Background: an optimization exercise with open tools, aiming at small area, a short achievable clock period and few clock cycles per item. Do not read the settings as production practice. RTL that was checked went through simulation tests only; none was proved equivalent to the original. Some runs may be left out. An edit can pass the tests and still lose a function that they never use. Function not checked in runs 2 to 5 and 10 to 15: the RTL went through the layout flow alone.

[flow/run.sh]
#!/bin/bash
# synth_recipe.tcl (not shown) runs the flow's synth.tcl, then flattens the netlist and writes it again
# the make line also repeats each setting of config.mk as NAME=value (left out here)
make -C /OpenROAD-flow-scripts/flow DESIGN_CONFIG=/design/flow/config.mk WORK_HOME=/design/flow/orfs CLKGATE_MAP_FILE= SYNTH_SCRIPT=/design/flow/synth_recipe.tcl finish
[flow/config.mk]
export PLATFORM = sky130hd
export DESIGN_NAME = ml_accel
export DESIGN_NICKNAME = ml_accel
export VERILOG_FILES = /design/flow/design.v
export SDC_FILE = /design/flow/constraint.sdc
export NUM_CORES = 4
export LEC_CHECK = 0
export CAP_MARGIN = 20
export CORE_MARGIN = 2
export CORE_UTILIZATION = 40
export SLEW_MARGIN = 20
[flow/constraint.sdc]
create_clock -name core_clock -period 10.0 [get_ports {clk}]
set_input_delay 2.0000 -clock core_clock [delete_from_list [all_inputs] [get_ports {clk}]]
set_output_delay 2.0000 -clock core_clock [all_outputs]
set_load 0.01 [all_outputs]
[flow/design.v]
module ml_accel(
    input wire clk,
    input wire rst,
    input wire w_en,  
    input wire r_en,  
    input wire [5:0] addr,  
    input wire [31:0] w_data,  
    output reg [31:0] r_data,  
    output reg done  
    );
    reg [31:0] vec_a [0:3];
    reg [31:0] vec_b [0:3];
    reg [31:0] result;
    parameter IDLE = 2'b00;
    parameter COMPUTE = 2'b01;
    parameter DONE = 2'b10;
    reg [1:0] state, next_state;
    always @(posedge clk or posedge rst) begin
        if (rst)
            state <= IDLE;
        else
            state <= next_state;
    end
    always @(*) begin
        case (state)
            IDLE: next_state = (w_en && addr == 6'h20) ? COMPUTE : IDLE;
            COMPUTE: next_state = DONE;
            DONE: next_state = IDLE;    
            default: next_state = IDLE;
        endcase
    end
    always @(posedge clk) begin
        if (rst) begin
            result <= 32'd0;
            done <= 1'b0;
        end
        else begin
            case (state)
                COMPUTE: begin
                    result <= vec_a[0]*vec_b[0] + vec_a[1]*vec_b[1] + vec_a[2]*vec_b[2] + vec_a[3]*vec_b[3];
                    done <= 1'b1;
                end
                DONE: begin
                    done <= 1'b0;
                end
            endcase
        end
    end
    always @(posedge clk) begin
        if(w_en) begin
            case (addr)
                8'h00: vec_a[0] <= w_data;
                8'h04: vec_a[1] <= w_data;
                8'h08: vec_a[2] <= w_data;
                8'h0C: vec_a[3] <= w_data;
                8'h10: vec_b[0] <= w_data;
                8'h14: vec_b[1] <= w_data;
                8'h18: vec_b[2] <= w_data;
                8'h1C: vec_b[3] <= w_data;
            endcase
        end
    end
    always @(*) begin
        if (r_en && addr == 6'h24)
            r_data = result;
        else
            r_data = 32'd0;
    end
endmodule
==> summary.txt, run 1 <==
routed wl met2 ~110 mm; status finished clean; Synth top area share 0.4889; gp weighted congestion 0.9604; TAP cells 2464; slew margin rel. 0.1928; number of cell rows 157; worst path bufs/invs 6; Die Y 433.1 microns; initial antenna violation count 4; Post-synth EDFFs roughly 260; top_reg_cell synth edfxtp_1; post-route setup TNS 0 ns; die area 187600 sq um; reg2reg setup slack 0.35 ns; CTS Root Cell clkbuf_16; clk buf depth 3; Fillers 17970; Most Crowded Layer GR met2; vias in the first global route 54380; Max FO, Critical Path 12; Crit. path cell count 28; Post-DRT Antenna Nets 0; Clk Latency, worst-skew pair 0.64 ns; 1st-pass router iterations 6; Worst Hold Path EP result[26]; Crit Path Category register to register; ys async rst share 0.006873; vias per cell 4.929; post_cts resized 0; synth warn 3; Post-Syn Area per Cell ~9.7 sq um; total gr overflow 0
Testbench counts for the RTL of run 1, summed over its fixed seeds: cycles 34,962, items 4,000.
## run 1: flip-flops by register name, indices dropped and copies added, names as in the netlist
signal  count
vec_a     128
vec_b     128
result     32
done        1
state       2
## run 1: metrics by stage
stage,util,std cells,hold WS [ns]
floorplan,-,7602,0.4337
global placement,0.4248,9980,0.4564
detailed placement,0.4249,9981,0.4597
CTS,0.4318,10050,0.4682
global route,0.4353,10100,0.4760
finish,0.4353,10100,0.4667
## run 1: synthesized netlist by cell type (6+ instances only)
cell and instances:
o21ai_0 13, mux2i_1 19, buf_2 20, inv_1 2036, and2_1 920, nor2_1 51, edfxtp_1 256, xnor2_1 228
a21oi_1 24, buf_1 8, fa_1 1799, clkbuf_1 329, nand2_1 1235, a21o_1 16, dfxtp_1 33, nand2b_1 6
xor2_1 43, a211oi_1 7, ha_1 495
## run 1: logic make-up after synthesis
kind of cell             synth area share
AO/OA/AOI/OAI                    0.007983
AND/OR/NAND/NOR                    0.1470
flip-flops                         0.1140
adder cells (fa/ha/maj)            0.5730
XOR/XNOR                          0.03314
multiplexers                     0.002582
buffers and inverters              0.1223
==> run_1/met1.png <==
Bar = 100 microns.
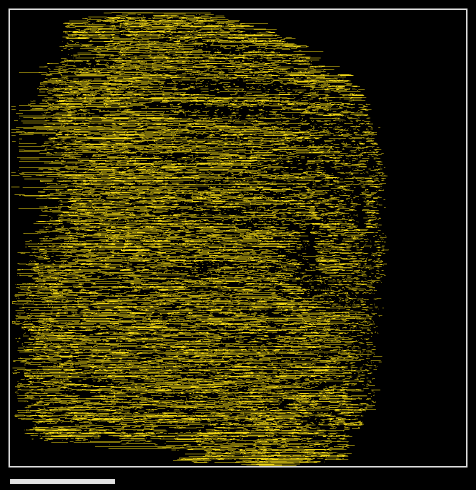
share of all routed wire = 41%
nets with wire on the layer = 9050
main direction = horizontal
wire length on this layer = 93.5 mm
longest straight run = 78.7 microns
vias: 49780
Total Wirelength: 229.6 mm
met1 Use GR: 0.3363

==> run_1/registers.png <==
Bar = 100 microns. Other sequential cells in the stronger gray, the rest of the logic in the fainter gray.
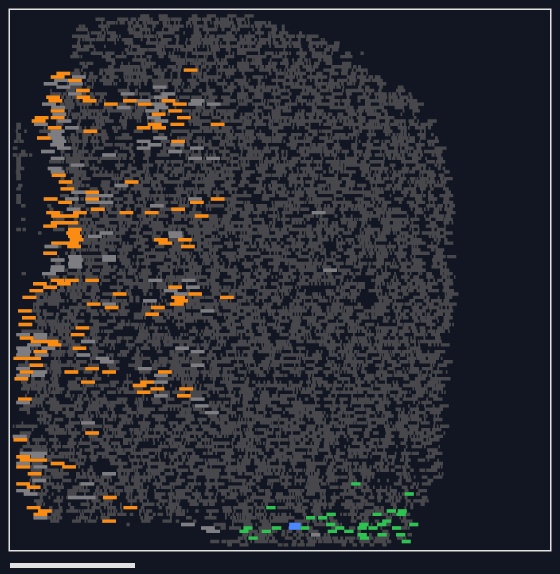
`vec_a` -> orange  # flops 128
`result` -> green  # flops 32
`state` -> blue  # flops 2
not colored = 129
FF+latch area: 8398 sq um
Seq area share: 0.1054

==> run_1/wire_density.png <==
The die is cut into 22 by 22 equal tiles; white is low, dark blue is high, scaled to the fullest tile. Values are wire area over tile area, all layers added.
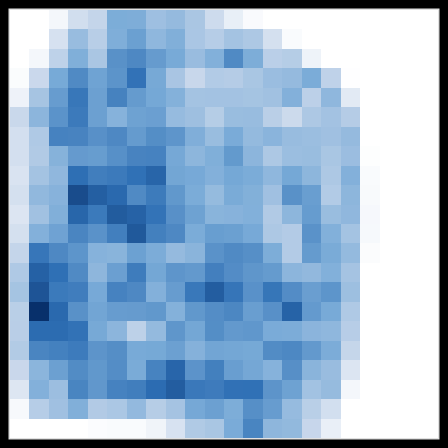
fullest tile = 0.54
mean over tiles = 0.20
emptiest ninth of the die = north-east
GRT Overall Usage: 0.2522
per-cell routed wire length: 22.73 microns

--- run 2 (diff from run 1) ---
==> flow/design.v (replaced) <==
module ml_accel(
    input wire clk,
    input wire rst,
    input wire w_en,
    input wire r_en,
    input wire [5:0] addr,
    input wire [31:0] w_data,
    output reg [31:0] r_data,
    output reg done
    );
    reg [31:0] vec_a [0:3];
    reg [31:0] vec_b [0:3];
    reg [3:0] va, vb;           
    reg [31:0] diff;            
    reg [31:0] other;           
    reg [31:0] acc;             
    reg [31:0] result;          
    wire [1:0] idx = addr[3:2];
    wire vec_wr = w_en && !addr[5] && addr[1:0] == 2'b00;
    wire start  = w_en && addr == 6'h20;
    wire [31:0] a_sel = vec_a[idx] & {32{va[idx]}};
    wire [31:0] b_sel = vec_b[idx] & {32{vb[idx]}};
    wire [31:0] old_v = addr[4] ? b_sel : a_sel;
    wire [31:0] oth_v = addr[4] ? a_sel : b_sel;
    wire [31:0] acc_next = acc + diff * other;
    always @(posedge clk) begin
        if (w_en) begin
            case (addr)
                6'h00: vec_a[0] <= w_data;
                6'h04: vec_a[1] <= w_data;
                6'h08: vec_a[2] <= w_data;
                6'h0C: vec_a[3] <= w_data;
                6'h10: vec_b[0] <= w_data;
                6'h14: vec_b[1] <= w_data;
                6'h18: vec_b[2] <= w_data;
                6'h1C: vec_b[3] <= w_data;
            endcase
        end
    end
    always @(posedge clk) begin
        diff  <= vec_wr ? (w_data - old_v) : 32'd0;
        other <= oth_v;
    end
    always @(posedge clk or posedge rst) begin
        if (rst) begin
            va <= 4'd0;
            vb <= 4'd0;
            acc <= 32'd0;
            result <= 32'd0;
            done <= 1'b0;
        end else begin
            if (vec_wr) begin
                if (addr[4]) vb[idx] <= 1'b1;
                else         va[idx] <= 1'b1;
            end
            acc <= acc_next;
            if (start) result <= acc_next;
            done <= start;
        end
    end
    always @(*) begin
        if (r_en && addr == 6'h24)
            r_data = result;
        else
            r_data = 32'd0;
    end
endmodule
==> run_2/gate_families.png <==
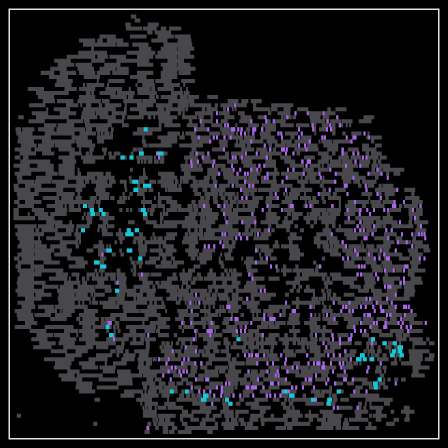
AND-OR and OR-AND gates -> cyan  # cells 57
inverters -> purple  # cells 486
non-filler cells in the finished layout: 4007
most common cell after layout, fill and taps aside: inv_1
multi-input combinational area share: 0.5405

==> run_2/registers.png <==
Bar = 100 microns. Other sequential cells in the stronger gray, the rest of the logic in the fainter gray.
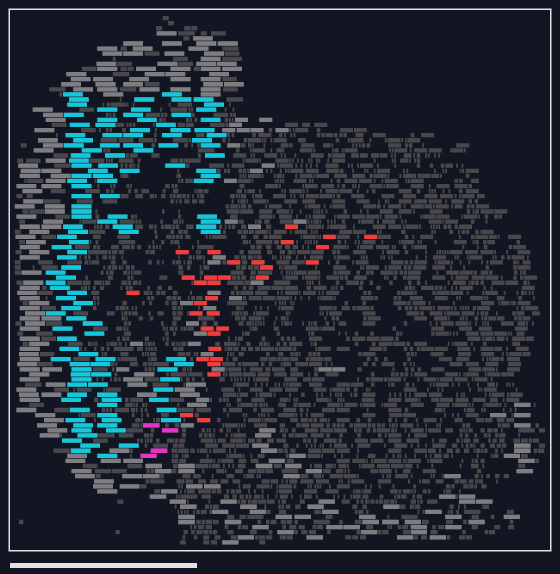
`va` -> magenta  # flops 4, where south-west
`vec_a` -> cyan  # flops 128
`diff` -> red  # flops 32
not colored = 229

==> summary.txt, run 2 <==
status finished clean; reg2reg setup slack 1.76 ns (+1.42 ns); vias 20600 (-59%); Synth Area in XOR/XNOR 0.02855 (-0.004589); top_reg_cell synth edfxtp_1; main combinational cell family by area after synthesis adder cells; Clk Latency, worst-skew pair 0.61 ns (-0.03 ns); Post-DRT Antenna Nets 0 (unchanged); Post-Syn Area per Cell 11.18 sq um (+15%); top-count cell post-synth inv_1; number of cell rows 104 (-34%); Seq area share 0.3026 (+0.1973); Die Y 288.6 microns (-33%); Fillers 7449 (-59%); total gr overflow 0 (unchanged); slew margin rel. 0.2585 (+0.06572); Post-Synth Adder-Cell Area 0.3312 (-0.2418); initial antenna violation count 2 (-2); Worst Hold Path EP result[13]; 1st-pass router iterations 7 (+1); complex-gate fraction of the synthesized area 0.04609 (+0.03811); CTS Root Cell clkbuf_16; die area 83260 sq um (-56%); vias in the first global route 22310 (-59%); Max FO, Critical Path 30 (+18); hold slack 0.4624 ns (-0.004278 ns); worst path bufs/invs 6 (unchanged); largest registers vec_a x128, vec_b x128; TAP cells 1060 (-57%); post_cts resized 0 (unchanged); multiplexer area fraction after synthesis 0.05706 (+0.05448); clk buf depth 3 (unchanged); synth warn 3 (unchanged); Post-synth EDFFs 256 (unchanged)
==> run_2/met1.png <==
Bar = 100 microns.
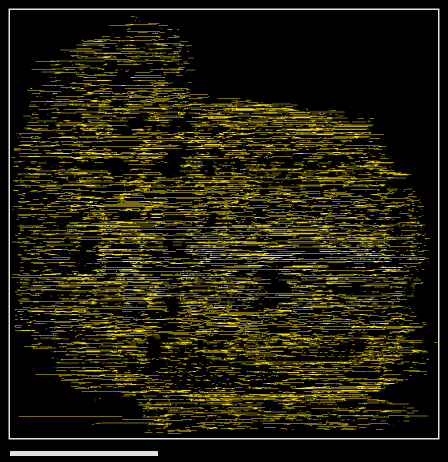
nets with wire on the layer = 3309
longest straight run = 70.8 microns
Total Wirelength: 85.23 mm
met1 Use GR: 0.2743

[run 2: cell count changes after synthesis, sizes merged, moves of 71 or more]
cell / previous run / this run
dfrtp: 2 / 73
xnor2: 228 / 73
nand2: 1235 / 345
and2: 920 / 309
clkbuf: 330 / 126
fa: 1799 / 439
inv: 2036 / 484
ha: 495 / 155
[run 2: stage by stage]
step	setup slack, ns	util	instances
3_3_place_gp	1.894	0.4266	3929
2_1_floorplan	2.579	-	2898
6_report	1.763	0.4443	4007
4_1_cts	1.820	0.4443	4007
5_1_grt	1.490	0.4443	4007
3_5_place_dp	1.812	0.4266	3929
[run 2: layer usage]
metal | up-vias | global-route usage
met5 | - | 0
met4 | 2 | 0.07746
met3 | 132 | 0.02899
met2 | 519 | 0.3611
met1 | 10700 | 0.2743
li1 | 9245 | -
==> run_2/wire_density.png <==
The die is cut into 29 by 29 equal tiles; white is low, dark blue is high, scaled to the fullest tile. Values are wire area over tile area, all layers added.
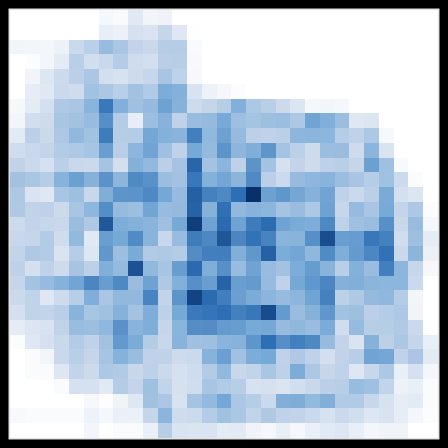

## Run 3: large edit since run 2, in outline
flow/design.v: 67 -> 1045 lines; modules unchanged: 0
  ml_accel: edited, 67 -> 1045 lines
==> run_3/wire_density.png <==
The die is cut into 30 by 30 equal tiles; white is low, dark blue is high, scaled to the fullest tile. Values are wire area over tile area, all layers added.
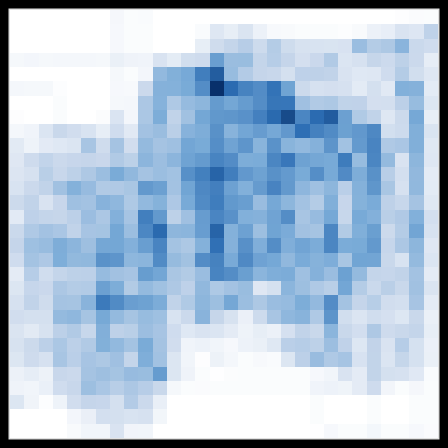
densest ninth of the die = center
nearly empty tiles = 14%
mean over tiles = 0.18
emptiest ninth of the die = north-west
fullest tile = 0.65

==> run_3/met1.png <==
Bar = 100 microns.
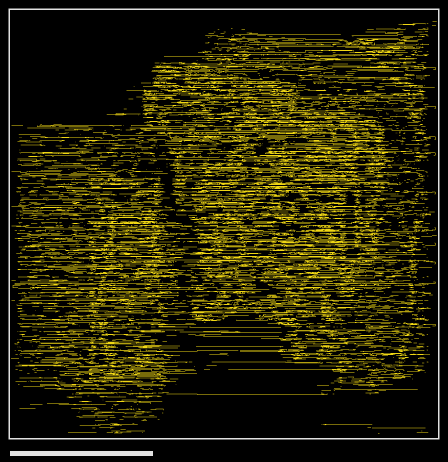
main direction = horizontal
wire length on this layer = 45.2 mm
met1 Use GR: 0.3196
Total Wirelength: 100.2 mm
vias: 27120

==> run_3/gate_families.png <==
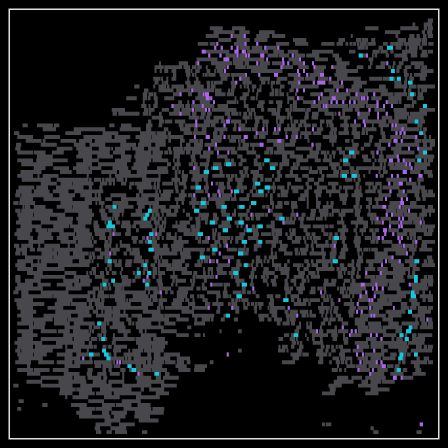
AND-OR and OR-AND gates -> cyan  # cells 93
inverters -> purple  # cells 301

==> summary.txt, run 3 <==
final core utilization 0.4386 (-0.005670); routing usage on met2 0.3522 (-0.008842); die area 89860 sq um (+7.9%); initial antenna violation count 0 (-2); Worst Hold Path EP vb[3]; post-place setup slack 2.950 ns (+1.138 ns); status finished clean; worst path bufs/invs 5 (-1); reg2reg setup slack 3.85 ns (+2.09 ns); largest registers vec_a x128, vec_b x128; Post-DRT Antenna Nets 0 (unchanged); Most Crowded Layer GR met2; vias in the first global route 25550 (+15%); number of cell rows 108 (+3.8%); hold slack 0.4634 ns (+0.0009800 ns); Post-synth EDFFs 256 (unchanged); Clk Latency, worst-skew pair 0.64 ns (+0.03 ns); non-filler cells in the finished layout 4782 (+19%); 1st-pass router iterations 6 (-1); CTS Root Cell clkbuf_16; top-count cell post-synth nand2_1; synth warn 3 (unchanged); Max FO, Critical Path 70 (+130%); M3 GR Usage 0.02558 (-0.003409); Die Y 299.8 microns (+3.9%); Post-Syn Area per Cell 9.301 sq um (-17%); Final WS setup 2.968 ns (+1.205 ns)
run 3: cell count changes after synthesis, moves of 86 or more:
cell | previous run | this run
and2_1 | 309 | 29
inv_1 | 484 | 298
nand2_1 | 345 | 461
o21ai_0 | 57 | 215
maj3_1 | 0 | 86
nor2b_1 | 11 | 99
a21oi_1 | 43 | 294
clkbuf_1 | 126 | 265
nor2_1 | 76 | 227
fa_1 | 439 | 252
o22ai_1 | 0 | 86
run 3: area by class of cell:
cell class / count / area (sq um)
Multi-Input combinational cell: 2675 / 20990
Fill cell: 8379 / 48700
Tap cell: 1155 / 1445
Sequential cell: 424 / 11610
Inverter: 301 / 1132
Timing Repair Buffer: 138 / 1215
Clock buffer: 68 / 1378
Clock inverter: 21 / 286.5
run 3: cell families after synthesis:
group	after synthesis	share of synthesized area
xor+xnor	123	0.03079
mux	106	0.05471
fa+ha+maj	429	0.2013
compound gates	1002	0.1809
simple gates	1015	0.1303
flops	424	0.3307
buf+inv	663	0.07126
==> run_3/registers.png <==
Bar = 100 microns. Other sequential cells in the stronger gray, the rest of the logic in the fainter gray.
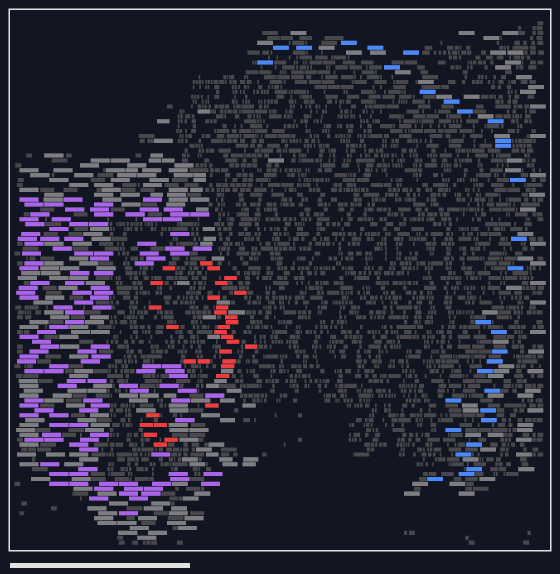

--- run 4 (diff from run 3) ---
--- a/flow/config.mk
+++ b/flow/config.mk
@@ -8,4 +8,5 @@
 export CAP_MARGIN = 20
 export CORE_MARGIN = 2
 export CORE_UTILIZATION = 40
+export SETUP_SLACK_MARGIN = 4.5
 export SLEW_MARGIN = 20
==> run_4/registers.png <==
Bar = 100 microns. Other sequential cells in the stronger gray, the rest of the logic in the fainter gray.
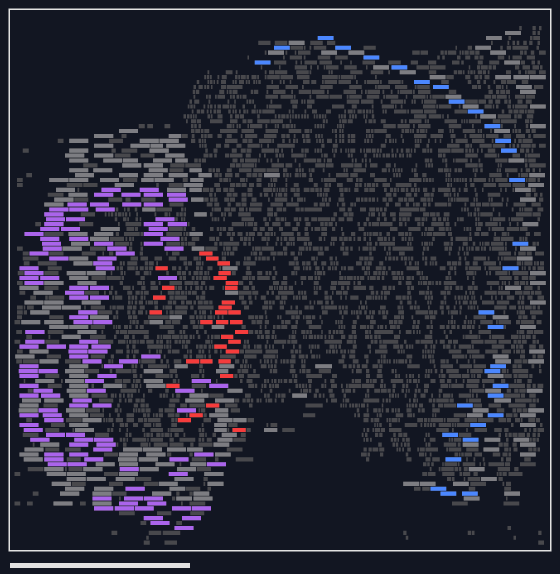
`vec_a` -> purple  # flops 128
`acc_c` -> blue  # flops 31
`diff` -> red  # flops 32, where center

==> run_4/met1.png <==
Bar = 100 microns.
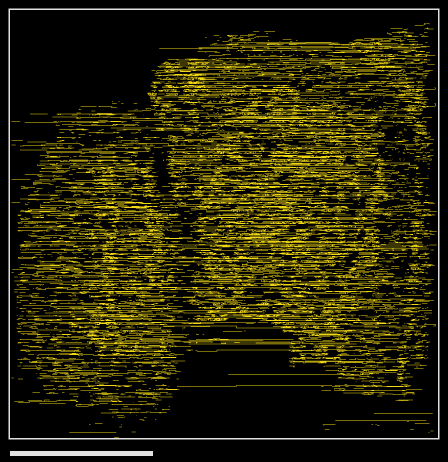
main direction = horizontal
nets with wire on the layer = 3787

==> run_4/wire_density.png <==
The die is cut into 30 by 30 equal tiles; white is low, dark blue is high, scaled to the fullest tile. Values are wire area over tile area, all layers added.
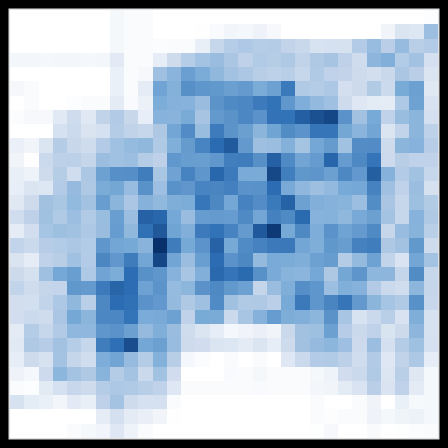
fullest tile = 0.61
densest ninth of the die = center
nearly empty tiles = 15%

==> summary.txt, run 4 <==
Post-Synth Adder-Cell Area 0.2013 (unchanged); main combinational cell family by area after synthesis adder cells; non-filler cells in the finished layout 4860 (+1.6%); Synth Area in XOR/XNOR 0.03079 (unchanged); status finished clean; initial antenna violation count 0 (unchanged); largest registers vec_a x128, vec_b x128; Total Wirelength 106.6 mm (+6.3%); Die Y 299.8 microns (unchanged); ANT cells 0; die area 89860 sq um (unchanged); synth warn 3 (unchanged); Final min period 5.604 ns; vias in the first global route 26830 (+5.0%); hold slack 0.4709 ns (+0.007533 ns); vias 27990 (+3.2%); Post-Syn Area per Cell 9.301 sq um (unchanged); number of cell rows 108 (unchanged); Clk Latency, worst-skew pair 0.64 ns (about the same); Worst Hold Path EP va[0]; Cell variety after synth 76; reg2reg setup slack 4.73 ns (+0.88 ns); CTS Root Cell clkbuf_16; Post-DRT Antenna Nets 0 (unchanged); Max FO, Critical Path 4 (-94%); worst path bufs/invs 3 (-2); simple logic cell fraction of the synthesized area 0.1303 (unchanged); complex-gate fraction of the synthesized area 0.1809 (unchanged); Post-synth EDFFs 256 (unchanged); multiplexer area fraction after synthesis 0.05471 (unchanged)
run 4: cell counts after synthesis:
No cell type changed its count.
run 4: repair_timing:
item                       in CTS  in global routing
cloned                          7                  2
buffers inserted               41                 29
hold buffers                    0                  0
pin swaps                      25                 33
resized for setup             224                115
setup endpoints to repair      60                 44
run 4: final cells by class:
cell class / instances / area [sq um]
timing repair inverter: 1 / 5.005
inverter: 301 / 1160
clock buffer: 64 / 1290
sequential: 424 / 11630
multi-input combinational: 2678 / 21540
fill: 8287 / 47230
clock inverter: 24 / 277.8
tap: 1155 / 1445
timing repair buffer: 213 / 2173
run 4: worst reg2reg max path: cells and delay by family (launching register included):
family	cells	cell delay [ns]
adder cells (fa/ha/maj)	5	2.62
buffers and inverters	3	0.50
AO/OA/AOI/OAI	2	0.37
flip-flops	1	0.61
XOR/XNOR	7	1.12
run 4: logic make-up after synthesis:
kind of cell | after synthesis
compound gates | 1002
simple gates | 1015
buf+inv | 663
xor+xnor | 123
mux | 106
fa+ha+maj | 429
flops | 424
run 4: layer usage:
metal | track usage | part of all wire
met5 | 0 | 0
met4 | 0.07881 | 0.037
met3 | 0.02927 | 0.062
met2 | 0.3806 | 0.47
met1 | 0.3271 | 0.44
--- run 5 (diff from run 4) ---
--- a/flow/config.mk
+++ b/flow/config.mk
@@ -5,6 +5,7 @@
 export SDC_FILE = /design/flow/constraint.sdc
 export NUM_CORES = 4
 export LEC_CHECK = 0
+export ABC_CLOCK_PERIOD_IN_PS = 5000
 export CAP_MARGIN = 20
 export CORE_MARGIN = 2
 export CORE_UTILIZATION = 40
==> run_5/gate_families.png <==
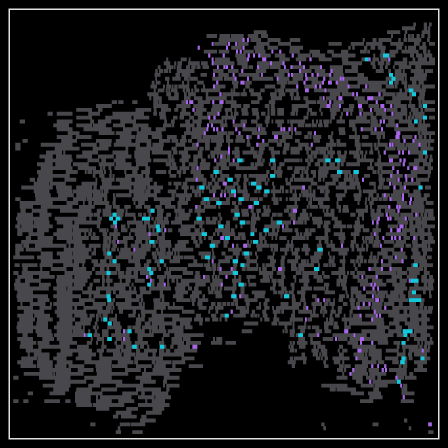
inverters -> purple  # cells 302
AND-OR and OR-AND gates -> cyan  # cells 93
non-filler cells in the finished layout: 4860
multi-input combinational area share: 0.5449
most common cell after layout, fill and taps aside: nand2_1

==> summary.txt, run 5 <==
status finished clean; hold slack 0.4709 ns (unchanged); Fillers 8287 (unchanged); Die Y 299.8 microns (unchanged); synth warn 3 (unchanged); complex-gate fraction of the synthesized area 0.1809 (unchanged); met1 Use GR 0.3271 (unchanged); Post-synth EDFFs 256 (unchanged); routing usage on met2 0.3806 (unchanged); Most Crowded Layer GR met2; met1 wire length 46.51 mm (unchanged); Post-Syn Area per Cell 9.301 sq um (unchanged); Total Wirelength 106.6 mm (unchanged); vias 27990 (unchanged); multiplexer area fraction after synthesis 0.05471 (unchanged); die area 89860 sq um (unchanged); ANT cells 0 (unchanged); main combinational cell family by area after synthesis adder cells; worst path bufs/invs 3 (unchanged); vias in the first global route 26830 (unchanged); area of the multi-input gates 21540 sq um (unchanged); Clk Latency, worst-skew pair 0.64 ns (about the same)
run 5: cell counts after synthesis:
Identical to the previous run, type by type.
run 5: repair_timing:
action,4_1_cts,5_1_grt
pin swaps,25,33
resized for setup,224,115
buffers inserted,41,29
gates cloned,7,2
hold buffers,0,0
endpoints found under the setup margin,60,44
run 5: cells by family (layout without fill, tap and decap cells):
| kind of cell | Yosys count | after routing |
|---|---|---|
| flops | 424 | 424 |
| simple gates | 1015 | 1017 |
| mux | 106 | 107 |
| fa+ha+maj | 429 | 429 |
| buf+inv | 663 | 603 |
| xor+xnor | 123 | 123 |
| compound gates | 1002 | 1002 |
run 5: worst paths after layout:
check	endpoint	slack (ns)	cells past startpoint
setup / recovery	r_data[24]	4.40	13
hold / removal	va[0]	0.47	1
setup reg to reg	acc_s[31]	4.73	17
hold reg to reg	va[0]	0.47	1
max in group asynchronous	acc_c[31]	6.88	3
min in group asynchronous	result[0]	1.84	2
run 5: layout make-up:
cell class,instances,area share
Multi-Input combinational cell,2678,0.5449
Sequential cell,424,0.2943
Timing Repair Buffer,213,0.05499
Tap cell,1155,0.03657
Clock buffer,64,0.03264
Inverter,301,0.02935
Clock inverter,24,0.007029
Timing Repair inverter,1,0.0001266
==> run 6: too many edits to list; what changed since run 5 <==
flow/design.v: 1045 -> 1049 lines; modules unchanged: 0
  ml_accel: edited, 1045 -> 1045 lines
  fa_cell: new, 4 lines
==> module fa_cell as of run 6 <==
module fa_cell(input wire a, input wire b, input wire c, output wire s, output wire co);
    assign s = a ^ b ^ c;
    assign co = (a & b) | (a & c) | (b & c);
endmodule
--- a/flow/config.mk
+++ b/flow/config.mk
@@ -6,8 +6,10 @@
 export NUM_CORES = 4
 export LEC_CHECK = 0
-export ABC_CLOCK_PERIOD_IN_PS = 5000
+export ABC_AREA = 1
 export CAP_MARGIN = 20
 export CORE_MARGIN = 2
 export CORE_UTILIZATION = 40
-export SETUP_SLACK_MARGIN = 4.5
+export SETUP_SLACK_MARGIN = 5
 export SLEW_MARGIN = 20
+export SYNTH_HIERARCHICAL = 1
+export SYNTH_MINIMUM_KEEP_SIZE = 0
==> run_6/met1.png <==
Bar = 100 microns.
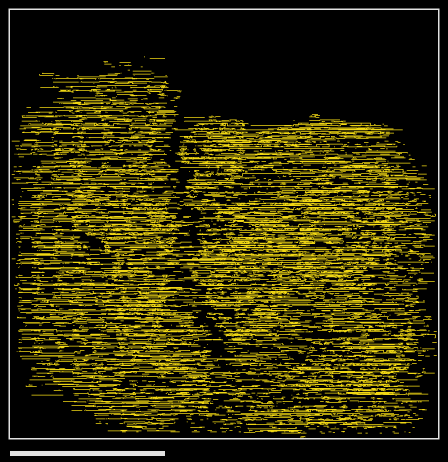
nets with wire on the layer = 3376
wire length on this layer = 39.1 mm
share of all routed wire = 42%
longest straight run = 59.3 microns

==> run_6/registers.png <==
Bar = 100 microns. Other sequential cells in the stronger gray, the rest of the logic in the fainter gray.
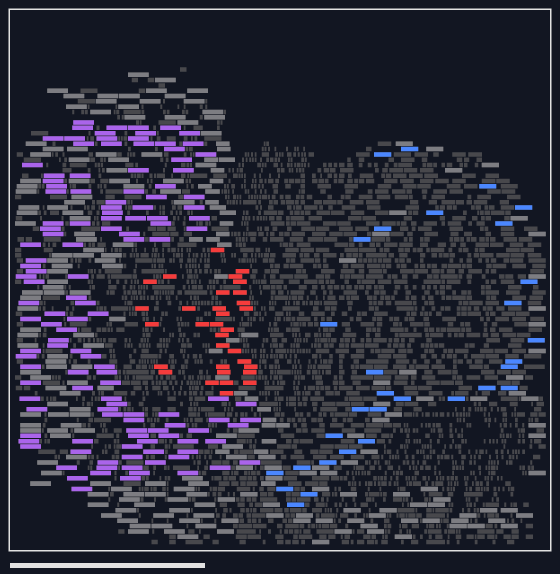
`vec_a` -> purple  # flops 128
`acc_c` -> blue  # flops 31
`diff` -> red  # flops 32, where center

==> summary.txt, run 6 <==
status finished clean; 1st-pass router iterations 6; top_reg_cell synth edfxtp_1; GRT Overall Usage 0.2378; clk buf depth 3; met1 Use GR 0.3232 (-0.003841); non-filler cells in the finished layout 4197 (-14%); complex-gate fraction of the synthesized area 0.1340 (-0.04693); CP Launch Point addr[4]; Least-Margin Pin Slew 0.7564 ns; Hold/Removal Path Class register to register; Post-DRT Antenna Nets 0; multiplexer area fraction after synthesis 0.0003367 (-0.05437); post-synth top area cell edfxtp_1; Post-synth EDFFs 256 (unchanged); Total Wirelength 93.01 mm (-13%); vias per cell 5.629; Synth Area in XOR/XNOR 0.08249; maximum clock frequency approximately 190 MHz; Most Crowded Layer GR met2; synth warn 9 (+6); Crit. path cell count 11 (-2); vias in the first global route 23390 (-13%); worst path bufs/invs 7 (+4); Die Y 276.6 microns (-7.7%); met1 wire length 39.08 mm (-16%); most frequent CP cell buf_12; Horiz. Die Dim 276.6 microns; die area 76520 sq um (-15%); Fin. Hold Viols 0; simple logic cell fraction of the synthesized area 0.1281; vias 23630 (-16%); Post-CTS Setup Bufs 46 (+12%); clk sink count 424; largest registers vec_a x128, vec_b x128; Clk Latency, worst-skew pair 0.62 ns (-0.02 ns); hold buffers post-CTS 0 (unchanged); post-route setup TNS 0 ns; reg2reg setup slack 5.13 ns (+0.40 ns); Post-Syn Area per Cell 9.633 sq um (+3.6%); most common cell after layout, fill and taps aside nand2_1; WHS Path Cells 1 (unchanged); Final setup viols 0; Commonest cells post-synth 610 x nand2_1, 268 x xor2_1, 257 x fa_1; post_cts resized 277 (+24%); routing usage on met2 0.3895 (+0.008957); Crit Path Category input pin to primary output; 1st-iter DRT viols 2394; main combinational cell family by area after synthesis adder cells; worst reg-to-reg path cell count 15 (-2); Clock Skew 0.05541 ns
Testbench counts for the RTL of run 6, summed over its fixed seeds: cycles 30,962, items 4,000.
==> run_6/gate_families.png <==
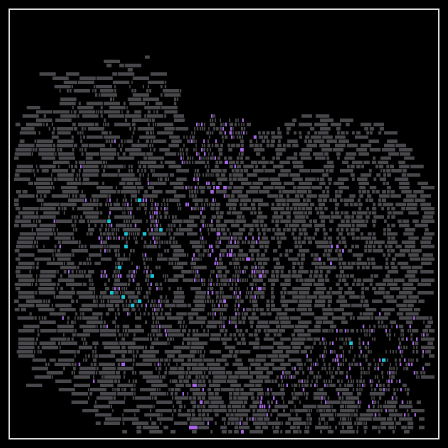
AND-OR and OR-AND gates -> cyan  # cells 14
inverters -> purple  # cells 255

run 6: area by class of cell:
class / count / area [sq um]
Multi-Input combinational cell: 2246 / 17180
Antenna cell: 1 / 2.502
Inverter: 250 / 1010
Sequential cell: 424 / 11600
Clock inverter: 23 / 275.3
Timing Repair inverter: 5 / 25.02
Clock buffer: 67 / 1425
Fill cell: 6795 / 38090
Timing Repair Buffer: 222 / 2520
Tap cell: 959 / 1200
run 6: worst paths after layout:
path                             end
setup / recovery           r_data[2]
hold / removal                 va[1]
setup reg to reg           acc_s[27]
hold reg to reg                va[1]
max in group asynchronous  acc_s[21]
min in group asynchronous  result[1]
run 6: through the flow:
| stage | setup WS (ns) | hold WS, ns | area (sq um) | util |
|---|---|---|---|---|
| 5_1_grt | 4.655 | 0.4951 | 35230 | 0.4805 |
| 3_3_place_gp | 3.460 | 0.4563 | 31420 | 0.4284 |
| 4_1_cts | 4.638 | 0.4780 | 34200 | 0.4664 |
| 2_1_floorplan | 4.945 | 0.4370 | 29730 | - |
| 3_5_place_dp | 3.445 | 0.4553 | 31420 | 0.4284 |
| 6_report | 4.695 | 0.4802 | 35240 | 0.4805 |
==> run_6/wire_density.png <==
The die is cut into 28 by 28 equal tiles; white is low, dark blue is high, scaled to the fullest tile. Values are wire area over tile area, all layers added.
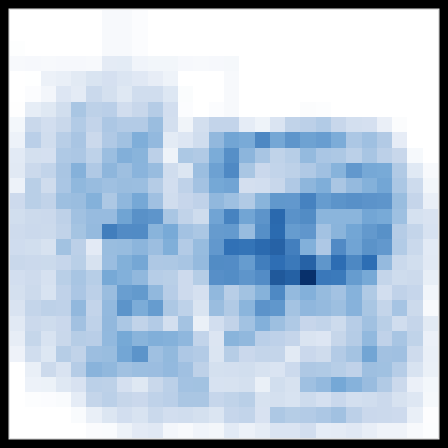

--- run 7 (diff from run 6) ---
--- a/flow/config.mk
+++ b/flow/config.mk
@@ -9,7 +9,7 @@
 export CAP_MARGIN = 20
 export CORE_MARGIN = 2
 export CORE_UTILIZATION = 40
-export SETUP_SLACK_MARGIN = 5
+export SETUP_SLACK_MARGIN = 4.5
 export SLEW_MARGIN = 20
 export SYNTH_HIERARCHICAL = 1
 export SYNTH_MINIMUM_KEEP_SIZE = 0
==> run_7/wire_density.png <==
The die is cut into 28 by 28 equal tiles; white is low, dark blue is high, scaled to the fullest tile. Values are wire area over tile area, all layers added.
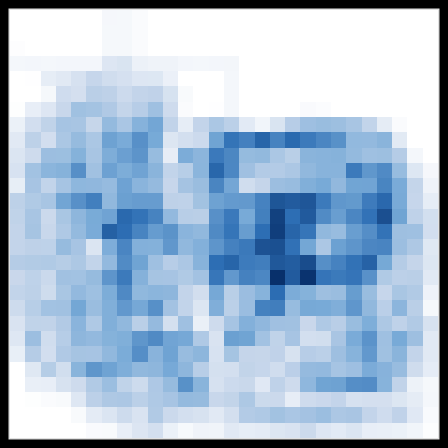
nearly empty tiles = 20%
fullest tile = 0.64
tiles over half the peak = 19%
mean over tiles = 0.19
densest ninth of the die = center
emptiest ninth of the die = north-east

==> run_7/registers.png <==
Bar = 100 microns. Other sequential cells in the stronger gray, the rest of the logic in the fainter gray.
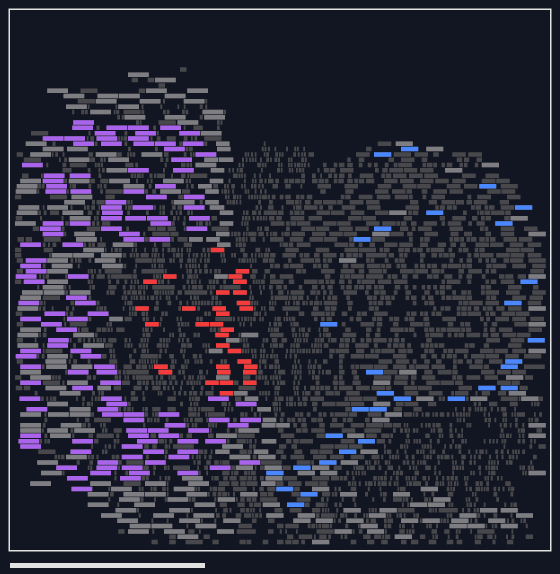
`vec_a` -> purple  # flops 128
`diff` -> red  # flops 32, where center
`acc_c` -> blue  # flops 31
not colored = 233
FF+latch area: 11580 sq um
Seq area share: 0.3452

==> run_7/met1.png <==
Bar = 100 microns.
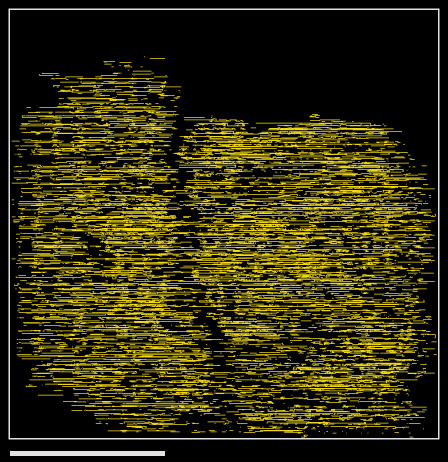
wire length on this layer = 38.4 mm
nets with wire on the layer = 3281
main direction = horizontal
share of all routed wire = 43%
Total Wirelength: 89.39 mm
vias: 23060
met1 Use GR: 0.3176

==> summary.txt, run 7 <==
worst reg-to-reg path cell count 21 (+6); main combinational cell family by area after synthesis adder cells; GRT Overall Usage 0.2330 (-0.004750); status finished clean; Non-clock buffers, area share 0.04212 (-0.02940); clk sink count 424 (unchanged); non-filler cells in the finished layout 4110 (-2.1%); inverters 252 (-1.2%); Layout clock area frac 0.05070 (+0.002441); vias in the first global route 23040 (-1.5%); Die Y 276.6 microns (unchanged); vias per cell 5.610 (-0.35%); Fillers 6954 (+2.3%); Clk Latency, worst-skew pair 0.62 ns (about the same); Clock Skew 0.05351 ns (-0.001900 ns); Hold/Removal Path Class register to register; Post-synth EDFFs 256 (unchanged); maximum clock frequency 183.4 MHz (-2.7%); largest registers vec_a x128, vec_b x128; hold buffers post-CTS 0 (unchanged); Post-DRT Antenna Nets 0 (unchanged); Area-dominant class multi-input combinational cells; Final WS setup 4.547 ns (-0.1480 ns); Crit Path Category input pin to primary output; Non-clock buffers 139 (-37%); Commonest cells post-synth 610 x nand2_1, 268 x xor2_1, 257 x fa_1
[run 7: cell counts after synthesis]
Identical to the previous run, type by type.
[run 7: how the worst min path moves through the flow]
stage                          start         end  slack [ns]  cells after the start
after floorplan           result[19]  result[19]        0.44                      2
final                     result[19]  result[19]        0.47                      2
after CTS                 result[19]  result[19]        0.47                      2
after global routing           va[3]       va[3]        0.49                      1
after detailed placement       va[1]       va[1]        0.46                      1
after global placement    result[19]  result[19]        0.46                      2
[run 7: modules after synthesis, one instance, submodules excluded]
module / cells / cell area (sq um) / flip-flops and latches
ml_accel: 2831 / 24620 / 424
fa_cell: 1 / 20.02 / 0
[run 7: cells by family after synthesis]
family          Yosys count
simple gates            925
compound gates          692
flops                   424
buf+inv                 416
fa+ha+maj               348
xor+xnor                280
mux                       1
[run 7: layer usage]
metal,part of all wire,track usage
met1,0.43,0.3176
met2,0.47,0.3820
met3,0.069,0.03459
met4,0.031,0.07678
met5,0,0
[run 7: what timing repair did]
item	in CTS	in global routing
gates resized for setup	92	38
cloned	6	1
setup buffers	5	8
endpoints found under the setup margin	73	55
pin swaps	1	1
==> run_7/gate_families.png <==
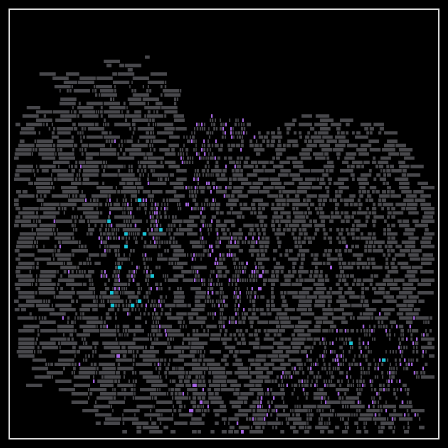

--- run 8 (diff from run 7) ---
--- a/flow/config.mk
+++ b/flow/config.mk
@@ -8,7 +8,8 @@
 export ABC_AREA = 1
 export CAP_MARGIN = 20
 export CORE_MARGIN = 2
-export CORE_UTILIZATION = 40
+export CORE_UTILIZATION = 60
+export CTS_BUF_LIST = sky130_fd_sc_hd__clkbuf_4 sky130_fd_sc_hd__clkbuf_8
 export SETUP_SLACK_MARGIN = 4.5
 export SLEW_MARGIN = 20
 export SYNTH_HIERARCHICAL = 1
==> run_8/gate_families.png <==
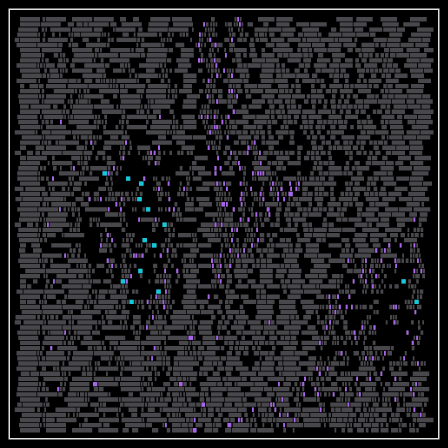
AND-OR and OR-AND gates -> cyan  # cells 14
inverters -> purple  # cells 250, where spread over the die
multi-input combinational area share: 0.5034
non-filler cells in the finished layout: 3887

==> run_8/met1.png <==
Bar = 50 microns.
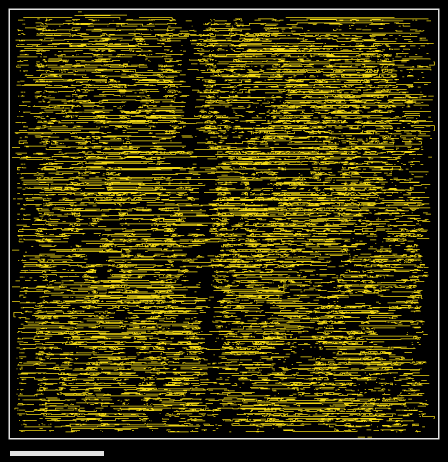
longest straight run = 64.4 microns
wire length on this layer = 34.8 mm
share of all routed wire = 38%
nets with wire on the layer = 3373

==> summary.txt, run 8 <==
post_cts resized 129 (+40%); Final WS setup 4.504 ns (-0.04321 ns); post-synth top area cell edfxtp_1; WHS Path Cells 1 (-1); Crit Path Category input pin to primary output; Hold/Removal Path Class register to register; Worst Hold Path EP vb[2]; vias per cell 6.208 (+11%); Post-DRT Antenna Nets 0 (unchanged); Area-dominant class multi-input combinational cells; Clk Latency, worst-skew pair 0.69 ns (+0.07 ns); synth warn 9; HP Start vb[2]; vias in the first global route 23880 (+3.6%); RR Startpoint other[13]; post-place setup slack 2.528 ns; Post-synth EDFFs 256 (unchanged); number of synthesized register bits 424; hold buffers post-CTS 0 (unchanged); status finished clean; Fin. Hold Viols 0; vias 24130 (+4.7%); main combinational cell family by area after synthesis adder cells; Non-clock buffers 168 (+21%); Most Crowded Layer GR met2; die area ~51000 sq um; M3 GR Usage 0.07581 (+0.04122); Die Y 226.6 microns (-18%); Non-clock buffers, area share 0.04941 (+0.007294); 1st-pass router iterations 8; largest registers vec_a x128, vec_b x128; Critical-path top delay cell buf_4; clk sink count 424 (unchanged); FF+latch area 11580 sq um (about the same); crit-path cells clkbuf_4 > clkinvlp_4 > buf_12 > nand2_2 > nor2_4 > buf_4 > buf_4 > buf_12 > nand3_4 > buf_4 > a21oi_2 > buf_2; met1 Use GR 0.4546 (+0.1370); final core utilization 0.6818; Total Wirelength 91.13 mm (+1.9%); routing usage on met2 0.5843 (+0.2023); Clock Skew 0.05568 ns (+0.002169 ns); worst reg-to-reg path cell count 13 (-38%); maximum clock frequency 182.0 MHz (-0.79%); GRT Overall Usage 0.3579 (+0.1249); Layout clock area frac 0.04637 (-0.004323); Commonest cells post-synth 610 x nand2_1, 268 x xor2_1, 257 x fa_1; Seq area share 0.3470 (+0.001823); Post-CTS Setup Bufs 14 (+9); CTS Buf Count 73; Fillers 3854 (-45%)
==> run_8/registers.png <==
Bar = 50 microns. Other sequential cells in the stronger gray, the rest of the logic in the fainter gray.
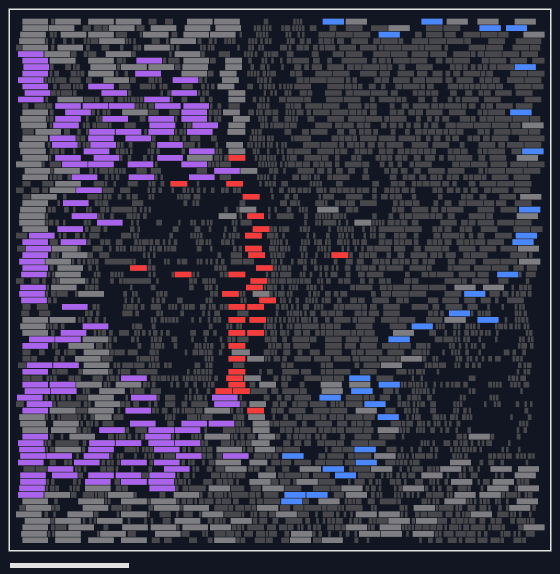
`vec_a` -> purple  # flops 128
`acc_c` -> blue  # flops 31
`diff` -> red  # flops 32, where center
not colored = 233

## run 8: cell counts after synthesis
Identical to the previous run, type by type.
## run 8: worst max-delay path by stage
| stage | start | endpoint | slack, ns | cells past startpoint |
|---|---|---|---|---|
| after floorplan | addr[4] | r_data[21] | 4.94 | 7 |
| after global placement | addr[3] | r_data[2] | 2.67 | 8 |
| after detailed placement | addr[3] | r_data[2] | 2.53 | 8 |
| after CTS | addr[1] | r_data[13] | 4.27 | 5 |
| after global routing | addr[4] | r_data[23] | 4.43 | 12 |
| final | addr[4] | r_data[23] | 4.50 | 12 |
## run 8: layer usage
layer | share of wire | wire length [microns] | vias to the layer above
met3 | 0.090 | 8197 | 303
met1 | 0.38 | 34820 | 11770
met4 | 0.049 | 4468 | 2
li1 | - | - | 10690
met2 | 0.48 | 43630 | 1370
met5 | 0.00018 | 16 | -
## run 8: cell families (layout without fill, tap and decap cells)
group,Yosys count,after routing
buf+inv,416,550
compound gates,692,692
simple gates,925,928
flops,424,424
mux,1,1
fa+ha+maj,348,348
xor+xnor,280,280
## run 8: modules after synthesis, one instance, submodules excluded
module    cell area [sq um]  cells inside  flops+latches
fa_cell               20.02             1              0
ml_accel              24620          2831            424
==> run_8/wire_density.png <==
The die is cut into 23 by 23 equal tiles; white is low, dark blue is high, scaled to the fullest tile. Values are wire area over tile area, all layers added.
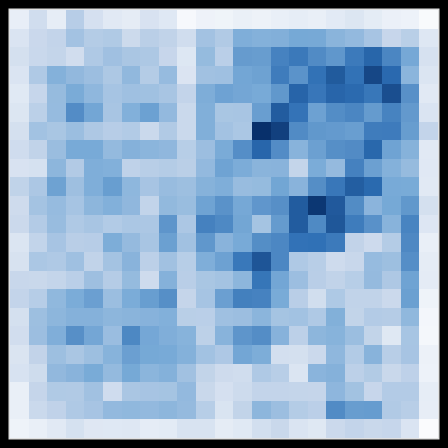

--- run 9 (diff from run 8) ---
==> flow/flow/run.sh (new file) <==
#!/bin/bash
# Standard layout, with the port buffers made from buf_2 cells instead of
# the default (a delay-buffer cell that repair cannot resize away).
set -euo pipefail
export BUFFER_PORTS_ARGS="-buffer_cell sky130_fd_sc_hd__buf_2"
bash standard.sh > standard.log 2>&1
==> flow/standard.sh (new file) <==
#!/bin/bash
# synth_recipe.tcl (not shown) runs the flow's synth.tcl, then flattens the netlist and writes it again
# the make line also repeats each setting of config.mk as NAME=value (left out here)
make -C /OpenROAD-flow-scripts/flow DESIGN_CONFIG=/design/flow/config.mk WORK_HOME=/design/flow/orfs CLKGATE_MAP_FILE= SYNTH_SCRIPT=/design/flow/synth_recipe.tcl "${@:-finish}"
--- a/flow/config.mk
+++ b/flow/config.mk
@@ -8,8 +8,7 @@
 export ABC_AREA = 1
 export CAP_MARGIN = 20
 export CORE_MARGIN = 2
-export CORE_UTILIZATION = 60
-export CTS_BUF_LIST = sky130_fd_sc_hd__clkbuf_4 sky130_fd_sc_hd__clkbuf_8
+export CORE_UTILIZATION = 40
 export SETUP_SLACK_MARGIN = 4.5
 export SLEW_MARGIN = 20
 export SYNTH_HIERARCHICAL = 1
removed: flow/run.sh
==> run_9/wire_density.png <==
The die is cut into 28 by 28 equal tiles; white is low, dark blue is high, scaled to the fullest tile. Values are wire area over tile area, all layers added.
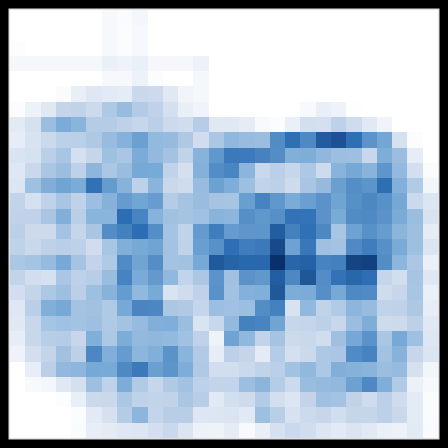
emptiest ninth of the die = north-east
fullest tile = 0.66
tiles over half the peak = 18%
vias: 22720
GRT Overall Usage: 0.2242

==> run_9/registers.png <==
Bar = 100 microns. Other sequential cells in the stronger gray, the rest of the logic in the fainter gray.
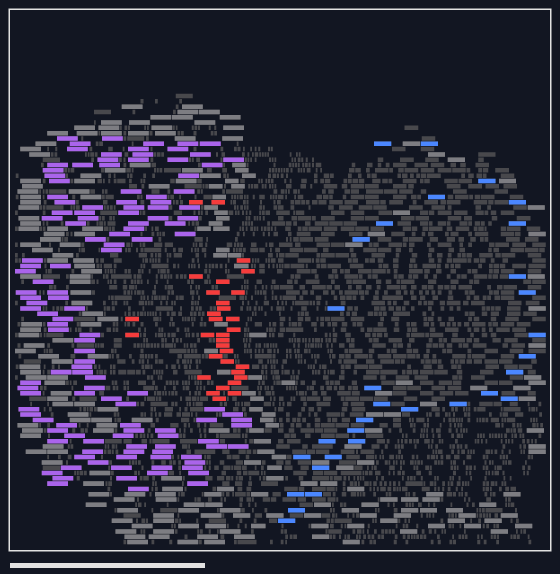
`acc_c` -> blue  # flops 31
`diff` -> red  # flops 32, where center
`vec_a` -> purple  # flops 128
Seq area share: 0.3530
final core utilization: 0.4474
FF+latch area: 11580 sq um

==> summary.txt, run 9 <==
status finished clean; Post-DRT Antenna Nets 0 (unchanged); post-synth top area cell edfxtp_1; Final WS setup 4.561 ns (+0.05661 ns); vias per cell 5.556 (-11%); met1 wire length 37.60 mm (+8.0%); Clk Latency, worst-skew pair 0.63 ns (-0.06 ns); Fillers 7017 (+82%); Crit Path Category input pin to primary output; CTS Buf Count 46 (-37%); routing usage on met2 0.3617 (-0.2226); uppermost routed layer met5; clk sink count 424 (unchanged); Most Crowded Layer GR met2; hold buffers post-CTS 0 (unchanged); CP Launch Point addr[4]; M3 GR Usage 0.03501 (-0.04079); 1st-pass router iterations 6 (-2); routed wl met2 40.77 mm (-6.6%); Post-synth EDFFs 256 (unchanged); Critical-path top delay cell buf_2; number of synthesized register bits 424 (unchanged); Area-dominant class multi-input combinational cells; Fin. Hold Viols 0 (unchanged); RR Startpoint other[23]; multi-input combinational area share 0.5069 (+0.003473); maximum clock frequency 183.8 MHz (+1.0%); crit-path cells buf_2 > buf_16 > clkinv_16 > nand2_1 > nor2_1 > nand3_1 > buf_8 > a211oi_1 > buf_2; largest registers vec_a x128, vec_b x128
==> run_9/met1.png <==
Bar = 100 microns.
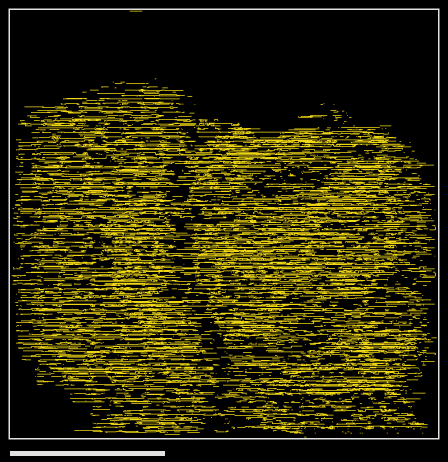
share of all routed wire = 43%
nets with wire on the layer = 3259
wire length on this layer = 37.6 mm
longest straight run = 51.5 microns
Total Wirelength: 87.44 mm
met1 Use GR: 0.3085

==> run 9: path summary, 6_finish.rpt <==
check	cells after the start	slack (ns)	end
max reg2reg	19	4.71	acc_s[31]
min in group asynchronous	2	1.45	result[1]
min	1	0.47	vb[2]
min reg2reg	1	0.47	vb[2]
max in group asynchronous	3	7.22	acc_c[23]
max	9	4.56	r_data[2]
==> run 9: what timing repair did <==
item / in CTS / in global routing
hold endpoints to repair: 0 / 0
cloned: 0 / 4
pin swaps: 0 / 1
resized for setup: 9 / 27
setup endpoints to repair: 34 / 49
setup buffers: 0 / 4
==> run 9: cells by family (layout without fill, tap and decap cells) <==
kind of cell	count (synthesis)	count (layout)	share of synthesized area
flip-flops	424	424	0.3892
AO/OA/AOI/OAI	692	692	0.1340
buffers and inverters	416	460	0.05450
XOR/XNOR	280	280	0.08249
AND/OR/NAND/NOR	925	925	0.1281
adder cells (fa/ha/maj)	348	348	0.2114
multiplexers	1	1	0.0003367
==> run 9: per-module statistics from Yosys (local to each module, per instance) <==
module / flip-flops and latches / cell area, sq um / copies in the design / cells inside
fa_cell: 0 / 20.02 / 255 / 1
ml_accel: 424 / 24620 / 1 / 2831
==> run_9/gate_families.png <==
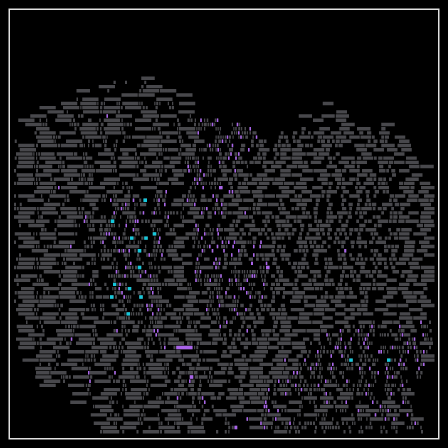

--- run 10 (diff from run 9) ---
--- a/flow/design.v
+++ b/flow/design.v
@@ -15,13 +15,16 @@
     reg [31:0] other;           
     reg [31:0] acc_s, acc_c;    
     reg [31:0] result;          
+    reg        res_ok;          
     wire [1:0] idx = addr[3:2];
     wire vec_wr = w_en && !addr[5] && addr[1:0] == 2'b00;
     wire start  = w_en && addr == 6'h20;
-    wire [31:0] a_sel = vec_a[idx] & {32{va[idx]}};
-    wire [31:0] b_sel = vec_b[idx] & {32{vb[idx]}};
-    wire [31:0] old_v = addr[4] ? b_sel : a_sel;
-    wire [31:0] oth_v = addr[4] ? a_sel : b_sel;
+    wire [1:0] s_idx = addr[3:2] & {2{~addr[5]}};
+    wire       s_b   = addr[4] & ~addr[5];
+    wire [31:0] a_sel = vec_a[s_idx] & {32{va[s_idx]}};
+    wire [31:0] b_sel = vec_b[s_idx] & {32{vb[s_idx]}};
+    wire [31:0] old_v = s_b ? b_sel : a_sel;
+    wire [31:0] oth_v = s_b ? a_sel : b_sel;
     wire [31:0] sum_s, sum_c;
     wire bo0 = other[0] ^ 1'b0;
     wire bt0 = (other[1] & ~other[0] & ~1'b0) | (~other[1] & other[0] & 1'b0);
@@ -1023,7 +1026,7 @@
             vb <= 4'd0;
             acc_s <= 32'd0;
             acc_c <= 32'd0;
-            result <= 32'd0;
+            res_ok <= 1'b0;
             done <= 1'b0;
         end else begin
             if (vec_wr) begin
@@ -1032,12 +1035,15 @@
             end
             acc_s <= sum_s;
             acc_c <= sum_c;
-            if (done) result <= acc_val;
+            if (done) res_ok <= 1'b1;
             done <= start;
         end
     end
+    always @(posedge clk) begin
+        if (done) result <= acc_val;
+    end
     always @(*) begin
-        if (r_en && addr == 6'h24)
+        if (r_en && addr == 6'h24 && (done || res_ok))
             r_data = done ? acc_val : result;
         else
             r_data = 32'd0;
==> run_10/gate_families.png <==
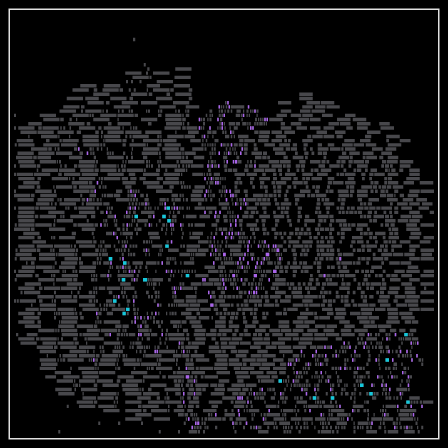
AND-OR and OR-AND gates -> cyan  # cells 21
inverters -> purple  # cells 259

==> run_10/registers.png <==
Bar = 100 microns. Other sequential cells in the stronger gray, the rest of the logic in the fainter gray.
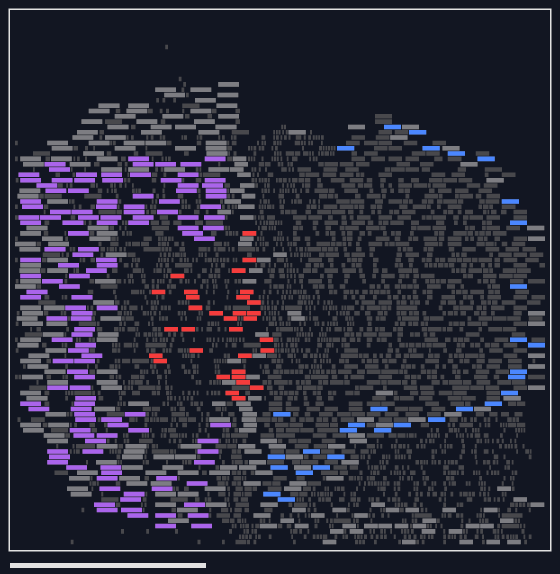
`acc_c` -> blue  # flops 31
`diff` -> red  # flops 32, where center
`vec_a` -> purple  # flops 128
not colored = 234

==> run_10/wire_density.png <==
The die is cut into 28 by 28 equal tiles; white is low, dark blue is high, scaled to the fullest tile. Values are wire area over tile area, all layers added.
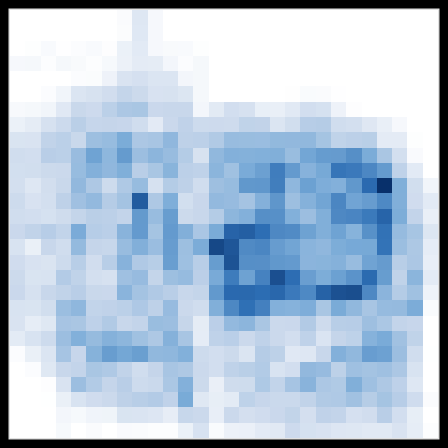
nearly empty tiles = 21%
tiles over half the peak = 12%
mean over tiles = 0.18
fullest tile = 0.70
emptiest ninth of the die = north-east

==> summary.txt, run 10 <==
Worst setup EP type primary output; crit-path cells buf_2 > inv_2 > nand2_1 > a21oi_1 > nand4_1 > buf_4 > a211oi_1 > buf_2; hold buffers post-CTS 0 (unchanged); HPWL reported at the end of detailed placement 59.76 mm; clock-pin slew on the worst setup and hold paths 0.06 ns; Fin. Hold Viols 0 (unchanged); largest registers vec_a x128, vec_b x128; FF+latch area 11450 sq um (-1.1%); Area-dominant class multi-input combinational cells; multi-input combinational area share 0.5076 (+0.0007199); final core utilization 0.4492 (+0.001757); Total Wirelength 84.52 mm (-3.3%); Final setup viols 0; Post-CTS Setup Bufs 0 (unchanged); Crit Path Category input pin to primary output; commonest non-fill, non-tap cells in the layout 534 x nand2_1, 265 x xor2_1, 257 x fa_1; number of synthesized register bits 425 (+0.24%); CTS Buf Count 46 (unchanged); post_cts resized 17 (+8); NumNets Final 3436; register area share after synthesis 0.3864; Post-DRT Antenna Nets 0 (unchanged); vias in the first global route 22170; Clk Latency, worst-skew pair 0.64 ns (about the same); GRT Overall Usage 0.2167 (-0.007451); post-synth top area cell edfxtp_1; Critical-path top delay cell buf_4; clk sink count 425 (+0.24%); PortBufs 74; most frequent CP cell buf_2; 1st-pass router iterations 6 (unchanged); Post-synth EDFFs 256 (unchanged); Final WS setup 4.705 ns (+0.1439 ns); inverters 259; Post-Syn Instances 3031; vias per cell 5.529 (-0.47%); status finished clean; Fillers 6963 (-0.77%); maximum clock frequency 188.8 MHz (+2.7%); Seq cells approximately 430; multi-input gates roughly 2200; Seq area share 0.3489 (-0.004075); vias 22340 (-1.7%)
-- run 10: cell families (layout without fill, tap and decap cells) --
logic type | Yosys count | in the layout | share of synthesized area
xor+xnor | 282 | 282 | 0.08345
mux | 1 | 1 | 0.0003382
simple gates | 880 | 880 | 0.1237
compound gates | 672 | 672 | 0.1379
fa+ha+maj | 348 | 348 | 0.2123
flops | 425 | 425 | 0.3864
buf+inv | 423 | 473 | 0.05589
-- run 10: metal layers --
metal / vias to the layer above / GRT usage / part of all wire
li1: 10410 / - / -
met4: 0 / 0.07482 / 0.037
met2: 848 / 0.3491 / 0.46
met3: 169 / 0.03025 / 0.063
met5: - / 0 / 0
met1: 10910 / 0.3004 / 0.44
-- run 10: worst paths after layout --
check,from,to,slack [ns],cells past startpoint
setup / recovery,addr[3],r_data[2],4.70,8
hold / removal,res_ok,res_ok,0.45,2
setup reg to reg,other[3],acc_s[31],4.76,25
hold reg to reg,res_ok,res_ok,0.45,2
max in group asynchronous,rst,acc_c[31],7.64,3
min in group asynchronous,rst,vb[3],1.30,2
-- run 10: modules after synthesis, one instance, submodules excluded --
module | times used | flip-flops and latches | cell area [sq um] | cells
ml_accel | 1 | 425 | 24490 | 2776
fa_cell | 255 | 0 | 20.02 | 1
==> run_10/met1.png <==
Bar = 100 microns.
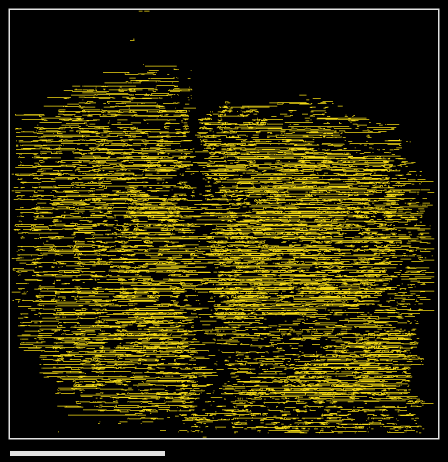

--- run 11 (diff from run 10) ---
--- a/flow/config.mk
+++ b/flow/config.mk
@@ -9,6 +9,9 @@
 export CAP_MARGIN = 20
 export CORE_MARGIN = 2
 export CORE_UTILIZATION = 40
+export CTS_BUF_LIST = sky130_fd_sc_hd__clkbuf_8 sky130_fd_sc_hd__clkbuf_16
+export CTS_CLUSTER_DIAMETER = 80
+export CTS_CLUSTER_SIZE = 30
 export SETUP_SLACK_MARGIN = 4.5
 export SLEW_MARGIN = 20
 export SYNTH_HIERARCHICAL = 1
==> run_11/met1.png <==
Bar = 100 microns.
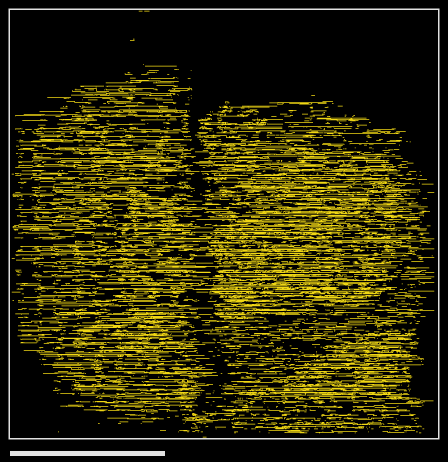
longest straight run = 77.7 microns
wire length on this layer = 37.0 mm
main direction = horizontal

==> run_11/registers.png <==
Bar = 100 microns. Other sequential cells in the stronger gray, the rest of the logic in the fainter gray.
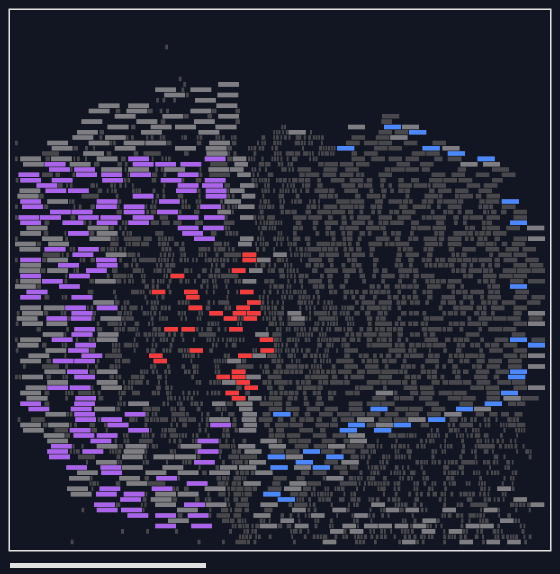
`acc_c` -> blue  # flops 31
`diff` -> red  # flops 32, where center
`vec_a` -> purple  # flops 128
not colored = 234
FF+latch area: 11460 sq um

==> run_11/wire_density.png <==
The die is cut into 28 by 28 equal tiles; white is low, dark blue is high, scaled to the fullest tile. Values are wire area over tile area, all layers added.
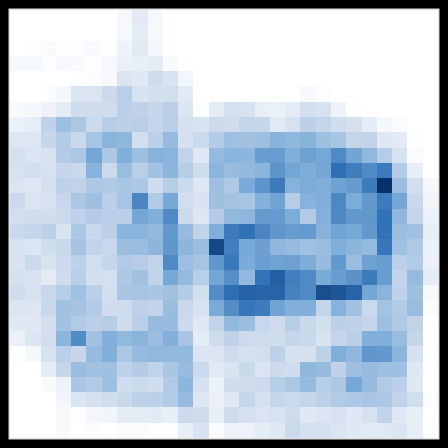
tiles over half the peak = 12%
mean over tiles = 0.18
nearly empty tiles = 22%
fullest tile = 0.72
GRT Overall Usage: 0.2148
per-cell routed wire length: 21.05 microns

==> summary.txt, run 11 <==
Clk Latency, worst-skew pair 0.64 ns (about the same); Post-DRT Antenna Nets 0 (unchanged); met1 wire length 36.97 mm (unchanged); vias per cell 5.546 (+0.30%); CP Launch Point addr[3]; Fillers 7010 (+0.67%); complex-gate fraction of the synthesized area 0.1379 (unchanged); post_cts resized 21 (+4); post-synth top area cell edfxtp_1; Total Wirelength 84.28 mm (-0.28%); Post-synth EDFFs 256 (unchanged); maximum clock frequency 188.6 MHz (-0.15%); vias in the first global route 22000 (-0.80%); RR Startpoint other[15]; uppermost routed layer met4; crit-path cells buf_2 > inv_2 > nand2_1 > a21oi_1 > nand4_1 > buf_4 > a211oi_1 > buf_2; Top Family by Delay on Critical Path buffers and inverters; CTS Buf Count 26 (-43%); Post-CTS Setup Bufs 2 (+2); Crit Path Category input pin to primary output; main combinational cell family by area after synthesis adder cells; HP Start result[22]; met3 wire length 5.154 mm (-3.5%); NumNets Final 3418 (-0.52%); simple logic cell fraction of the synthesized area 0.1237 (unchanged); 1st-pass router iterations 5 (-1); commonest non-fill, non-tap cells in the layout 533 x nand2_1, 265 x xor2_1, 257 x fa_1; clock-pin slew on the worst setup and hold paths 0.08 ns (+0.02 ns); hold buffers post-CTS 0 (unchanged); status finished clean; Critical-path top delay cell buf_4; routing usage on met2 0.3484 (-0.0007123); Final setup viols 0 (unchanged); largest registers vec_a x128, vec_b x128; most frequent CP cell buf_2; Post-Syn Instances 3031 (unchanged); M3 GR Usage 0.02628 (-0.003972); Post-Synth Adder-Cell Area 0.2123 (unchanged); final core utilization 0.4422 (-0.006986); routed wl met2 39.12 mm (about the same); number of synthesized register bits 425 (unchanged); vias 22200 (-0.62%); register area share after synthesis 0.3864 (unchanged); Synth Area in XOR/XNOR 0.08345 (unchanged); multiplexer area fraction after synthesis 0.0003382 (unchanged); Worst setup EP type primary output; PortBufs 74 (unchanged); HPWL reported at the end of detailed placement 59.76 mm (unchanged); Final WS setup 4.697 ns (-0.008090 ns)
==> run 11: cell types whose count changed in the layout (fill, tap and decap cells not counted), moves of 3 or more <==
cell        previous run  this run
clkinvlp_4             9         6
clkinv_2               8         2
clkbuf_1               8         0
clkinv_1              18        10
clkbuf_16             50        31
inv_16                 0         4
inv_12                 0         4
==> run 11: final cells by class <==
class                           count  area [sq um]  area share
Sequential cell                   425         11460      0.3546
Timing Repair inverter              3         15.01   0.0004646
Multi-Input combinational cell   2183         16650      0.5153
Tap cell                          959          1200     0.03713
Inverter                          256          1001     0.03098
Timing Repair Buffer              133          1051     0.03252
Clock buffer                       26         650.6     0.02013
Clock inverter                     18         289.0    0.008944
==> run 11: final timing paths <==
path	to	slack (ns)	cells after the start
hold reg to reg	result[22]	0.46	2
min in group asynchronous	done	1.25	2
max in group asynchronous	acc_c[27]	7.63	3
setup reg to reg	acc_s[31]	4.71	24
hold / removal	result[22]	0.46	2
setup / recovery	r_data[2]	4.70	8
==> run 11: per-module statistics from Yosys, one instance, submodules excluded <==
| module | cells | area, sq um |
|---|---|---|
| ml_accel | 2776 | 24490 |
| fa_cell | 1 | 20.02 |
==> run_11/gate_families.png <==
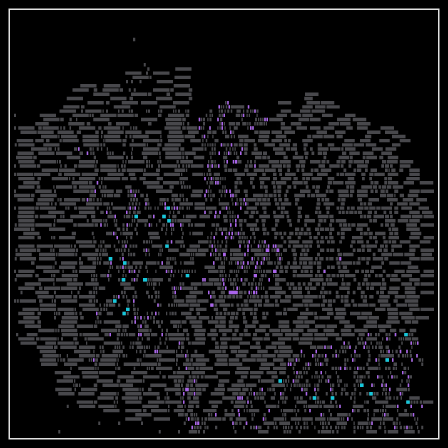

--- run 12: outline of the changes from run 11 ---
flow/design.v: 1055 -> 1101 lines; modules unchanged: 1
  ml_accel: edited, 1051 -> 1094 lines
  x2_cell: new, 3 lines
==> module x2_cell as of run 12 <==
module x2_cell(input wire a, input wire b, output wire y);
    assign y = a ^ b;
endmodule
==> run_12/gate_families.png <==
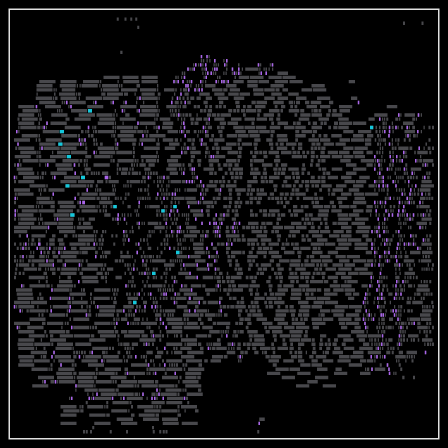
AND-OR and OR-AND gates -> cyan  # cells 14, where west
inverters -> purple  # cells 407
multi-input combinational area share: 0.5159
non-filler cells in the finished layout: 4321

==> run_12/met1.png <==
Bar = 100 microns.
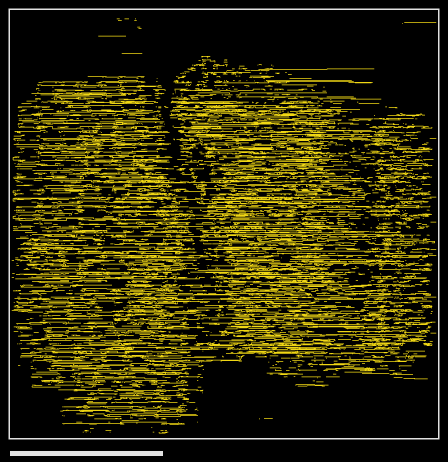
nets with wire on the layer = 3460
share of all routed wire = 44%
Total Wirelength: 85.23 mm
vias: 22930
met1 Use GR: 0.2956

==> run_12/wire_density.png <==
The die is cut into 28 by 28 equal tiles; white is low, dark blue is high, scaled to the fullest tile. Values are wire area over tile area, all layers added.
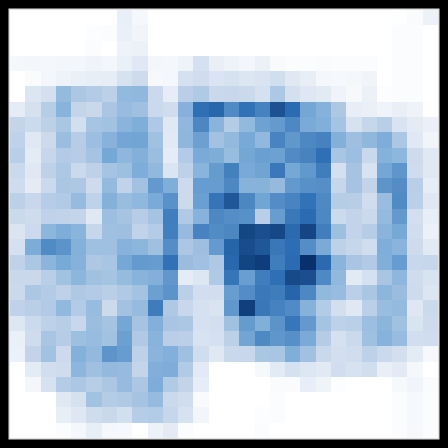
tiles over half the peak = 17%
nearly empty tiles = 18%
emptiest ninth of the die = north-east
fullest tile = 0.64
GRT Overall Usage: 0.2173
per-cell routed wire length: 19.72 microns

==> summary.txt, run 12 <==
R2R Path End acc_s[29]; CTS Buf Count 25 (-3.8%); M3 GR Usage 0.04502 (+0.01874); met3 wire length 6.605 mm (+28%); Worst setup EP type primary output; PortBufs 74 (unchanged); RR Startpoint other[15]; routed wl met2 38.83 mm (-0.75%); most frequent CP cell buf_2; Final setup viols 0 (unchanged); Post-CTS Setup Bufs 0 (-2); maximum clock frequency 187.5 MHz (-0.58%); worst reg-to-reg path cell count 11 (-54%); CP Launch Point addr[5]; final core utilization 0.4369 (-0.005249); HPWL reported at the end of detailed placement 59.12 mm (-1.1%); post-synth top area cell edfxtp_1; largest registers vec_a x128, vec_b x128; Critical-path top delay cell buf_2; uppermost routed layer met4; clock-pin slew on the worst setup and hold paths 0.07 ns (about the same); routing usage on met2 0.3499 (+0.001497); crit-path cells buf_2 > inv_2 > nor2_1 > nand4_1 > buf_6 > a211oi_1 > buf_2; status finished clean; vias in the first global route 22580 (+2.6%); vias per cell 5.305 (-4.3%); HP Start result[7]; Top Family by Delay on Critical Path buffers and inverters; Post-DRT Antenna Nets 0 (unchanged); Fillers 7211 (+2.9%); 1st-pass router iterations 5 (unchanged); met1 wire length 37.12 mm (+0.41%); Final WS setup 4.666 ns (-0.03097 ns); Post-Syn Instances 3351 (+11%)
[run 12: worst max-delay path by stage]
stage | to | slack, ns | cells past startpoint
final | r_data[6] | 4.67 | 7
after global routing | diff[30] | 4.50 | 23
after CTS | acc_s[31] | 4.51 | 12
after detailed placement | diff[30] | 3.69 | 22
after global placement | diff[30] | 3.76 | 22
after floorplan | r_data[14] | 5.19 | 6
[run 12: what timing repair did]
action	CTS	global route
resized for setup	3	12
pin swaps	0	2
cloned	0	3
setup endpoints to repair	40	25
hold buffers	0	0
[run 12: cell families after synthesis]
| kind of cell | count (synthesis) | share of synthesized area |
|---|---|---|
| simple gates | 1135 | 0.1491 |
| buf+inv | 582 | 0.07459 |
| compound gates | 581 | 0.1133 |
| flops | 421 | 0.3740 |
| fa+ha+maj | 346 | 0.2065 |
| xor+xnor | 285 | 0.08235 |
| other cells | 1 | 0.0001237 |
[run 12: area by class of cell]
cell class,instances,area [sq um],area share
sequential,421,11340,0.3476
multi-input combinational,2351,16840,0.5159
clock inverter,20,211.5,0.006479
timing repair buffer,127,839.6,0.02572
inverter,406,1534,0.04700
clock buffer,26,650.6,0.01994
tap,969,1212,0.03715
timing repair inverter,1,5.005,0.0001534
==> run_12/registers.png <==
Bar = 100 microns. Other sequential cells in the stronger gray, the rest of the logic in the fainter gray.
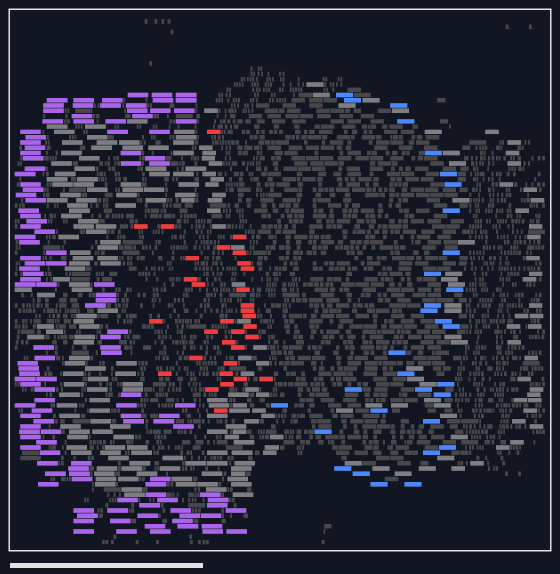

--- run 13 (diff from run 12) ---
--- a/flow/design.v
+++ b/flow/design.v
@@ -10,7 +10,7 @@
     );
     reg [31:0] vec_a [0:3];
     reg [31:0] vec_b [0:3];
-    reg [3:0]  pv;              
+    reg [3:0] va, vb;           
     reg [31:0] diff;            
     reg [31:0] other;           
     reg [31:0] acc_s, acc_c;    
@@ -19,11 +19,10 @@
     wire [1:0] idx = addr[3:2];
     wire vec_wr = w_en && !addr[5] && addr[1:0] == 2'b00;
     wire start  = w_en && addr == 6'h20;
-    wire first  = !pv[idx];
     wire [1:0] s_idx = addr[3:2] & {2{~addr[5]}};
     wire       s_b   = addr[4] & ~addr[5];
-    wire [31:0] a_sel = vec_a[s_idx];
-    wire [31:0] b_sel = vec_b[s_idx];
+    wire [31:0] a_sel = vec_a[s_idx] & {32{va[s_idx]}};
+    wire [31:0] b_sel = vec_b[s_idx] & {32{vb[s_idx]}};
     wire [31:0] old_v = s_b ? b_sel : a_sel;
     wire [31:0] oth_v = s_b ? a_sel : b_sel;
     wire [31:0] sum_s, sum_c;
@@ -983,99 +982,74 @@
     assign sum_c[29] = fc570;
     assign sum_s[30] = fs573;
     assign sum_c[30] = fc572;
-    wire tx575;
-    x2_cell u_tx575 (.a(acc_s[31]), .b(acc_c[31]), .y(tx575));
-    wire tx576;
-    x2_cell u_tx576 (.a(tx575), .b(fc62), .y(tx576));
-    wire tx577;
-    x2_cell u_tx577 (.a(pp0_31), .b(pp1_29), .y(tx577));
-    wire tx578;
-    x2_cell u_tx578 (.a(pp2_27), .b(pp3_25), .y(tx578));
-    wire tx579;
-    x2_cell u_tx579 (.a(pp4_23), .b(pp5_21), .y(tx579));
-    wire tx580;
-    x2_cell u_tx580 (.a(pp6_19), .b(pp7_17), .y(tx580));
-    wire tx581;
-    x2_cell u_tx581 (.a(pp8_15), .b(pp9_13), .y(tx581));
-    wire tx582;
-    x2_cell u_tx582 (.a(pp10_11), .b(pp11_9), .y(tx582));
-    wire tx583;
-    x2_cell u_tx583 (.a(pp12_7), .b(pp13_5), .y(tx583));
-    wire tx584;
-    x2_cell u_tx584 (.a(pp14_3), .b(pp15_1), .y(tx584));
-    wire tx585;
-    x2_cell u_tx585 (.a(tx576), .b(hc72), .y(tx585));
-    wire tx586;
-    x2_cell u_tx586 (.a(tx577), .b(tx578), .y(tx586));
-    wire tx587;
-    x2_cell u_tx587 (.a(tx579), .b(tx580), .y(tx587));
-    wire tx588;
-    x2_cell u_tx588 (.a(tx581), .b(tx582), .y(tx588));
-    wire tx589;
-    x2_cell u_tx589 (.a(tx583), .b(tx584), .y(tx589));
-    wire tx590;
-    x2_cell u_tx590 (.a(fc64), .b(fc66), .y(tx590));
-    wire tx591;
-    x2_cell u_tx591 (.a(fc68), .b(fc70), .y(tx591));
-    wire tx592;
-    x2_cell u_tx592 (.a(fc194), .b(tx585), .y(tx592));
-    wire tx593;
-    x2_cell u_tx593 (.a(tx586), .b(tx587), .y(tx593));
-    wire tx594;
-    x2_cell u_tx594 (.a(tx588), .b(tx589), .y(tx594));
-    wire tx595;
-    x2_cell u_tx595 (.a(tx590), .b(tx591), .y(tx595));
-    wire tx596;
-    x2_cell u_tx596 (.a(tx592), .b(tx593), .y(tx596));
-    wire tx597;
-    x2_cell u_tx597 (.a(tx594), .b(fc196), .y(tx597));
-    wire tx598;
-    x2_cell u_tx598 (.a(fc198), .b(fc200), .y(tx598));
-    wire tx599;
-    x2_cell u_tx599 (.a(fc334), .b(tx595), .y(tx599));
-    wire tx600;
-    x2_cell u_tx600 (.a(tx596), .b(tx597), .y(tx600));
-    wire tx601;
-    x2_cell u_tx601 (.a(tx598), .b(tx599), .y(tx601));
-    wire tx602;
-    x2_cell u_tx602 (.a(fc336), .b(fc338), .y(tx602));
-    wire tx603;
-    x2_cell u_tx603 (.a(tx600), .b(tx601), .y(tx603));
-    wire tx604;
-    x2_cell u_tx604 (.a(tx602), .b(tx603), .y(tx604));
-    wire tx605;
-    x2_cell u_tx605 (.a(fc448), .b(fc450), .y(tx605));
-    wire tx606;
-    x2_cell u_tx606 (.a(tx604), .b(tx605), .y(tx606));
-    wire tx607;
-    x2_cell u_tx607 (.a(fc512), .b(tx606), .y(tx607));
-    wire tx608;
-    x2_cell u_tx608 (.a(tx607), .b(fc574), .y(tx608));
-    assign sum_s[31] = tx608;
+    wire tx575, ty576;
+    fa_cell u_tx575 (.a(acc_s[31]), .b(acc_c[31]), .c(fc62), .s(tx575), .co(ty576));
+    wire tx577, ty578;
+    fa_cell u_tx577 (.a(pp0_31), .b(pp1_29), .c(pp2_27), .s(tx577), .co(ty578));
+    wire tx579, ty580;
+    fa_cell u_tx579 (.a(pp3_25), .b(pp4_23), .c(pp5_21), .s(tx579), .co(ty580));
+    wire tx581, ty582;
+    fa_cell u_tx581 (.a(pp6_19), .b(pp7_17), .c(pp8_15), .s(tx581), .co(ty582));
+    wire tx583, ty584;
+    fa_cell u_tx583 (.a(pp9_13), .b(pp10_11), .c(pp11_9), .s(tx583), .co(ty584));
+    wire tx585, ty586;
+    fa_cell u_tx585 (.a(pp12_7), .b(pp13_5), .c(pp14_3), .s(tx585), .co(ty586));
+    wire tx587, ty588;
+    fa_cell u_tx587 (.a(pp15_1), .b(hc72), .c(tx575), .s(tx587), .co(ty588));
+    wire tx589, ty590;
+    fa_cell u_tx589 (.a(fc64), .b(fc66), .c(fc68), .s(tx589), .co(ty590));
+    wire tx591, ty592;
+    fa_cell u_tx591 (.a(fc70), .b(fc194), .c(tx577), .s(tx591), .co(ty592));
+    wire tx593, ty594;
+    fa_cell u_tx593 (.a(tx579), .b(tx581), .c(tx583), .s(tx593), .co(ty594));
+    wire tx595, ty596;
+    fa_cell u_tx595 (.a(tx585), .b(tx587), .c(fc196), .s(tx595), .co(ty596));
+    wire tx597, ty598;
+    fa_cell u_tx597 (.a(fc198), .b(fc200), .c(fc334), .s(tx597), .co(ty598));
+    wire tx599, ty600;
+    fa_cell u_tx599 (.a(tx589), .b(tx591), .c(tx593), .s(tx599), .co(ty600));
+    wire tx601, ty602;
+    fa_cell u_tx601 (.a(fc336), .b(fc338), .c(tx595), .s(tx601), .co(ty602));
+    wire tx603, ty604;
+    fa_cell u_tx603 (.a(tx597), .b(tx599), .c(fc448), .s(tx603), .co(ty604));
+    wire tx605, ty606;
+    fa_cell u_tx605 (.a(fc450), .b(tx601), .c(fc512), .s(tx605), .co(ty606));
+    wire tx607, ty608;
+    fa_cell u_tx607 (.a(tx603), .b(fc574), .c(tx605), .s(tx607), .co(ty608));
+    assign sum_s[31] = tx607;
     assign sum_c[31] = 1'b0;
     wire [31:0] acc_val = acc_s + acc_c;
-    wire [31:0] wd_a = w_data & {32{~addr[4]}};
-    wire [31:0] wd_b = w_data & {32{addr[4]}};
-    integer i;
     always @(posedge clk) begin
-        for (i = 0; i < 4; i = i + 1) begin
-            if (vec_wr && idx == i && (!addr[4] || first)) vec_a[i] <= wd_a;
-            if (vec_wr && idx == i && (addr[4] || first))  vec_b[i] <= wd_b;
+        if (w_en) begin
+            case (addr)
+                6'h00: vec_a[0] <= w_data;
+                6'h04: vec_a[1] <= w_data;
+                6'h08: vec_a[2] <= w_data;
+                6'h0C: vec_a[3] <= w_data;
+                6'h10: vec_b[0] <= w_data;
+                6'h14: vec_b[1] <= w_data;
+                6'h18: vec_b[2] <= w_data;
+                6'h1C: vec_b[3] <= w_data;
+            endcase
         end
     end
     always @(posedge clk) begin
-        diff  <= (vec_wr && !first) ? (w_data - old_v) : 32'd0;
+        diff  <= vec_wr ? (w_data - old_v) : 32'd0;
         other <= oth_v;
     end
     always @(posedge clk or posedge rst) begin
         if (rst) begin
-            pv <= 4'd0;
+            va <= 4'd0;
+            vb <= 4'd0;
             acc_s <= 32'd0;
             acc_c <= 32'd0;
             res_ok <= 1'b0;
             done <= 1'b0;
         end else begin
-            if (vec_wr) pv[idx] <= 1'b1;
+            if (vec_wr) begin
+                if (addr[4]) vb[idx] <= 1'b1;
+                else         va[idx] <= 1'b1;
+            end
             acc_s <= sum_s;
             acc_c <= sum_c;
             if (done) res_ok <= 1'b1;
@@ -1096,6 +1070,3 @@
     assign s = a ^ b ^ c;
     assign co = (a & b) | (a & c) | (b & c);
 endmodule
-module x2_cell(input wire a, input wire b, output wire y);
-    assign y = a ^ b;
-endmodule
==> run_13/registers.png <==
Bar = 100 microns. Other sequential cells in the stronger gray, the rest of the logic in the fainter gray.
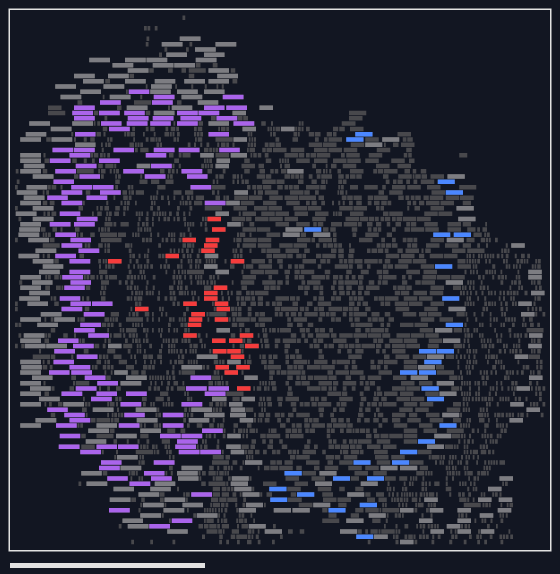
`vec_a` -> purple  # flops 128
`diff` -> red  # flops 32, where center
`acc_c` -> blue  # flops 31

==> run_13/gate_families.png <==
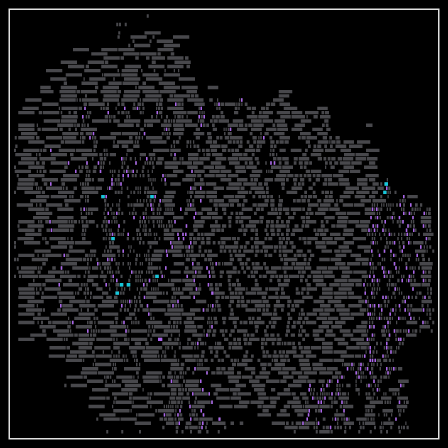
AND-OR and OR-AND gates -> cyan  # cells 9
inverters -> purple  # cells 290
non-filler cells in the finished layout: 4071
multi-input combinational area share: 0.5160

==> summary.txt, run 13 <==
final core utilization 0.4377 (+0.0008050); largest registers vec_a x128, vec_b x128; FF+latch area 11450 sq um (+0.94%); status finished clean; Synth Area in XOR/XNOR 0.08356 (+0.001207); main combinational cell family by area after synthesis adder cells; 1st-pass router iterations 5 (unchanged); PortBufs 74 (unchanged); CTS Buf Count 29 (+16%); worst reg-to-reg path cell count 12 (+1); Crit. path cell count 12 (+5); GRT Overall Usage 0.2173 (about the same); RR Startpoint other[21]; area of the multi-input gates 16760 sq um (-0.48%); Post-DRT Antenna Nets 0 (unchanged); Post-Syn Instances 3096 (-7.6%); Final setup viols 0 (unchanged); Critical-path top delay cell a21oi_1; vias in the first global route 21870 (-3.1%); Worst setup EP type register; post-synth top area cell edfxtp_1; crit-path cells buf_4 > nor2_1 > a21oi_1 > o22ai_1 > xor2_1 > fa_1 > fa_1 > fa_1 > fa_1 > fa_1 > fa_1 > fa_1; Post-Synth Adder-Cell Area 0.2209 (+0.01442); complex-gate fraction of the synthesized area 0.1229 (+0.009577); most frequent CP cell fa_1; Top Family by Delay on Critical Path adder cells
==> run_13/met1.png <==
Bar = 100 microns.
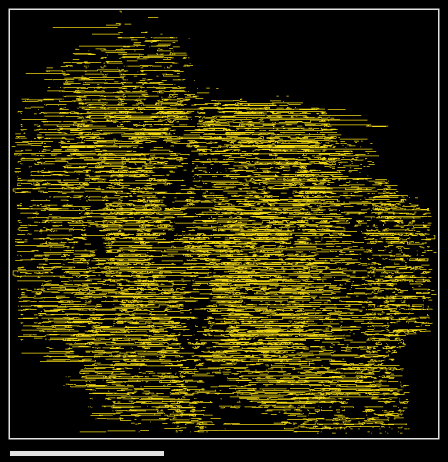
wire length on this layer = 36.8 mm
main direction = horizontal
met1 Use GR: 0.2991
vias: 21950
Total Wirelength: 84.02 mm

[run 13: changes by cell type in the layout (fill, tap and decap cells not counted), moves of 6 or more]
cell	delta
nor2_1	-34
nand3_1	+16
inv_16	+8
a221oi_1	-6
o21ai_0	-39
inv_1	-115
a22oi_1	+17
o211ai_1	+48
nand2_1	-170
a22o_1	-7
o22ai_1	-8
o21ai_1	+10
fa_1	+17
[run 13: cell type report]
| type | instances | share of cell area |
|---|---|---|
| Inverter | 290 | 0.03375 |
| Clock buffer | 29 | 0.02234 |
| Multi-Input combinational cell | 2204 | 0.5160 |
| Timing Repair Buffer | 129 | 0.02647 |
| Clock inverter | 25 | 0.01152 |
| Tap cell | 969 | 0.03733 |
| Sequential cell | 425 | 0.3526 |
[run 13: per-layer routing]
metal	track usage	routed length, microns
met3	0.03403	5123
met4	0.06006	2289
met5	0	13
met2	0.3567	39770
met1	0.2991	36820
[run 13: what timing repair did]
action,CTS,global route
cloned,0,1
setup endpoints to repair,37,23
pin swaps,0,2
setup buffers,0,1
resized for setup,8,24
==> run_13/wire_density.png <==
The die is cut into 28 by 28 equal tiles; white is low, dark blue is high, scaled to the fullest tile. Values are wire area over tile area, all layers added.
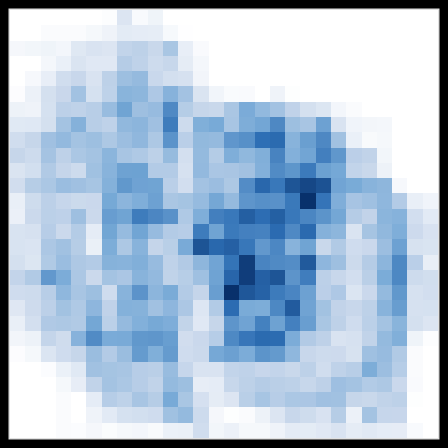

--- run 14 (diff from run 13) ---
--- a/flow/design.v
+++ b/flow/design.v
@@ -12,7 +12,7 @@
     reg [31:0] vec_b [0:3];
     reg [3:0] va, vb;           
     reg [31:0] diff;            
-    reg [31:0] other;           
+    reg [15:0] b_one, b_two, b_neg;  
     reg [31:0] acc_s, acc_c;    
     reg [31:0] result;          
     reg        res_ok;          
@@ -25,10 +25,21 @@
     wire [31:0] b_sel = vec_b[s_idx] & {32{vb[s_idx]}};
     wire [31:0] old_v = s_b ? b_sel : a_sel;
     wire [31:0] oth_v = s_b ? a_sel : b_sel;
+    wire [32:0] oth_x = {oth_v, 1'b0};
+    wire [15:0] bo_v, bt_v, bn_v;
+    genvar g;
+    generate
+        for (g = 0; g < 16; g = g + 1) begin : benc
+            assign bo_v[g] = oth_x[2*g+1] ^ oth_x[2*g];
+            assign bt_v[g] = (oth_x[2*g+2] & ~oth_x[2*g+1] & ~oth_x[2*g]) |
+                             (~oth_x[2*g+2] & oth_x[2*g+1] & oth_x[2*g]);
+            assign bn_v[g] = oth_x[2*g+2];
+        end
+    endgenerate
     wire [31:0] sum_s, sum_c;
-    wire bo0 = other[0] ^ 1'b0;
-    wire bt0 = (other[1] & ~other[0] & ~1'b0) | (~other[1] & other[0] & 1'b0);
-    wire bn0 = other[1];
+    wire bo0 = b_one[0];
+    wire bt0 = b_two[0];
+    wire bn0 = b_neg[0];
     wire pp0_0 = (bo0 & diff[0]) ^ bn0;
     wire pp0_1 = ((bo0 & diff[1]) | (bt0 & diff[0])) ^ bn0;
     wire pp0_2 = ((bo0 & diff[2]) | (bt0 & diff[1])) ^ bn0;
@@ -61,9 +72,9 @@
     wire pp0_29 = ((bo0 & diff[29]) | (bt0 & diff[28])) ^ bn0;
     wire pp0_30 = ((bo0 & diff[30]) | (bt0 & diff[29])) ^ bn0;
     wire pp0_31 = ((bo0 & diff[31]) | (bt0 & diff[30])) ^ bn0;
-    wire bo1 = other[2] ^ other[1];
-    wire bt1 = (other[3] & ~other[2] & ~other[1]) | (~other[3] & other[2] & other[1]);
-    wire bn1 = other[3];
+    wire bo1 = b_one[1];
+    wire bt1 = b_two[1];
+    wire bn1 = b_neg[1];
     wire pp1_0 = (bo1 & diff[0]) ^ bn1;
     wire pp1_1 = ((bo1 & diff[1]) | (bt1 & diff[0])) ^ bn1;
     wire pp1_2 = ((bo1 & diff[2]) | (bt1 & diff[1])) ^ bn1;
@@ -94,9 +105,9 @@
     wire pp1_27 = ((bo1 & diff[27]) | (bt1 & diff[26])) ^ bn1;
     wire pp1_28 = ((bo1 & diff[28]) | (bt1 & diff[27])) ^ bn1;
     wire pp1_29 = ((bo1 & diff[29]) | (bt1 & diff[28])) ^ bn1;
-    wire bo2 = other[4] ^ other[3];
-    wire bt2 = (other[5] & ~other[4] & ~other[3]) | (~other[5] & other[4] & other[3]);
-    wire bn2 = other[5];
+    wire bo2 = b_one[2];
+    wire bt2 = b_two[2];
+    wire bn2 = b_neg[2];
     wire pp2_0 = (bo2 & diff[0]) ^ bn2;
     wire pp2_1 = ((bo2 & diff[1]) | (bt2 & diff[0])) ^ bn2;
     wire pp2_2 = ((bo2 & diff[2]) | (bt2 & diff[1])) ^ bn2;
@@ -125,9 +136,9 @@
     wire pp2_25 = ((bo2 & diff[25]) | (bt2 & diff[24])) ^ bn2;
     wire pp2_26 = ((bo2 & diff[26]) | (bt2 & diff[25])) ^ bn2;
     wire pp2_27 = ((bo2 & diff[27]) | (bt2 & diff[26])) ^ bn2;
-    wire bo3 = other[6] ^ other[5];
-    wire bt3 = (other[7] & ~other[6] & ~other[5]) | (~other[7] & other[6] & other[5]);
-    wire bn3 = other[7];
+    wire bo3 = b_one[3];
+    wire bt3 = b_two[3];
+    wire bn3 = b_neg[3];
     wire pp3_0 = (bo3 & diff[0]) ^ bn3;
     wire pp3_1 = ((bo3 & diff[1]) | (bt3 & diff[0])) ^ bn3;
     wire pp3_2 = ((bo3 & diff[2]) | (bt3 & diff[1])) ^ bn3;
@@ -154,9 +165,9 @@
     wire pp3_23 = ((bo3 & diff[23]) | (bt3 & diff[22])) ^ bn3;
     wire pp3_24 = ((bo3 & diff[24]) | (bt3 & diff[23])) ^ bn3;
     wire pp3_25 = ((bo3 & diff[25]) | (bt3 & diff[24])) ^ bn3;
-    wire bo4 = other[8] ^ other[7];
-    wire bt4 = (other[9] & ~other[8] & ~other[7]) | (~other[9] & other[8] & other[7]);
-    wire bn4 = other[9];
+    wire bo4 = b_one[4];
+    wire bt4 = b_two[4];
+    wire bn4 = b_neg[4];
     wire pp4_0 = (bo4 & diff[0]) ^ bn4;
     wire pp4_1 = ((bo4 & diff[1]) | (bt4 & diff[0])) ^ bn4;
     wire pp4_2 = ((bo4 & diff[2]) | (bt4 & diff[1])) ^ bn4;
@@ -181,9 +192,9 @@
     wire pp4_21 = ((bo4 & diff[21]) | (bt4 & diff[20])) ^ bn4;
     wire pp4_22 = ((bo4 & diff[22]) | (bt4 & diff[21])) ^ bn4;
     wire pp4_23 = ((bo4 & diff[23]) | (bt4 & diff[22])) ^ bn4;
-    wire bo5 = other[10] ^ other[9];
-    wire bt5 = (other[11] & ~other[10] & ~other[9]) | (~other[11] & other[10] & other[9]);
-    wire bn5 = other[11];
+    wire bo5 = b_one[5];
+    wire bt5 = b_two[5];
+    wire bn5 = b_neg[5];
     wire pp5_0 = (bo5 & diff[0]) ^ bn5;
     wire pp5_1 = ((bo5 & diff[1]) | (bt5 & diff[0])) ^ bn5;
     wire pp5_2 = ((bo5 & diff[2]) | (bt5 & diff[1])) ^ bn5;
@@ -206,9 +217,9 @@
     wire pp5_19 = ((bo5 & diff[19]) | (bt5 & diff[18])) ^ bn5;
     wire pp5_20 = ((bo5 & diff[20]) | (bt5 & diff[19])) ^ bn5;
     wire pp5_21 = ((bo5 & diff[21]) | (bt5 & diff[20])) ^ bn5;
-    wire bo6 = other[12] ^ other[11];
-    wire bt6 = (other[13] & ~other[12] & ~other[11]) | (~other[13] & other[12] & other[11]);
-    wire bn6 = other[13];
+    wire bo6 = b_one[6];
+    wire bt6 = b_two[6];
+    wire bn6 = b_neg[6];
     wire pp6_0 = (bo6 & diff[0]) ^ bn6;
     wire pp6_1 = ((bo6 & diff[1]) | (bt6 & diff[0])) ^ bn6;
     wire pp6_2 = ((bo6 & diff[2]) | (bt6 & diff[1])) ^ bn6;
@@ -229,9 +240,9 @@
     wire pp6_17 = ((bo6 & diff[17]) | (bt6 & diff[16])) ^ bn6;
     wire pp6_18 = ((bo6 & diff[18]) | (bt6 & diff[17])) ^ bn6;
     wire pp6_19 = ((bo6 & diff[19]) | (bt6 & diff[18])) ^ bn6;
-    wire bo7 = other[14] ^ other[13];
-    wire bt7 = (other[15] & ~other[14] & ~other[13]) | (~other[15] & other[14] & other[13]);
-    wire bn7 = other[15];
+    wire bo7 = b_one[7];
+    wire bt7 = b_two[7];
+    wire bn7 = b_neg[7];
     wire pp7_0 = (bo7 & diff[0]) ^ bn7;
     wire pp7_1 = ((bo7 & diff[1]) | (bt7 & diff[0])) ^ bn7;
     wire pp7_2 = ((bo7 & diff[2]) | (bt7 & diff[1])) ^ bn7;
@@ -250,9 +261,9 @@
     wire pp7_15 = ((bo7 & diff[15]) | (bt7 & diff[14])) ^ bn7;
     wire pp7_16 = ((bo7 & diff[16]) | (bt7 & diff[15])) ^ bn7;
     wire pp7_17 = ((bo7 & diff[17]) | (bt7 & diff[16])) ^ bn7;
-    wire bo8 = other[16] ^ other[15];
-    wire bt8 = (other[17] & ~other[16] & ~other[15]) | (~other[17] & other[16] & other[15]);
-    wire bn8 = other[17];
+    wire bo8 = b_one[8];
+    wire bt8 = b_two[8];
+    wire bn8 = b_neg[8];
     wire pp8_0 = (bo8 & diff[0]) ^ bn8;
     wire pp8_1 = ((bo8 & diff[1]) | (bt8 & diff[0])) ^ bn8;
     wire pp8_2 = ((bo8 & diff[2]) | (bt8 & diff[1])) ^ bn8;
@@ -269,9 +280,9 @@
     wire pp8_13 = ((bo8 & diff[13]) | (bt8 & diff[12])) ^ bn8;
     wire pp8_14 = ((bo8 & diff[14]) | (bt8 & diff[13])) ^ bn8;
     wire pp8_15 = ((bo8 & diff[15]) | (bt8 & diff[14])) ^ bn8;
-    wire bo9 = other[18] ^ other[17];
-    wire bt9 = (other[19] & ~other[18] & ~other[17]) | (~other[19] & other[18] & other[17]);
-    wire bn9 = other[19];
+    wire bo9 = b_one[9];
+    wire bt9 = b_two[9];
+    wire bn9 = b_neg[9];
     wire pp9_0 = (bo9 & diff[0]) ^ bn9;
     wire pp9_1 = ((bo9 & diff[1]) | (bt9 & diff[0])) ^ bn9;
     wire pp9_2 = ((bo9 & diff[2]) | (bt9 & diff[1])) ^ bn9;
@@ -286,9 +297,9 @@
     wire pp9_11 = ((bo9 & diff[11]) | (bt9 & diff[10])) ^ bn9;
     wire pp9_12 = ((bo9 & diff[12]) | (bt9 & diff[11])) ^ bn9;
     wire pp9_13 = ((bo9 & diff[13]) | (bt9 & diff[12])) ^ bn9;
-    wire bo10 = other[20] ^ other[19];
-    wire bt10 = (other[21] & ~other[20] & ~other[19]) | (~other[21] & other[20] & other[19]);
-    wire bn10 = other[21];
+    wire bo10 = b_one[10];
+    wire bt10 = b_two[10];
+    wire bn10 = b_neg[10];
     wire pp10_0 = (bo10 & diff[0]) ^ bn10;
     wire pp10_1 = ((bo10 & diff[1]) | (bt10 & diff[0])) ^ bn10;
     wire pp10_2 = ((bo10 & diff[2]) | (bt10 & diff[1])) ^ bn10;
@@ -301,9 +312,9 @@
     wire pp10_9 = ((bo10 & diff[9]) | (bt10 & diff[8])) ^ bn10;
     wire pp10_10 = ((bo10 & diff[10]) | (bt10 & diff[9])) ^ bn10;
     wire pp10_11 = ((bo10 & diff[11]) | (bt10 & diff[10])) ^ bn10;
-    wire bo11 = other[22] ^ other[21];
-    wire bt11 = (other[23] & ~other[22] & ~other[21]) | (~other[23] & other[22] & other[21]);
-    wire bn11 = other[23];
+    wire bo11 = b_one[11];
+    wire bt11 = b_two[11];
+    wire bn11 = b_neg[11];
     wire pp11_0 = (bo11 & diff[0]) ^ bn11;
     wire pp11_1 = ((bo11 & diff[1]) | (bt11 & diff[0])) ^ bn11;
     wire pp11_2 = ((bo11 & diff[2]) | (bt11 & diff[1])) ^ bn11;
@@ -314,9 +325,9 @@
     wire pp11_7 = ((bo11 & diff[7]) | (bt11 & diff[6])) ^ bn11;
     wire pp11_8 = ((bo11 & diff[8]) | (bt11 & diff[7])) ^ bn11;
     wire pp11_9 = ((bo11 & diff[9]) | (bt11 & diff[8])) ^ bn11;
-    wire bo12 = other[24] ^ other[23];
-    wire bt12 = (other[25] & ~other[24] & ~other[23]) | (~other[25] & other[24] & other[23]);
-    wire bn12 = other[25];
+    wire bo12 = b_one[12];
+    wire bt12 = b_two[12];
+    wire bn12 = b_neg[12];
     wire pp12_0 = (bo12 & diff[0]) ^ bn12;
     wire pp12_1 = ((bo12 & diff[1]) | (bt12 & diff[0])) ^ bn12;
     wire pp12_2 = ((bo12 & diff[2]) | (bt12 & diff[1])) ^ bn12;
@@ -325,25 +336,25 @@
     wire pp12_5 = ((bo12 & diff[5]) | (bt12 & diff[4])) ^ bn12;
     wire pp12_6 = ((bo12 & diff[6]) | (bt12 & diff[5])) ^ bn12;
     wire pp12_7 = ((bo12 & diff[7]) | (bt12 & diff[6])) ^ bn12;
-    wire bo13 = other[26] ^ other[25];
-    wire bt13 = (other[27] & ~other[26] & ~other[25]) | (~other[27] & other[26] & other[25]);
-    wire bn13 = other[27];
+    wire bo13 = b_one[13];
+    wire bt13 = b_two[13];
+    wire bn13 = b_neg[13];
     wire pp13_0 = (bo13 & diff[0]) ^ bn13;
     wire pp13_1 = ((bo13 & diff[1]) | (bt13 & diff[0])) ^ bn13;
     wire pp13_2 = ((bo13 & diff[2]) | (bt13 & diff[1])) ^ bn13;
     wire pp13_3 = ((bo13 & diff[3]) | (bt13 & diff[2])) ^ bn13;
     wire pp13_4 = ((bo13 & diff[4]) | (bt13 & diff[3])) ^ bn13;
     wire pp13_5 = ((bo13 & diff[5]) | (bt13 & diff[4])) ^ bn13;
-    wire bo14 = other[28] ^ other[27];
-    wire bt14 = (other[29] & ~other[28] & ~other[27]) | (~other[29] & other[28] & other[27]);
-    wire bn14 = other[29];
+    wire bo14 = b_one[14];
+    wire bt14 = b_two[14];
+    wire bn14 = b_neg[14];
     wire pp14_0 = (bo14 & diff[0]) ^ bn14;
     wire pp14_1 = ((bo14 & diff[1]) | (bt14 & diff[0])) ^ bn14;
     wire pp14_2 = ((bo14 & diff[2]) | (bt14 & diff[1])) ^ bn14;
     wire pp14_3 = ((bo14 & diff[3]) | (bt14 & diff[2])) ^ bn14;
-    wire bo15 = other[30] ^ other[29];
-    wire bt15 = (other[31] & ~other[30] & ~other[29]) | (~other[31] & other[30] & other[29]);
-    wire bn15 = other[31];
+    wire bo15 = b_one[15];
+    wire bt15 = b_two[15];
+    wire bn15 = b_neg[15];
     wire pp15_0 = (bo15 & diff[0]) ^ bn15;
     wire pp15_1 = ((bo15 & diff[1]) | (bt15 & diff[0])) ^ bn15;
     wire hs1 = bn10 ^ acc_s[20];
@@ -1035,7 +1046,9 @@
     end
     always @(posedge clk) begin
         diff  <= vec_wr ? (w_data - old_v) : 32'd0;
-        other <= oth_v;
+        b_one <= bo_v;
+        b_two <= bt_v;
+        b_neg <= bn_v;
     end
     always @(posedge clk or posedge rst) begin
         if (rst) begin
==> run_14/wire_density.png <==
The die is cut into 28 by 28 equal tiles; white is low, dark blue is high, scaled to the fullest tile. Values are wire area over tile area, all layers added.
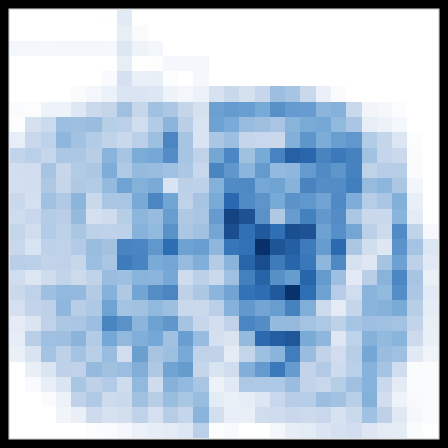
fullest tile = 0.63
nearly empty tiles = 20%
mean over tiles = 0.18
tiles over half the peak = 18%
densest ninth of the die = center
GRT Overall Usage: 0.2207
per-cell routed wire length: 20.79 microns
vias: 22430
Total Wirelength: 86.20 mm

==> run_14/met1.png <==
Bar = 100 microns.
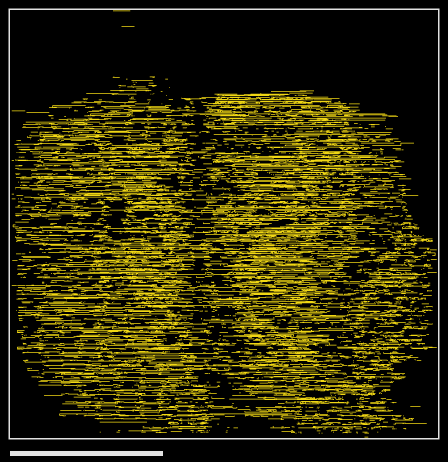
nets with wire on the layer = 3275
main direction = horizontal
longest straight run = 95.2 microns
share of all routed wire = 44%
wire length on this layer = 37.7 mm
met1 Use GR: 0.3049

==> run_14/gate_families.png <==
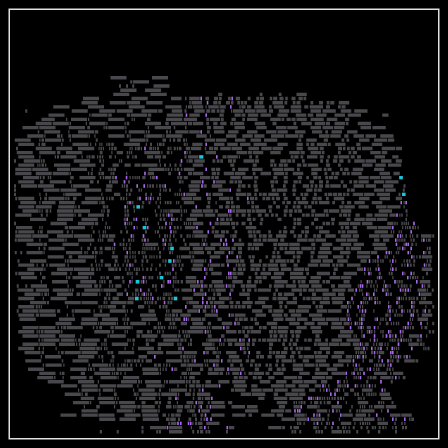
inverters -> purple  # cells 286
AND-OR and OR-AND gates -> cyan  # cells 11

==> summary.txt, run 14 <==
non-filler cells in the finished layout 4146 (+1.8%); CTS Buf Count 26 (-10%); Post-Synth Adder-Cell Area 0.2174 (-0.003523); FF+latch area 11760 sq um (+2.7%); vias in the first global route 22520 (+3.0%); area of the multi-input gates 16890 sq um (+0.76%); WHS Path Cells 1; Setup crit end r_data[12]; Final min period roughly 5.3 ns; Post-DRT Antenna Nets 0 (unchanged); Worst EP required approximately 8.0 ns; 1st-pass router iterations 5 (unchanged); Critical-path top delay cell clkbuf_4; Hold/Removal Path Class register to register; crit-path cells clkbuf_4 > inv_2 > nor2_1 > inv_1 > nor3_4 > nand3_1 > buf_6 > a21oi_1 > buf_2; worst reg-to-reg path cell count 10 (-2); status finished clean; placed cell count approximately 4000; Top Family by Delay on Critical Path buffers and inverters; Final setup viols 0 (unchanged); Post-Syn Area per Cell 9.583 sq um; PortBufs 74 (unchanged); Post-CTS Setup Bufs 0 (unchanged); final core utilization 0.4322 (-0.005540); Synth Area in XOR/XNOR 0.08626 (+0.002706); largest registers vec_a x128, vec_b x128; Worst setup EP type primary output; # H-tree levels 1; Post-Syn Instances 3168 (+2.3%); CP arrival 3.31 ns; post-synth top area cell edfxtp_1
## run 14: cell count changes after synthesis, sizes merged, moves of 9 or more
cell	previous run	this run
a21oi	107	92
a22oi	57	37
a31oi	5	31
clkinv	8	17
dfxtp	96	112
inv	282	269
nand2	584	696
nand3	128	153
nand4	9	34
o211ai	49	2
o21ai	117	66
xnor2	4	29
xor2	281	270
## run 14: layout make-up
type	count	area share
repair buffers	127	0.02490
flip-flops and latches	441	0.3601
inverters	286	0.03287
multi-input cells	2269	0.5170
clock buffers	29	0.02153
well taps	978	0.03747
clock inverters	16	0.006053
## run 14: metal layers
metal / vias up / GRT usage / routed length (microns)
met5: - / 0 / 0
met4: 0 / 0.05828 / 2318
met3: 137 / 0.03845 / 5980
met2: 845 / 0.3595 / 40160
met1: 10950 / 0.3049 / 37740
li1: 10500 / - / -
## run 14: what timing repair did
action                                  4_1_cts  5_1_grt
pin swaps                                     0        0
endpoints found under the setup margin       32       44
resized for setup                             1       12
--- run 15 (diff from run 14) ---
==> flow/flow/run.sh (replaced) <==
#!/bin/bash
# Standard layout, with two changes to how cells are sized:
#  - the port buffers are buf_2 cells instead of the default (a delay-buffer
#    cell that timing repair cannot resize away);
#  - timing repair may resize a cell to one of a different width.
set -euo pipefail
export BUFFER_PORTS_ARGS="-buffer_cell sky130_fd_sc_hd__buf_2"
bash standard.sh MATCH_CELL_FOOTPRINT=0 finish > standard.log 2>&1
==> run_15/registers.png <==
Bar = 100 microns. Other sequential cells in the stronger gray, the rest of the logic in the fainter gray.
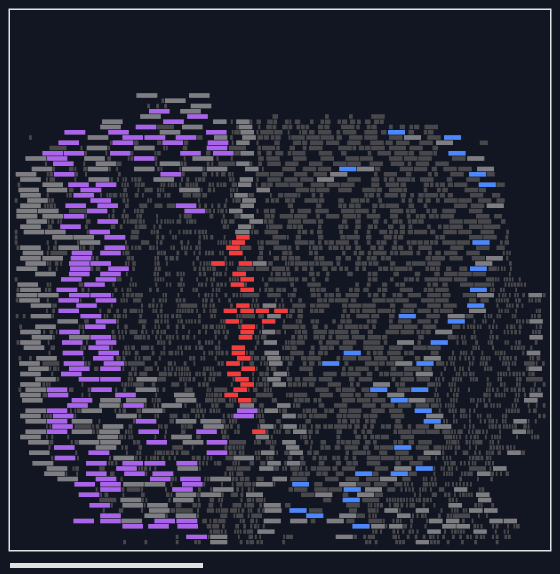
`acc_c` -> blue  # flops 31
`diff` -> red  # flops 32, where center
`vec_a` -> purple  # flops 128, where a vertical strip on the left
not colored = 250

==> summary.txt, run 15 <==
Worst EP required 8.00 ns (about the same); per-cell routed wire length 20.79 microns (unchanged); final core utilization 0.4322 (unchanged); WHS Path Cells 1 (unchanged); CTS Buf Count 26 (unchanged); largest registers vec_a x128, vec_b x128; Hold/Removal Path Class register to register; Total Wirelength 86.20 mm (unchanged); Synth Area in XOR/XNOR 0.08626 (unchanged); routing usage on met2 0.3595 (unchanged); Post-Synth Adder-Cell Area 0.2174 (unchanged); Final setup viols 0 (unchanged); FF+latch area 11760 sq um (unchanged); Post-Syn Area per Cell 9.583 sq um (unchanged); GRT Overall Usage 0.2207 (unchanged); met1 wire length 37.74 mm (unchanged); status finished clean; placed cell count 4101 (unchanged); worst reg-to-reg path cell count 10 (unchanged); vias 22430 (unchanged); crit-path cells clkbuf_4 > inv_2 > nor2_1 > inv_1 > nor3_4 > nand3_1 > buf_6 > a21oi_1 > buf_2; vias in the first global route 22520 (unchanged); 1st-pass router iterations 5 (unchanged); met1 Use GR 0.3049 (unchanged); CP arrival 3.31 ns (about the same); Post-DRT Antenna Nets 0 (unchanged); met3 wire length 5.980 mm (unchanged); non-filler cells in the finished layout 4146 (unchanged); uppermost routed layer met4; post_cts resized 1 (unchanged); PortBufs 74 (unchanged); # H-tree levels 1 (unchanged); post-synth top area cell edfxtp_1; Post-Syn Instances 3168 (unchanged); Worst setup EP type primary output; Most Crowded Layer GR met2; Top Family by Delay on Critical Path buffers and inverters
==> run 15: cell counts after synthesis <==
Identical to the previous run, type by type.
==> run 15: worst register-to-register path, delay by kind of cell (launching register included) <==
family                     cells  cell delay, ns
xor gates and xnor gates       1            0.24
DFF                            1            0.35
adders and majority gates      7            3.35
buffers and inverters          1            0.61
AOI/OAI and AO/OA              1            0.46
==> run 15: final cells by class <==
cell class	instances	share of cell area
timing repair buffer	127	0.02490
clock inverter	16	0.006053
tap	978	0.03747
clock buffer	29	0.02153
inverter	286	0.03287
sequential	441	0.3601
multi-input combinational	2269	0.5170
==> run 15: worst max-delay path by stage <==
stage	startpoint	endpoint	slack, ns	cells after the start
2_1_floorplan	addr[5]	r_data[10]	4.91	8
3_3_place_gp	addr[3]	diff[24]	4.08	27
3_5_place_dp	addr[3]	diff[20]	4.00	27
4_1_cts	addr[5]	r_data[12]	4.51	9
5_1_grt	addr[3]	diff[30]	4.51	25
6_report	addr[5]	r_data[12]	4.69	9
==> run 15: kinds of logic (layout without fill, tap and decap cells) <==
group	Yosys count	after routing
simple gates	1106	1106
fa+ha+maj	363	363
flops	441	441
xor+xnor	299	299
other cells	1	1
compound gates	500	500
buf+inv	458	458
--- run 16 (diff from run 15) ---
--- a/flow/design.v
+++ b/flow/design.v
@@ -1072,14 +1072,26 @@
     always @(posedge clk) begin
         if (done) result <= acc_val;
     end
-    always @(*) begin
-        if (r_en && addr == 6'h24 && (done || res_ok))
-            r_data = done ? acc_val : result;
-        else
-            r_data = 32'd0;
-    end
+    wire [31:0] r_val;
+    rd_port u_rd (.acc_val(acc_val), .result(result), .done(done), .res_ok(res_ok),
+                  .r_en(r_en), .addr(addr), .r_data(r_val));
+    always @(*) r_data = r_val;
 endmodule
 module fa_cell(input wire a, input wire b, input wire c, output wire s, output wire co);
     assign s = a ^ b ^ c;
     assign co = (a & b) | (a & c) | (b & c);
 endmodule
+module rd_port(
+    input wire [31:0] acc_val,
+    input wire [31:0] result,
+    input wire done,
+    input wire res_ok,
+    input wire r_en,
+    input wire [5:0] addr,
+    output wire [31:0] r_data
+    );
+    wire hit = r_en & addr[5] & addr[2] & ~addr[4] & ~addr[3] & ~addr[1] & ~addr[0];
+    wire s_acc = hit & done;
+    wire s_res = hit & ~done & res_ok;
+    assign r_data = ({32{s_acc}} & acc_val) | ({32{s_res}} & result);
+endmodule
==> run_16/gate_families.png <==
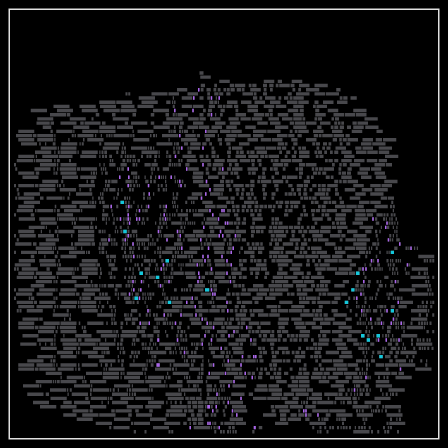
AND-OR and OR-AND gates -> cyan  # cells 17
inverters -> purple  # cells 179
multi-input combinational area share: 0.5161
non-filler cells in the finished layout: 3936

==> run_16/wire_density.png <==
The die is cut into 28 by 28 equal tiles; white is low, dark blue is high, scaled to the fullest tile. Values are wire area over tile area, all layers added.
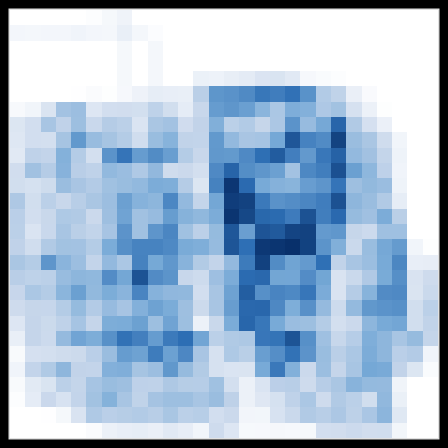
fullest tile = 0.61
densest ninth of the die = center
tiles over half the peak = 21%
nearly empty tiles = 21%
emptiest ninth of the die = north-west
mean over tiles = 0.19

==> run_16/registers.png <==
Bar = 100 microns. Other sequential cells in the stronger gray, the rest of the logic in the fainter gray.
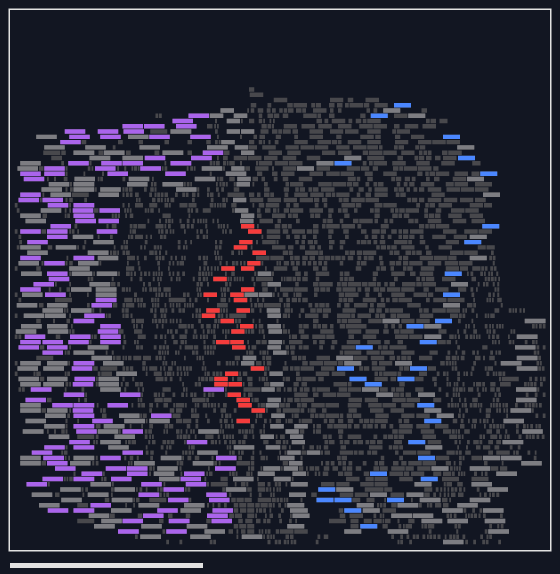
`acc_c` -> blue  # flops 31, where a vertical strip on the right
`diff` -> red  # flops 32, where center
`vec_a` -> purple  # flops 128
not colored = 250
FF+latch area: 12080 sq um
Seq area share: 0.3707

==> summary.txt, run 16 <==
vias 22040 (-1.7%); Hold/Removal Path Class register to register; Total Wirelength 88.53 mm (+2.7%); total gr overflow 0; Post-Syn Area per Cell 10.24 sq um (+6.9%); # H-tree levels 1 (unchanged); per-cell routed wire length 22.49 microns (+8.2%); largest registers vec_a x128, vec_b x128; final core utilization 0.4363 (+0.004149); Post-Syn Instances 2955 (-6.7%); placed cell count 3875 (-5.5%); Slew Viols, Final 0; CTS Buf Count 26 (unchanged); CP Launch Point addr[5]; drc violations 0; Top Family by Delay on Critical Path simple AND/OR/NAND/NOR gates; 1st-pass router iterations 5 (unchanged); post-synth top area cell edfxtp_1; crit-path cells buf_2 > nand2_1 > inv_1 > nand2_2 > nor2_8 > buf_12 > nand3_1 > nand2_1 > buf_2; Worst setup EP type primary output; status finished clean; CP arrival 3.34 ns (+0.03 ns); Final setup viols 0 (unchanged)
Testbench counts for the RTL of run 16, summed over its fixed seeds: cycles 30,962, items 4,000.
-- run 16: cell types whose count changed in the layout (fill, tap and decap cells not counted), sizes merged, moves of 11 or more --
cell    change
edfxtp     +32
nand3      +70
xor2       +11
nand2     -179
or2        -12
nor2       -18
inv       -104
dfxtp      -32
-- run 16: final timing paths --
| check | endpoint | slack (ns) | cells past startpoint |
|---|---|---|---|
| hold / removal | vb[0] | 0.46 | 2 |
| hold reg to reg | vb[0] | 0.46 | 2 |
| setup reg to reg | acc_s[31] | 4.76 | 10 |
| min in group asynchronous | va[0] | 1.38 | 3 |
| setup / recovery | r_data[16] | 4.66 | 9 |
| max in group asynchronous | acc_c[27] | 8.00 | 4 |
-- run 16: per-layer routing --
metal	track usage	wire length [microns]
met5	0	41
met4	0.06603	2720
met3	0.03640	6303
met2	0.3641	41500
met1	0.3126	37960
-- run 16: area by class of cell --
type / count / area [sq um]
timing repair buffer: 133 / 865.8
sequential: 441 / 12080
fill: 7074 / 42100
clock inverter: 22 / 281.5
timing repair inverter: 1 / 5.005
clock buffer: 26 / 650.6
multi-input combinational: 2166 / 16820
inverter: 178 / 675.6
tap: 969 / 1212

-- separate check: timing with driven ports --
How much do the figures lean on ideal ports? The routed layouts below were timed once more, with nothing changed but the port constraints. Step 1 sets driving cells, clkbuf_16 on the clock port and buf_2 on the other inputs (assumed; they add their load-dependent delay and slew). Step 2 adds t to the input delays and takes it off the output delays; t is the mean of the earliest and latest rising clock arrival at the registers after step 1. Input paths then give back, and output paths get back, about the clock's delay inside the block. Three values: ideal ports, drivers, drivers and shift; two values: the first two.
run | t (ns) | setup WS [ns] | worst register clock-pin slew, ns | worst data-port slew with drivers (ns) | cell pins on the clock port's net
run 1 | 0.691 | 0.347 / 0.347 / 0.347 | 0.07 / 0.07 | 0.05 | 1
run 2 | 0.653 | 1.763 / 1.763 / 1.763 | 0.07 / 0.07 | 0.09 | 1
run 3 | 0.683 | 2.968 / 2.949 / 2.949 | 0.07 / 0.07 | 0.07 | 1
run 4 | 0.691 | 4.396 / 4.329 / 3.903 | 0.07 / 0.07 | 0.19 | 1
run 5 | 0.691 | 4.396 / 4.329 / 3.903 | 0.07 / 0.07 | 0.19 | 1
run 6 | 0.654 | 4.695 / 4.647 / 4.516 | 0.07 / 0.07 | 0.06 | 1
run 7 | 0.655 | 4.547 / 4.513 / 4.114 | 0.07 / 0.07 | 0.05 | 1
run 8 | 0.724 | 4.504 / 4.481 / 4.227 | 0.07 / 0.07 | 0.07 | 1
run 9 | 0.673 | 4.561 / 4.539 / 4.378 | 0.07 / 0.07 | 0.05 | 1
run 10 | 0.675 | 4.705 / 4.685 / 4.210 | 0.06 / 0.06 | 0.06 | 1
run 11 | 0.680 | 4.697 / 4.677 / 4.216 | 0.11 / 0.11 | 0.06 | 1
run 12 | 0.677 | 4.666 / 4.643 / 4.306 | 0.11 / 0.11 | 0.04 | 1
run 13 | 0.698 | 4.646 / 4.646 / 4.268 | 0.11 / 0.11 | 0.05 | 1
run 14 | 0.673 | 4.690 / 4.666 / 4.198 | 0.11 / 0.11 | 0.16 | 1
run 15 | 0.673 | 4.690 / 4.666 / 4.198 | 0.11 / 0.11 | 0.16 | 1
run 16 | 0.685 | 4.661 / 4.640 / 4.320 | 0.11 / 0.11 | 0.08 | 1
After both steps every run listed still meets setup and hold. For run 10, which loses most, drivers alone change the setup slack by -0.020 ns; drivers and shift together by -0.495 ns.
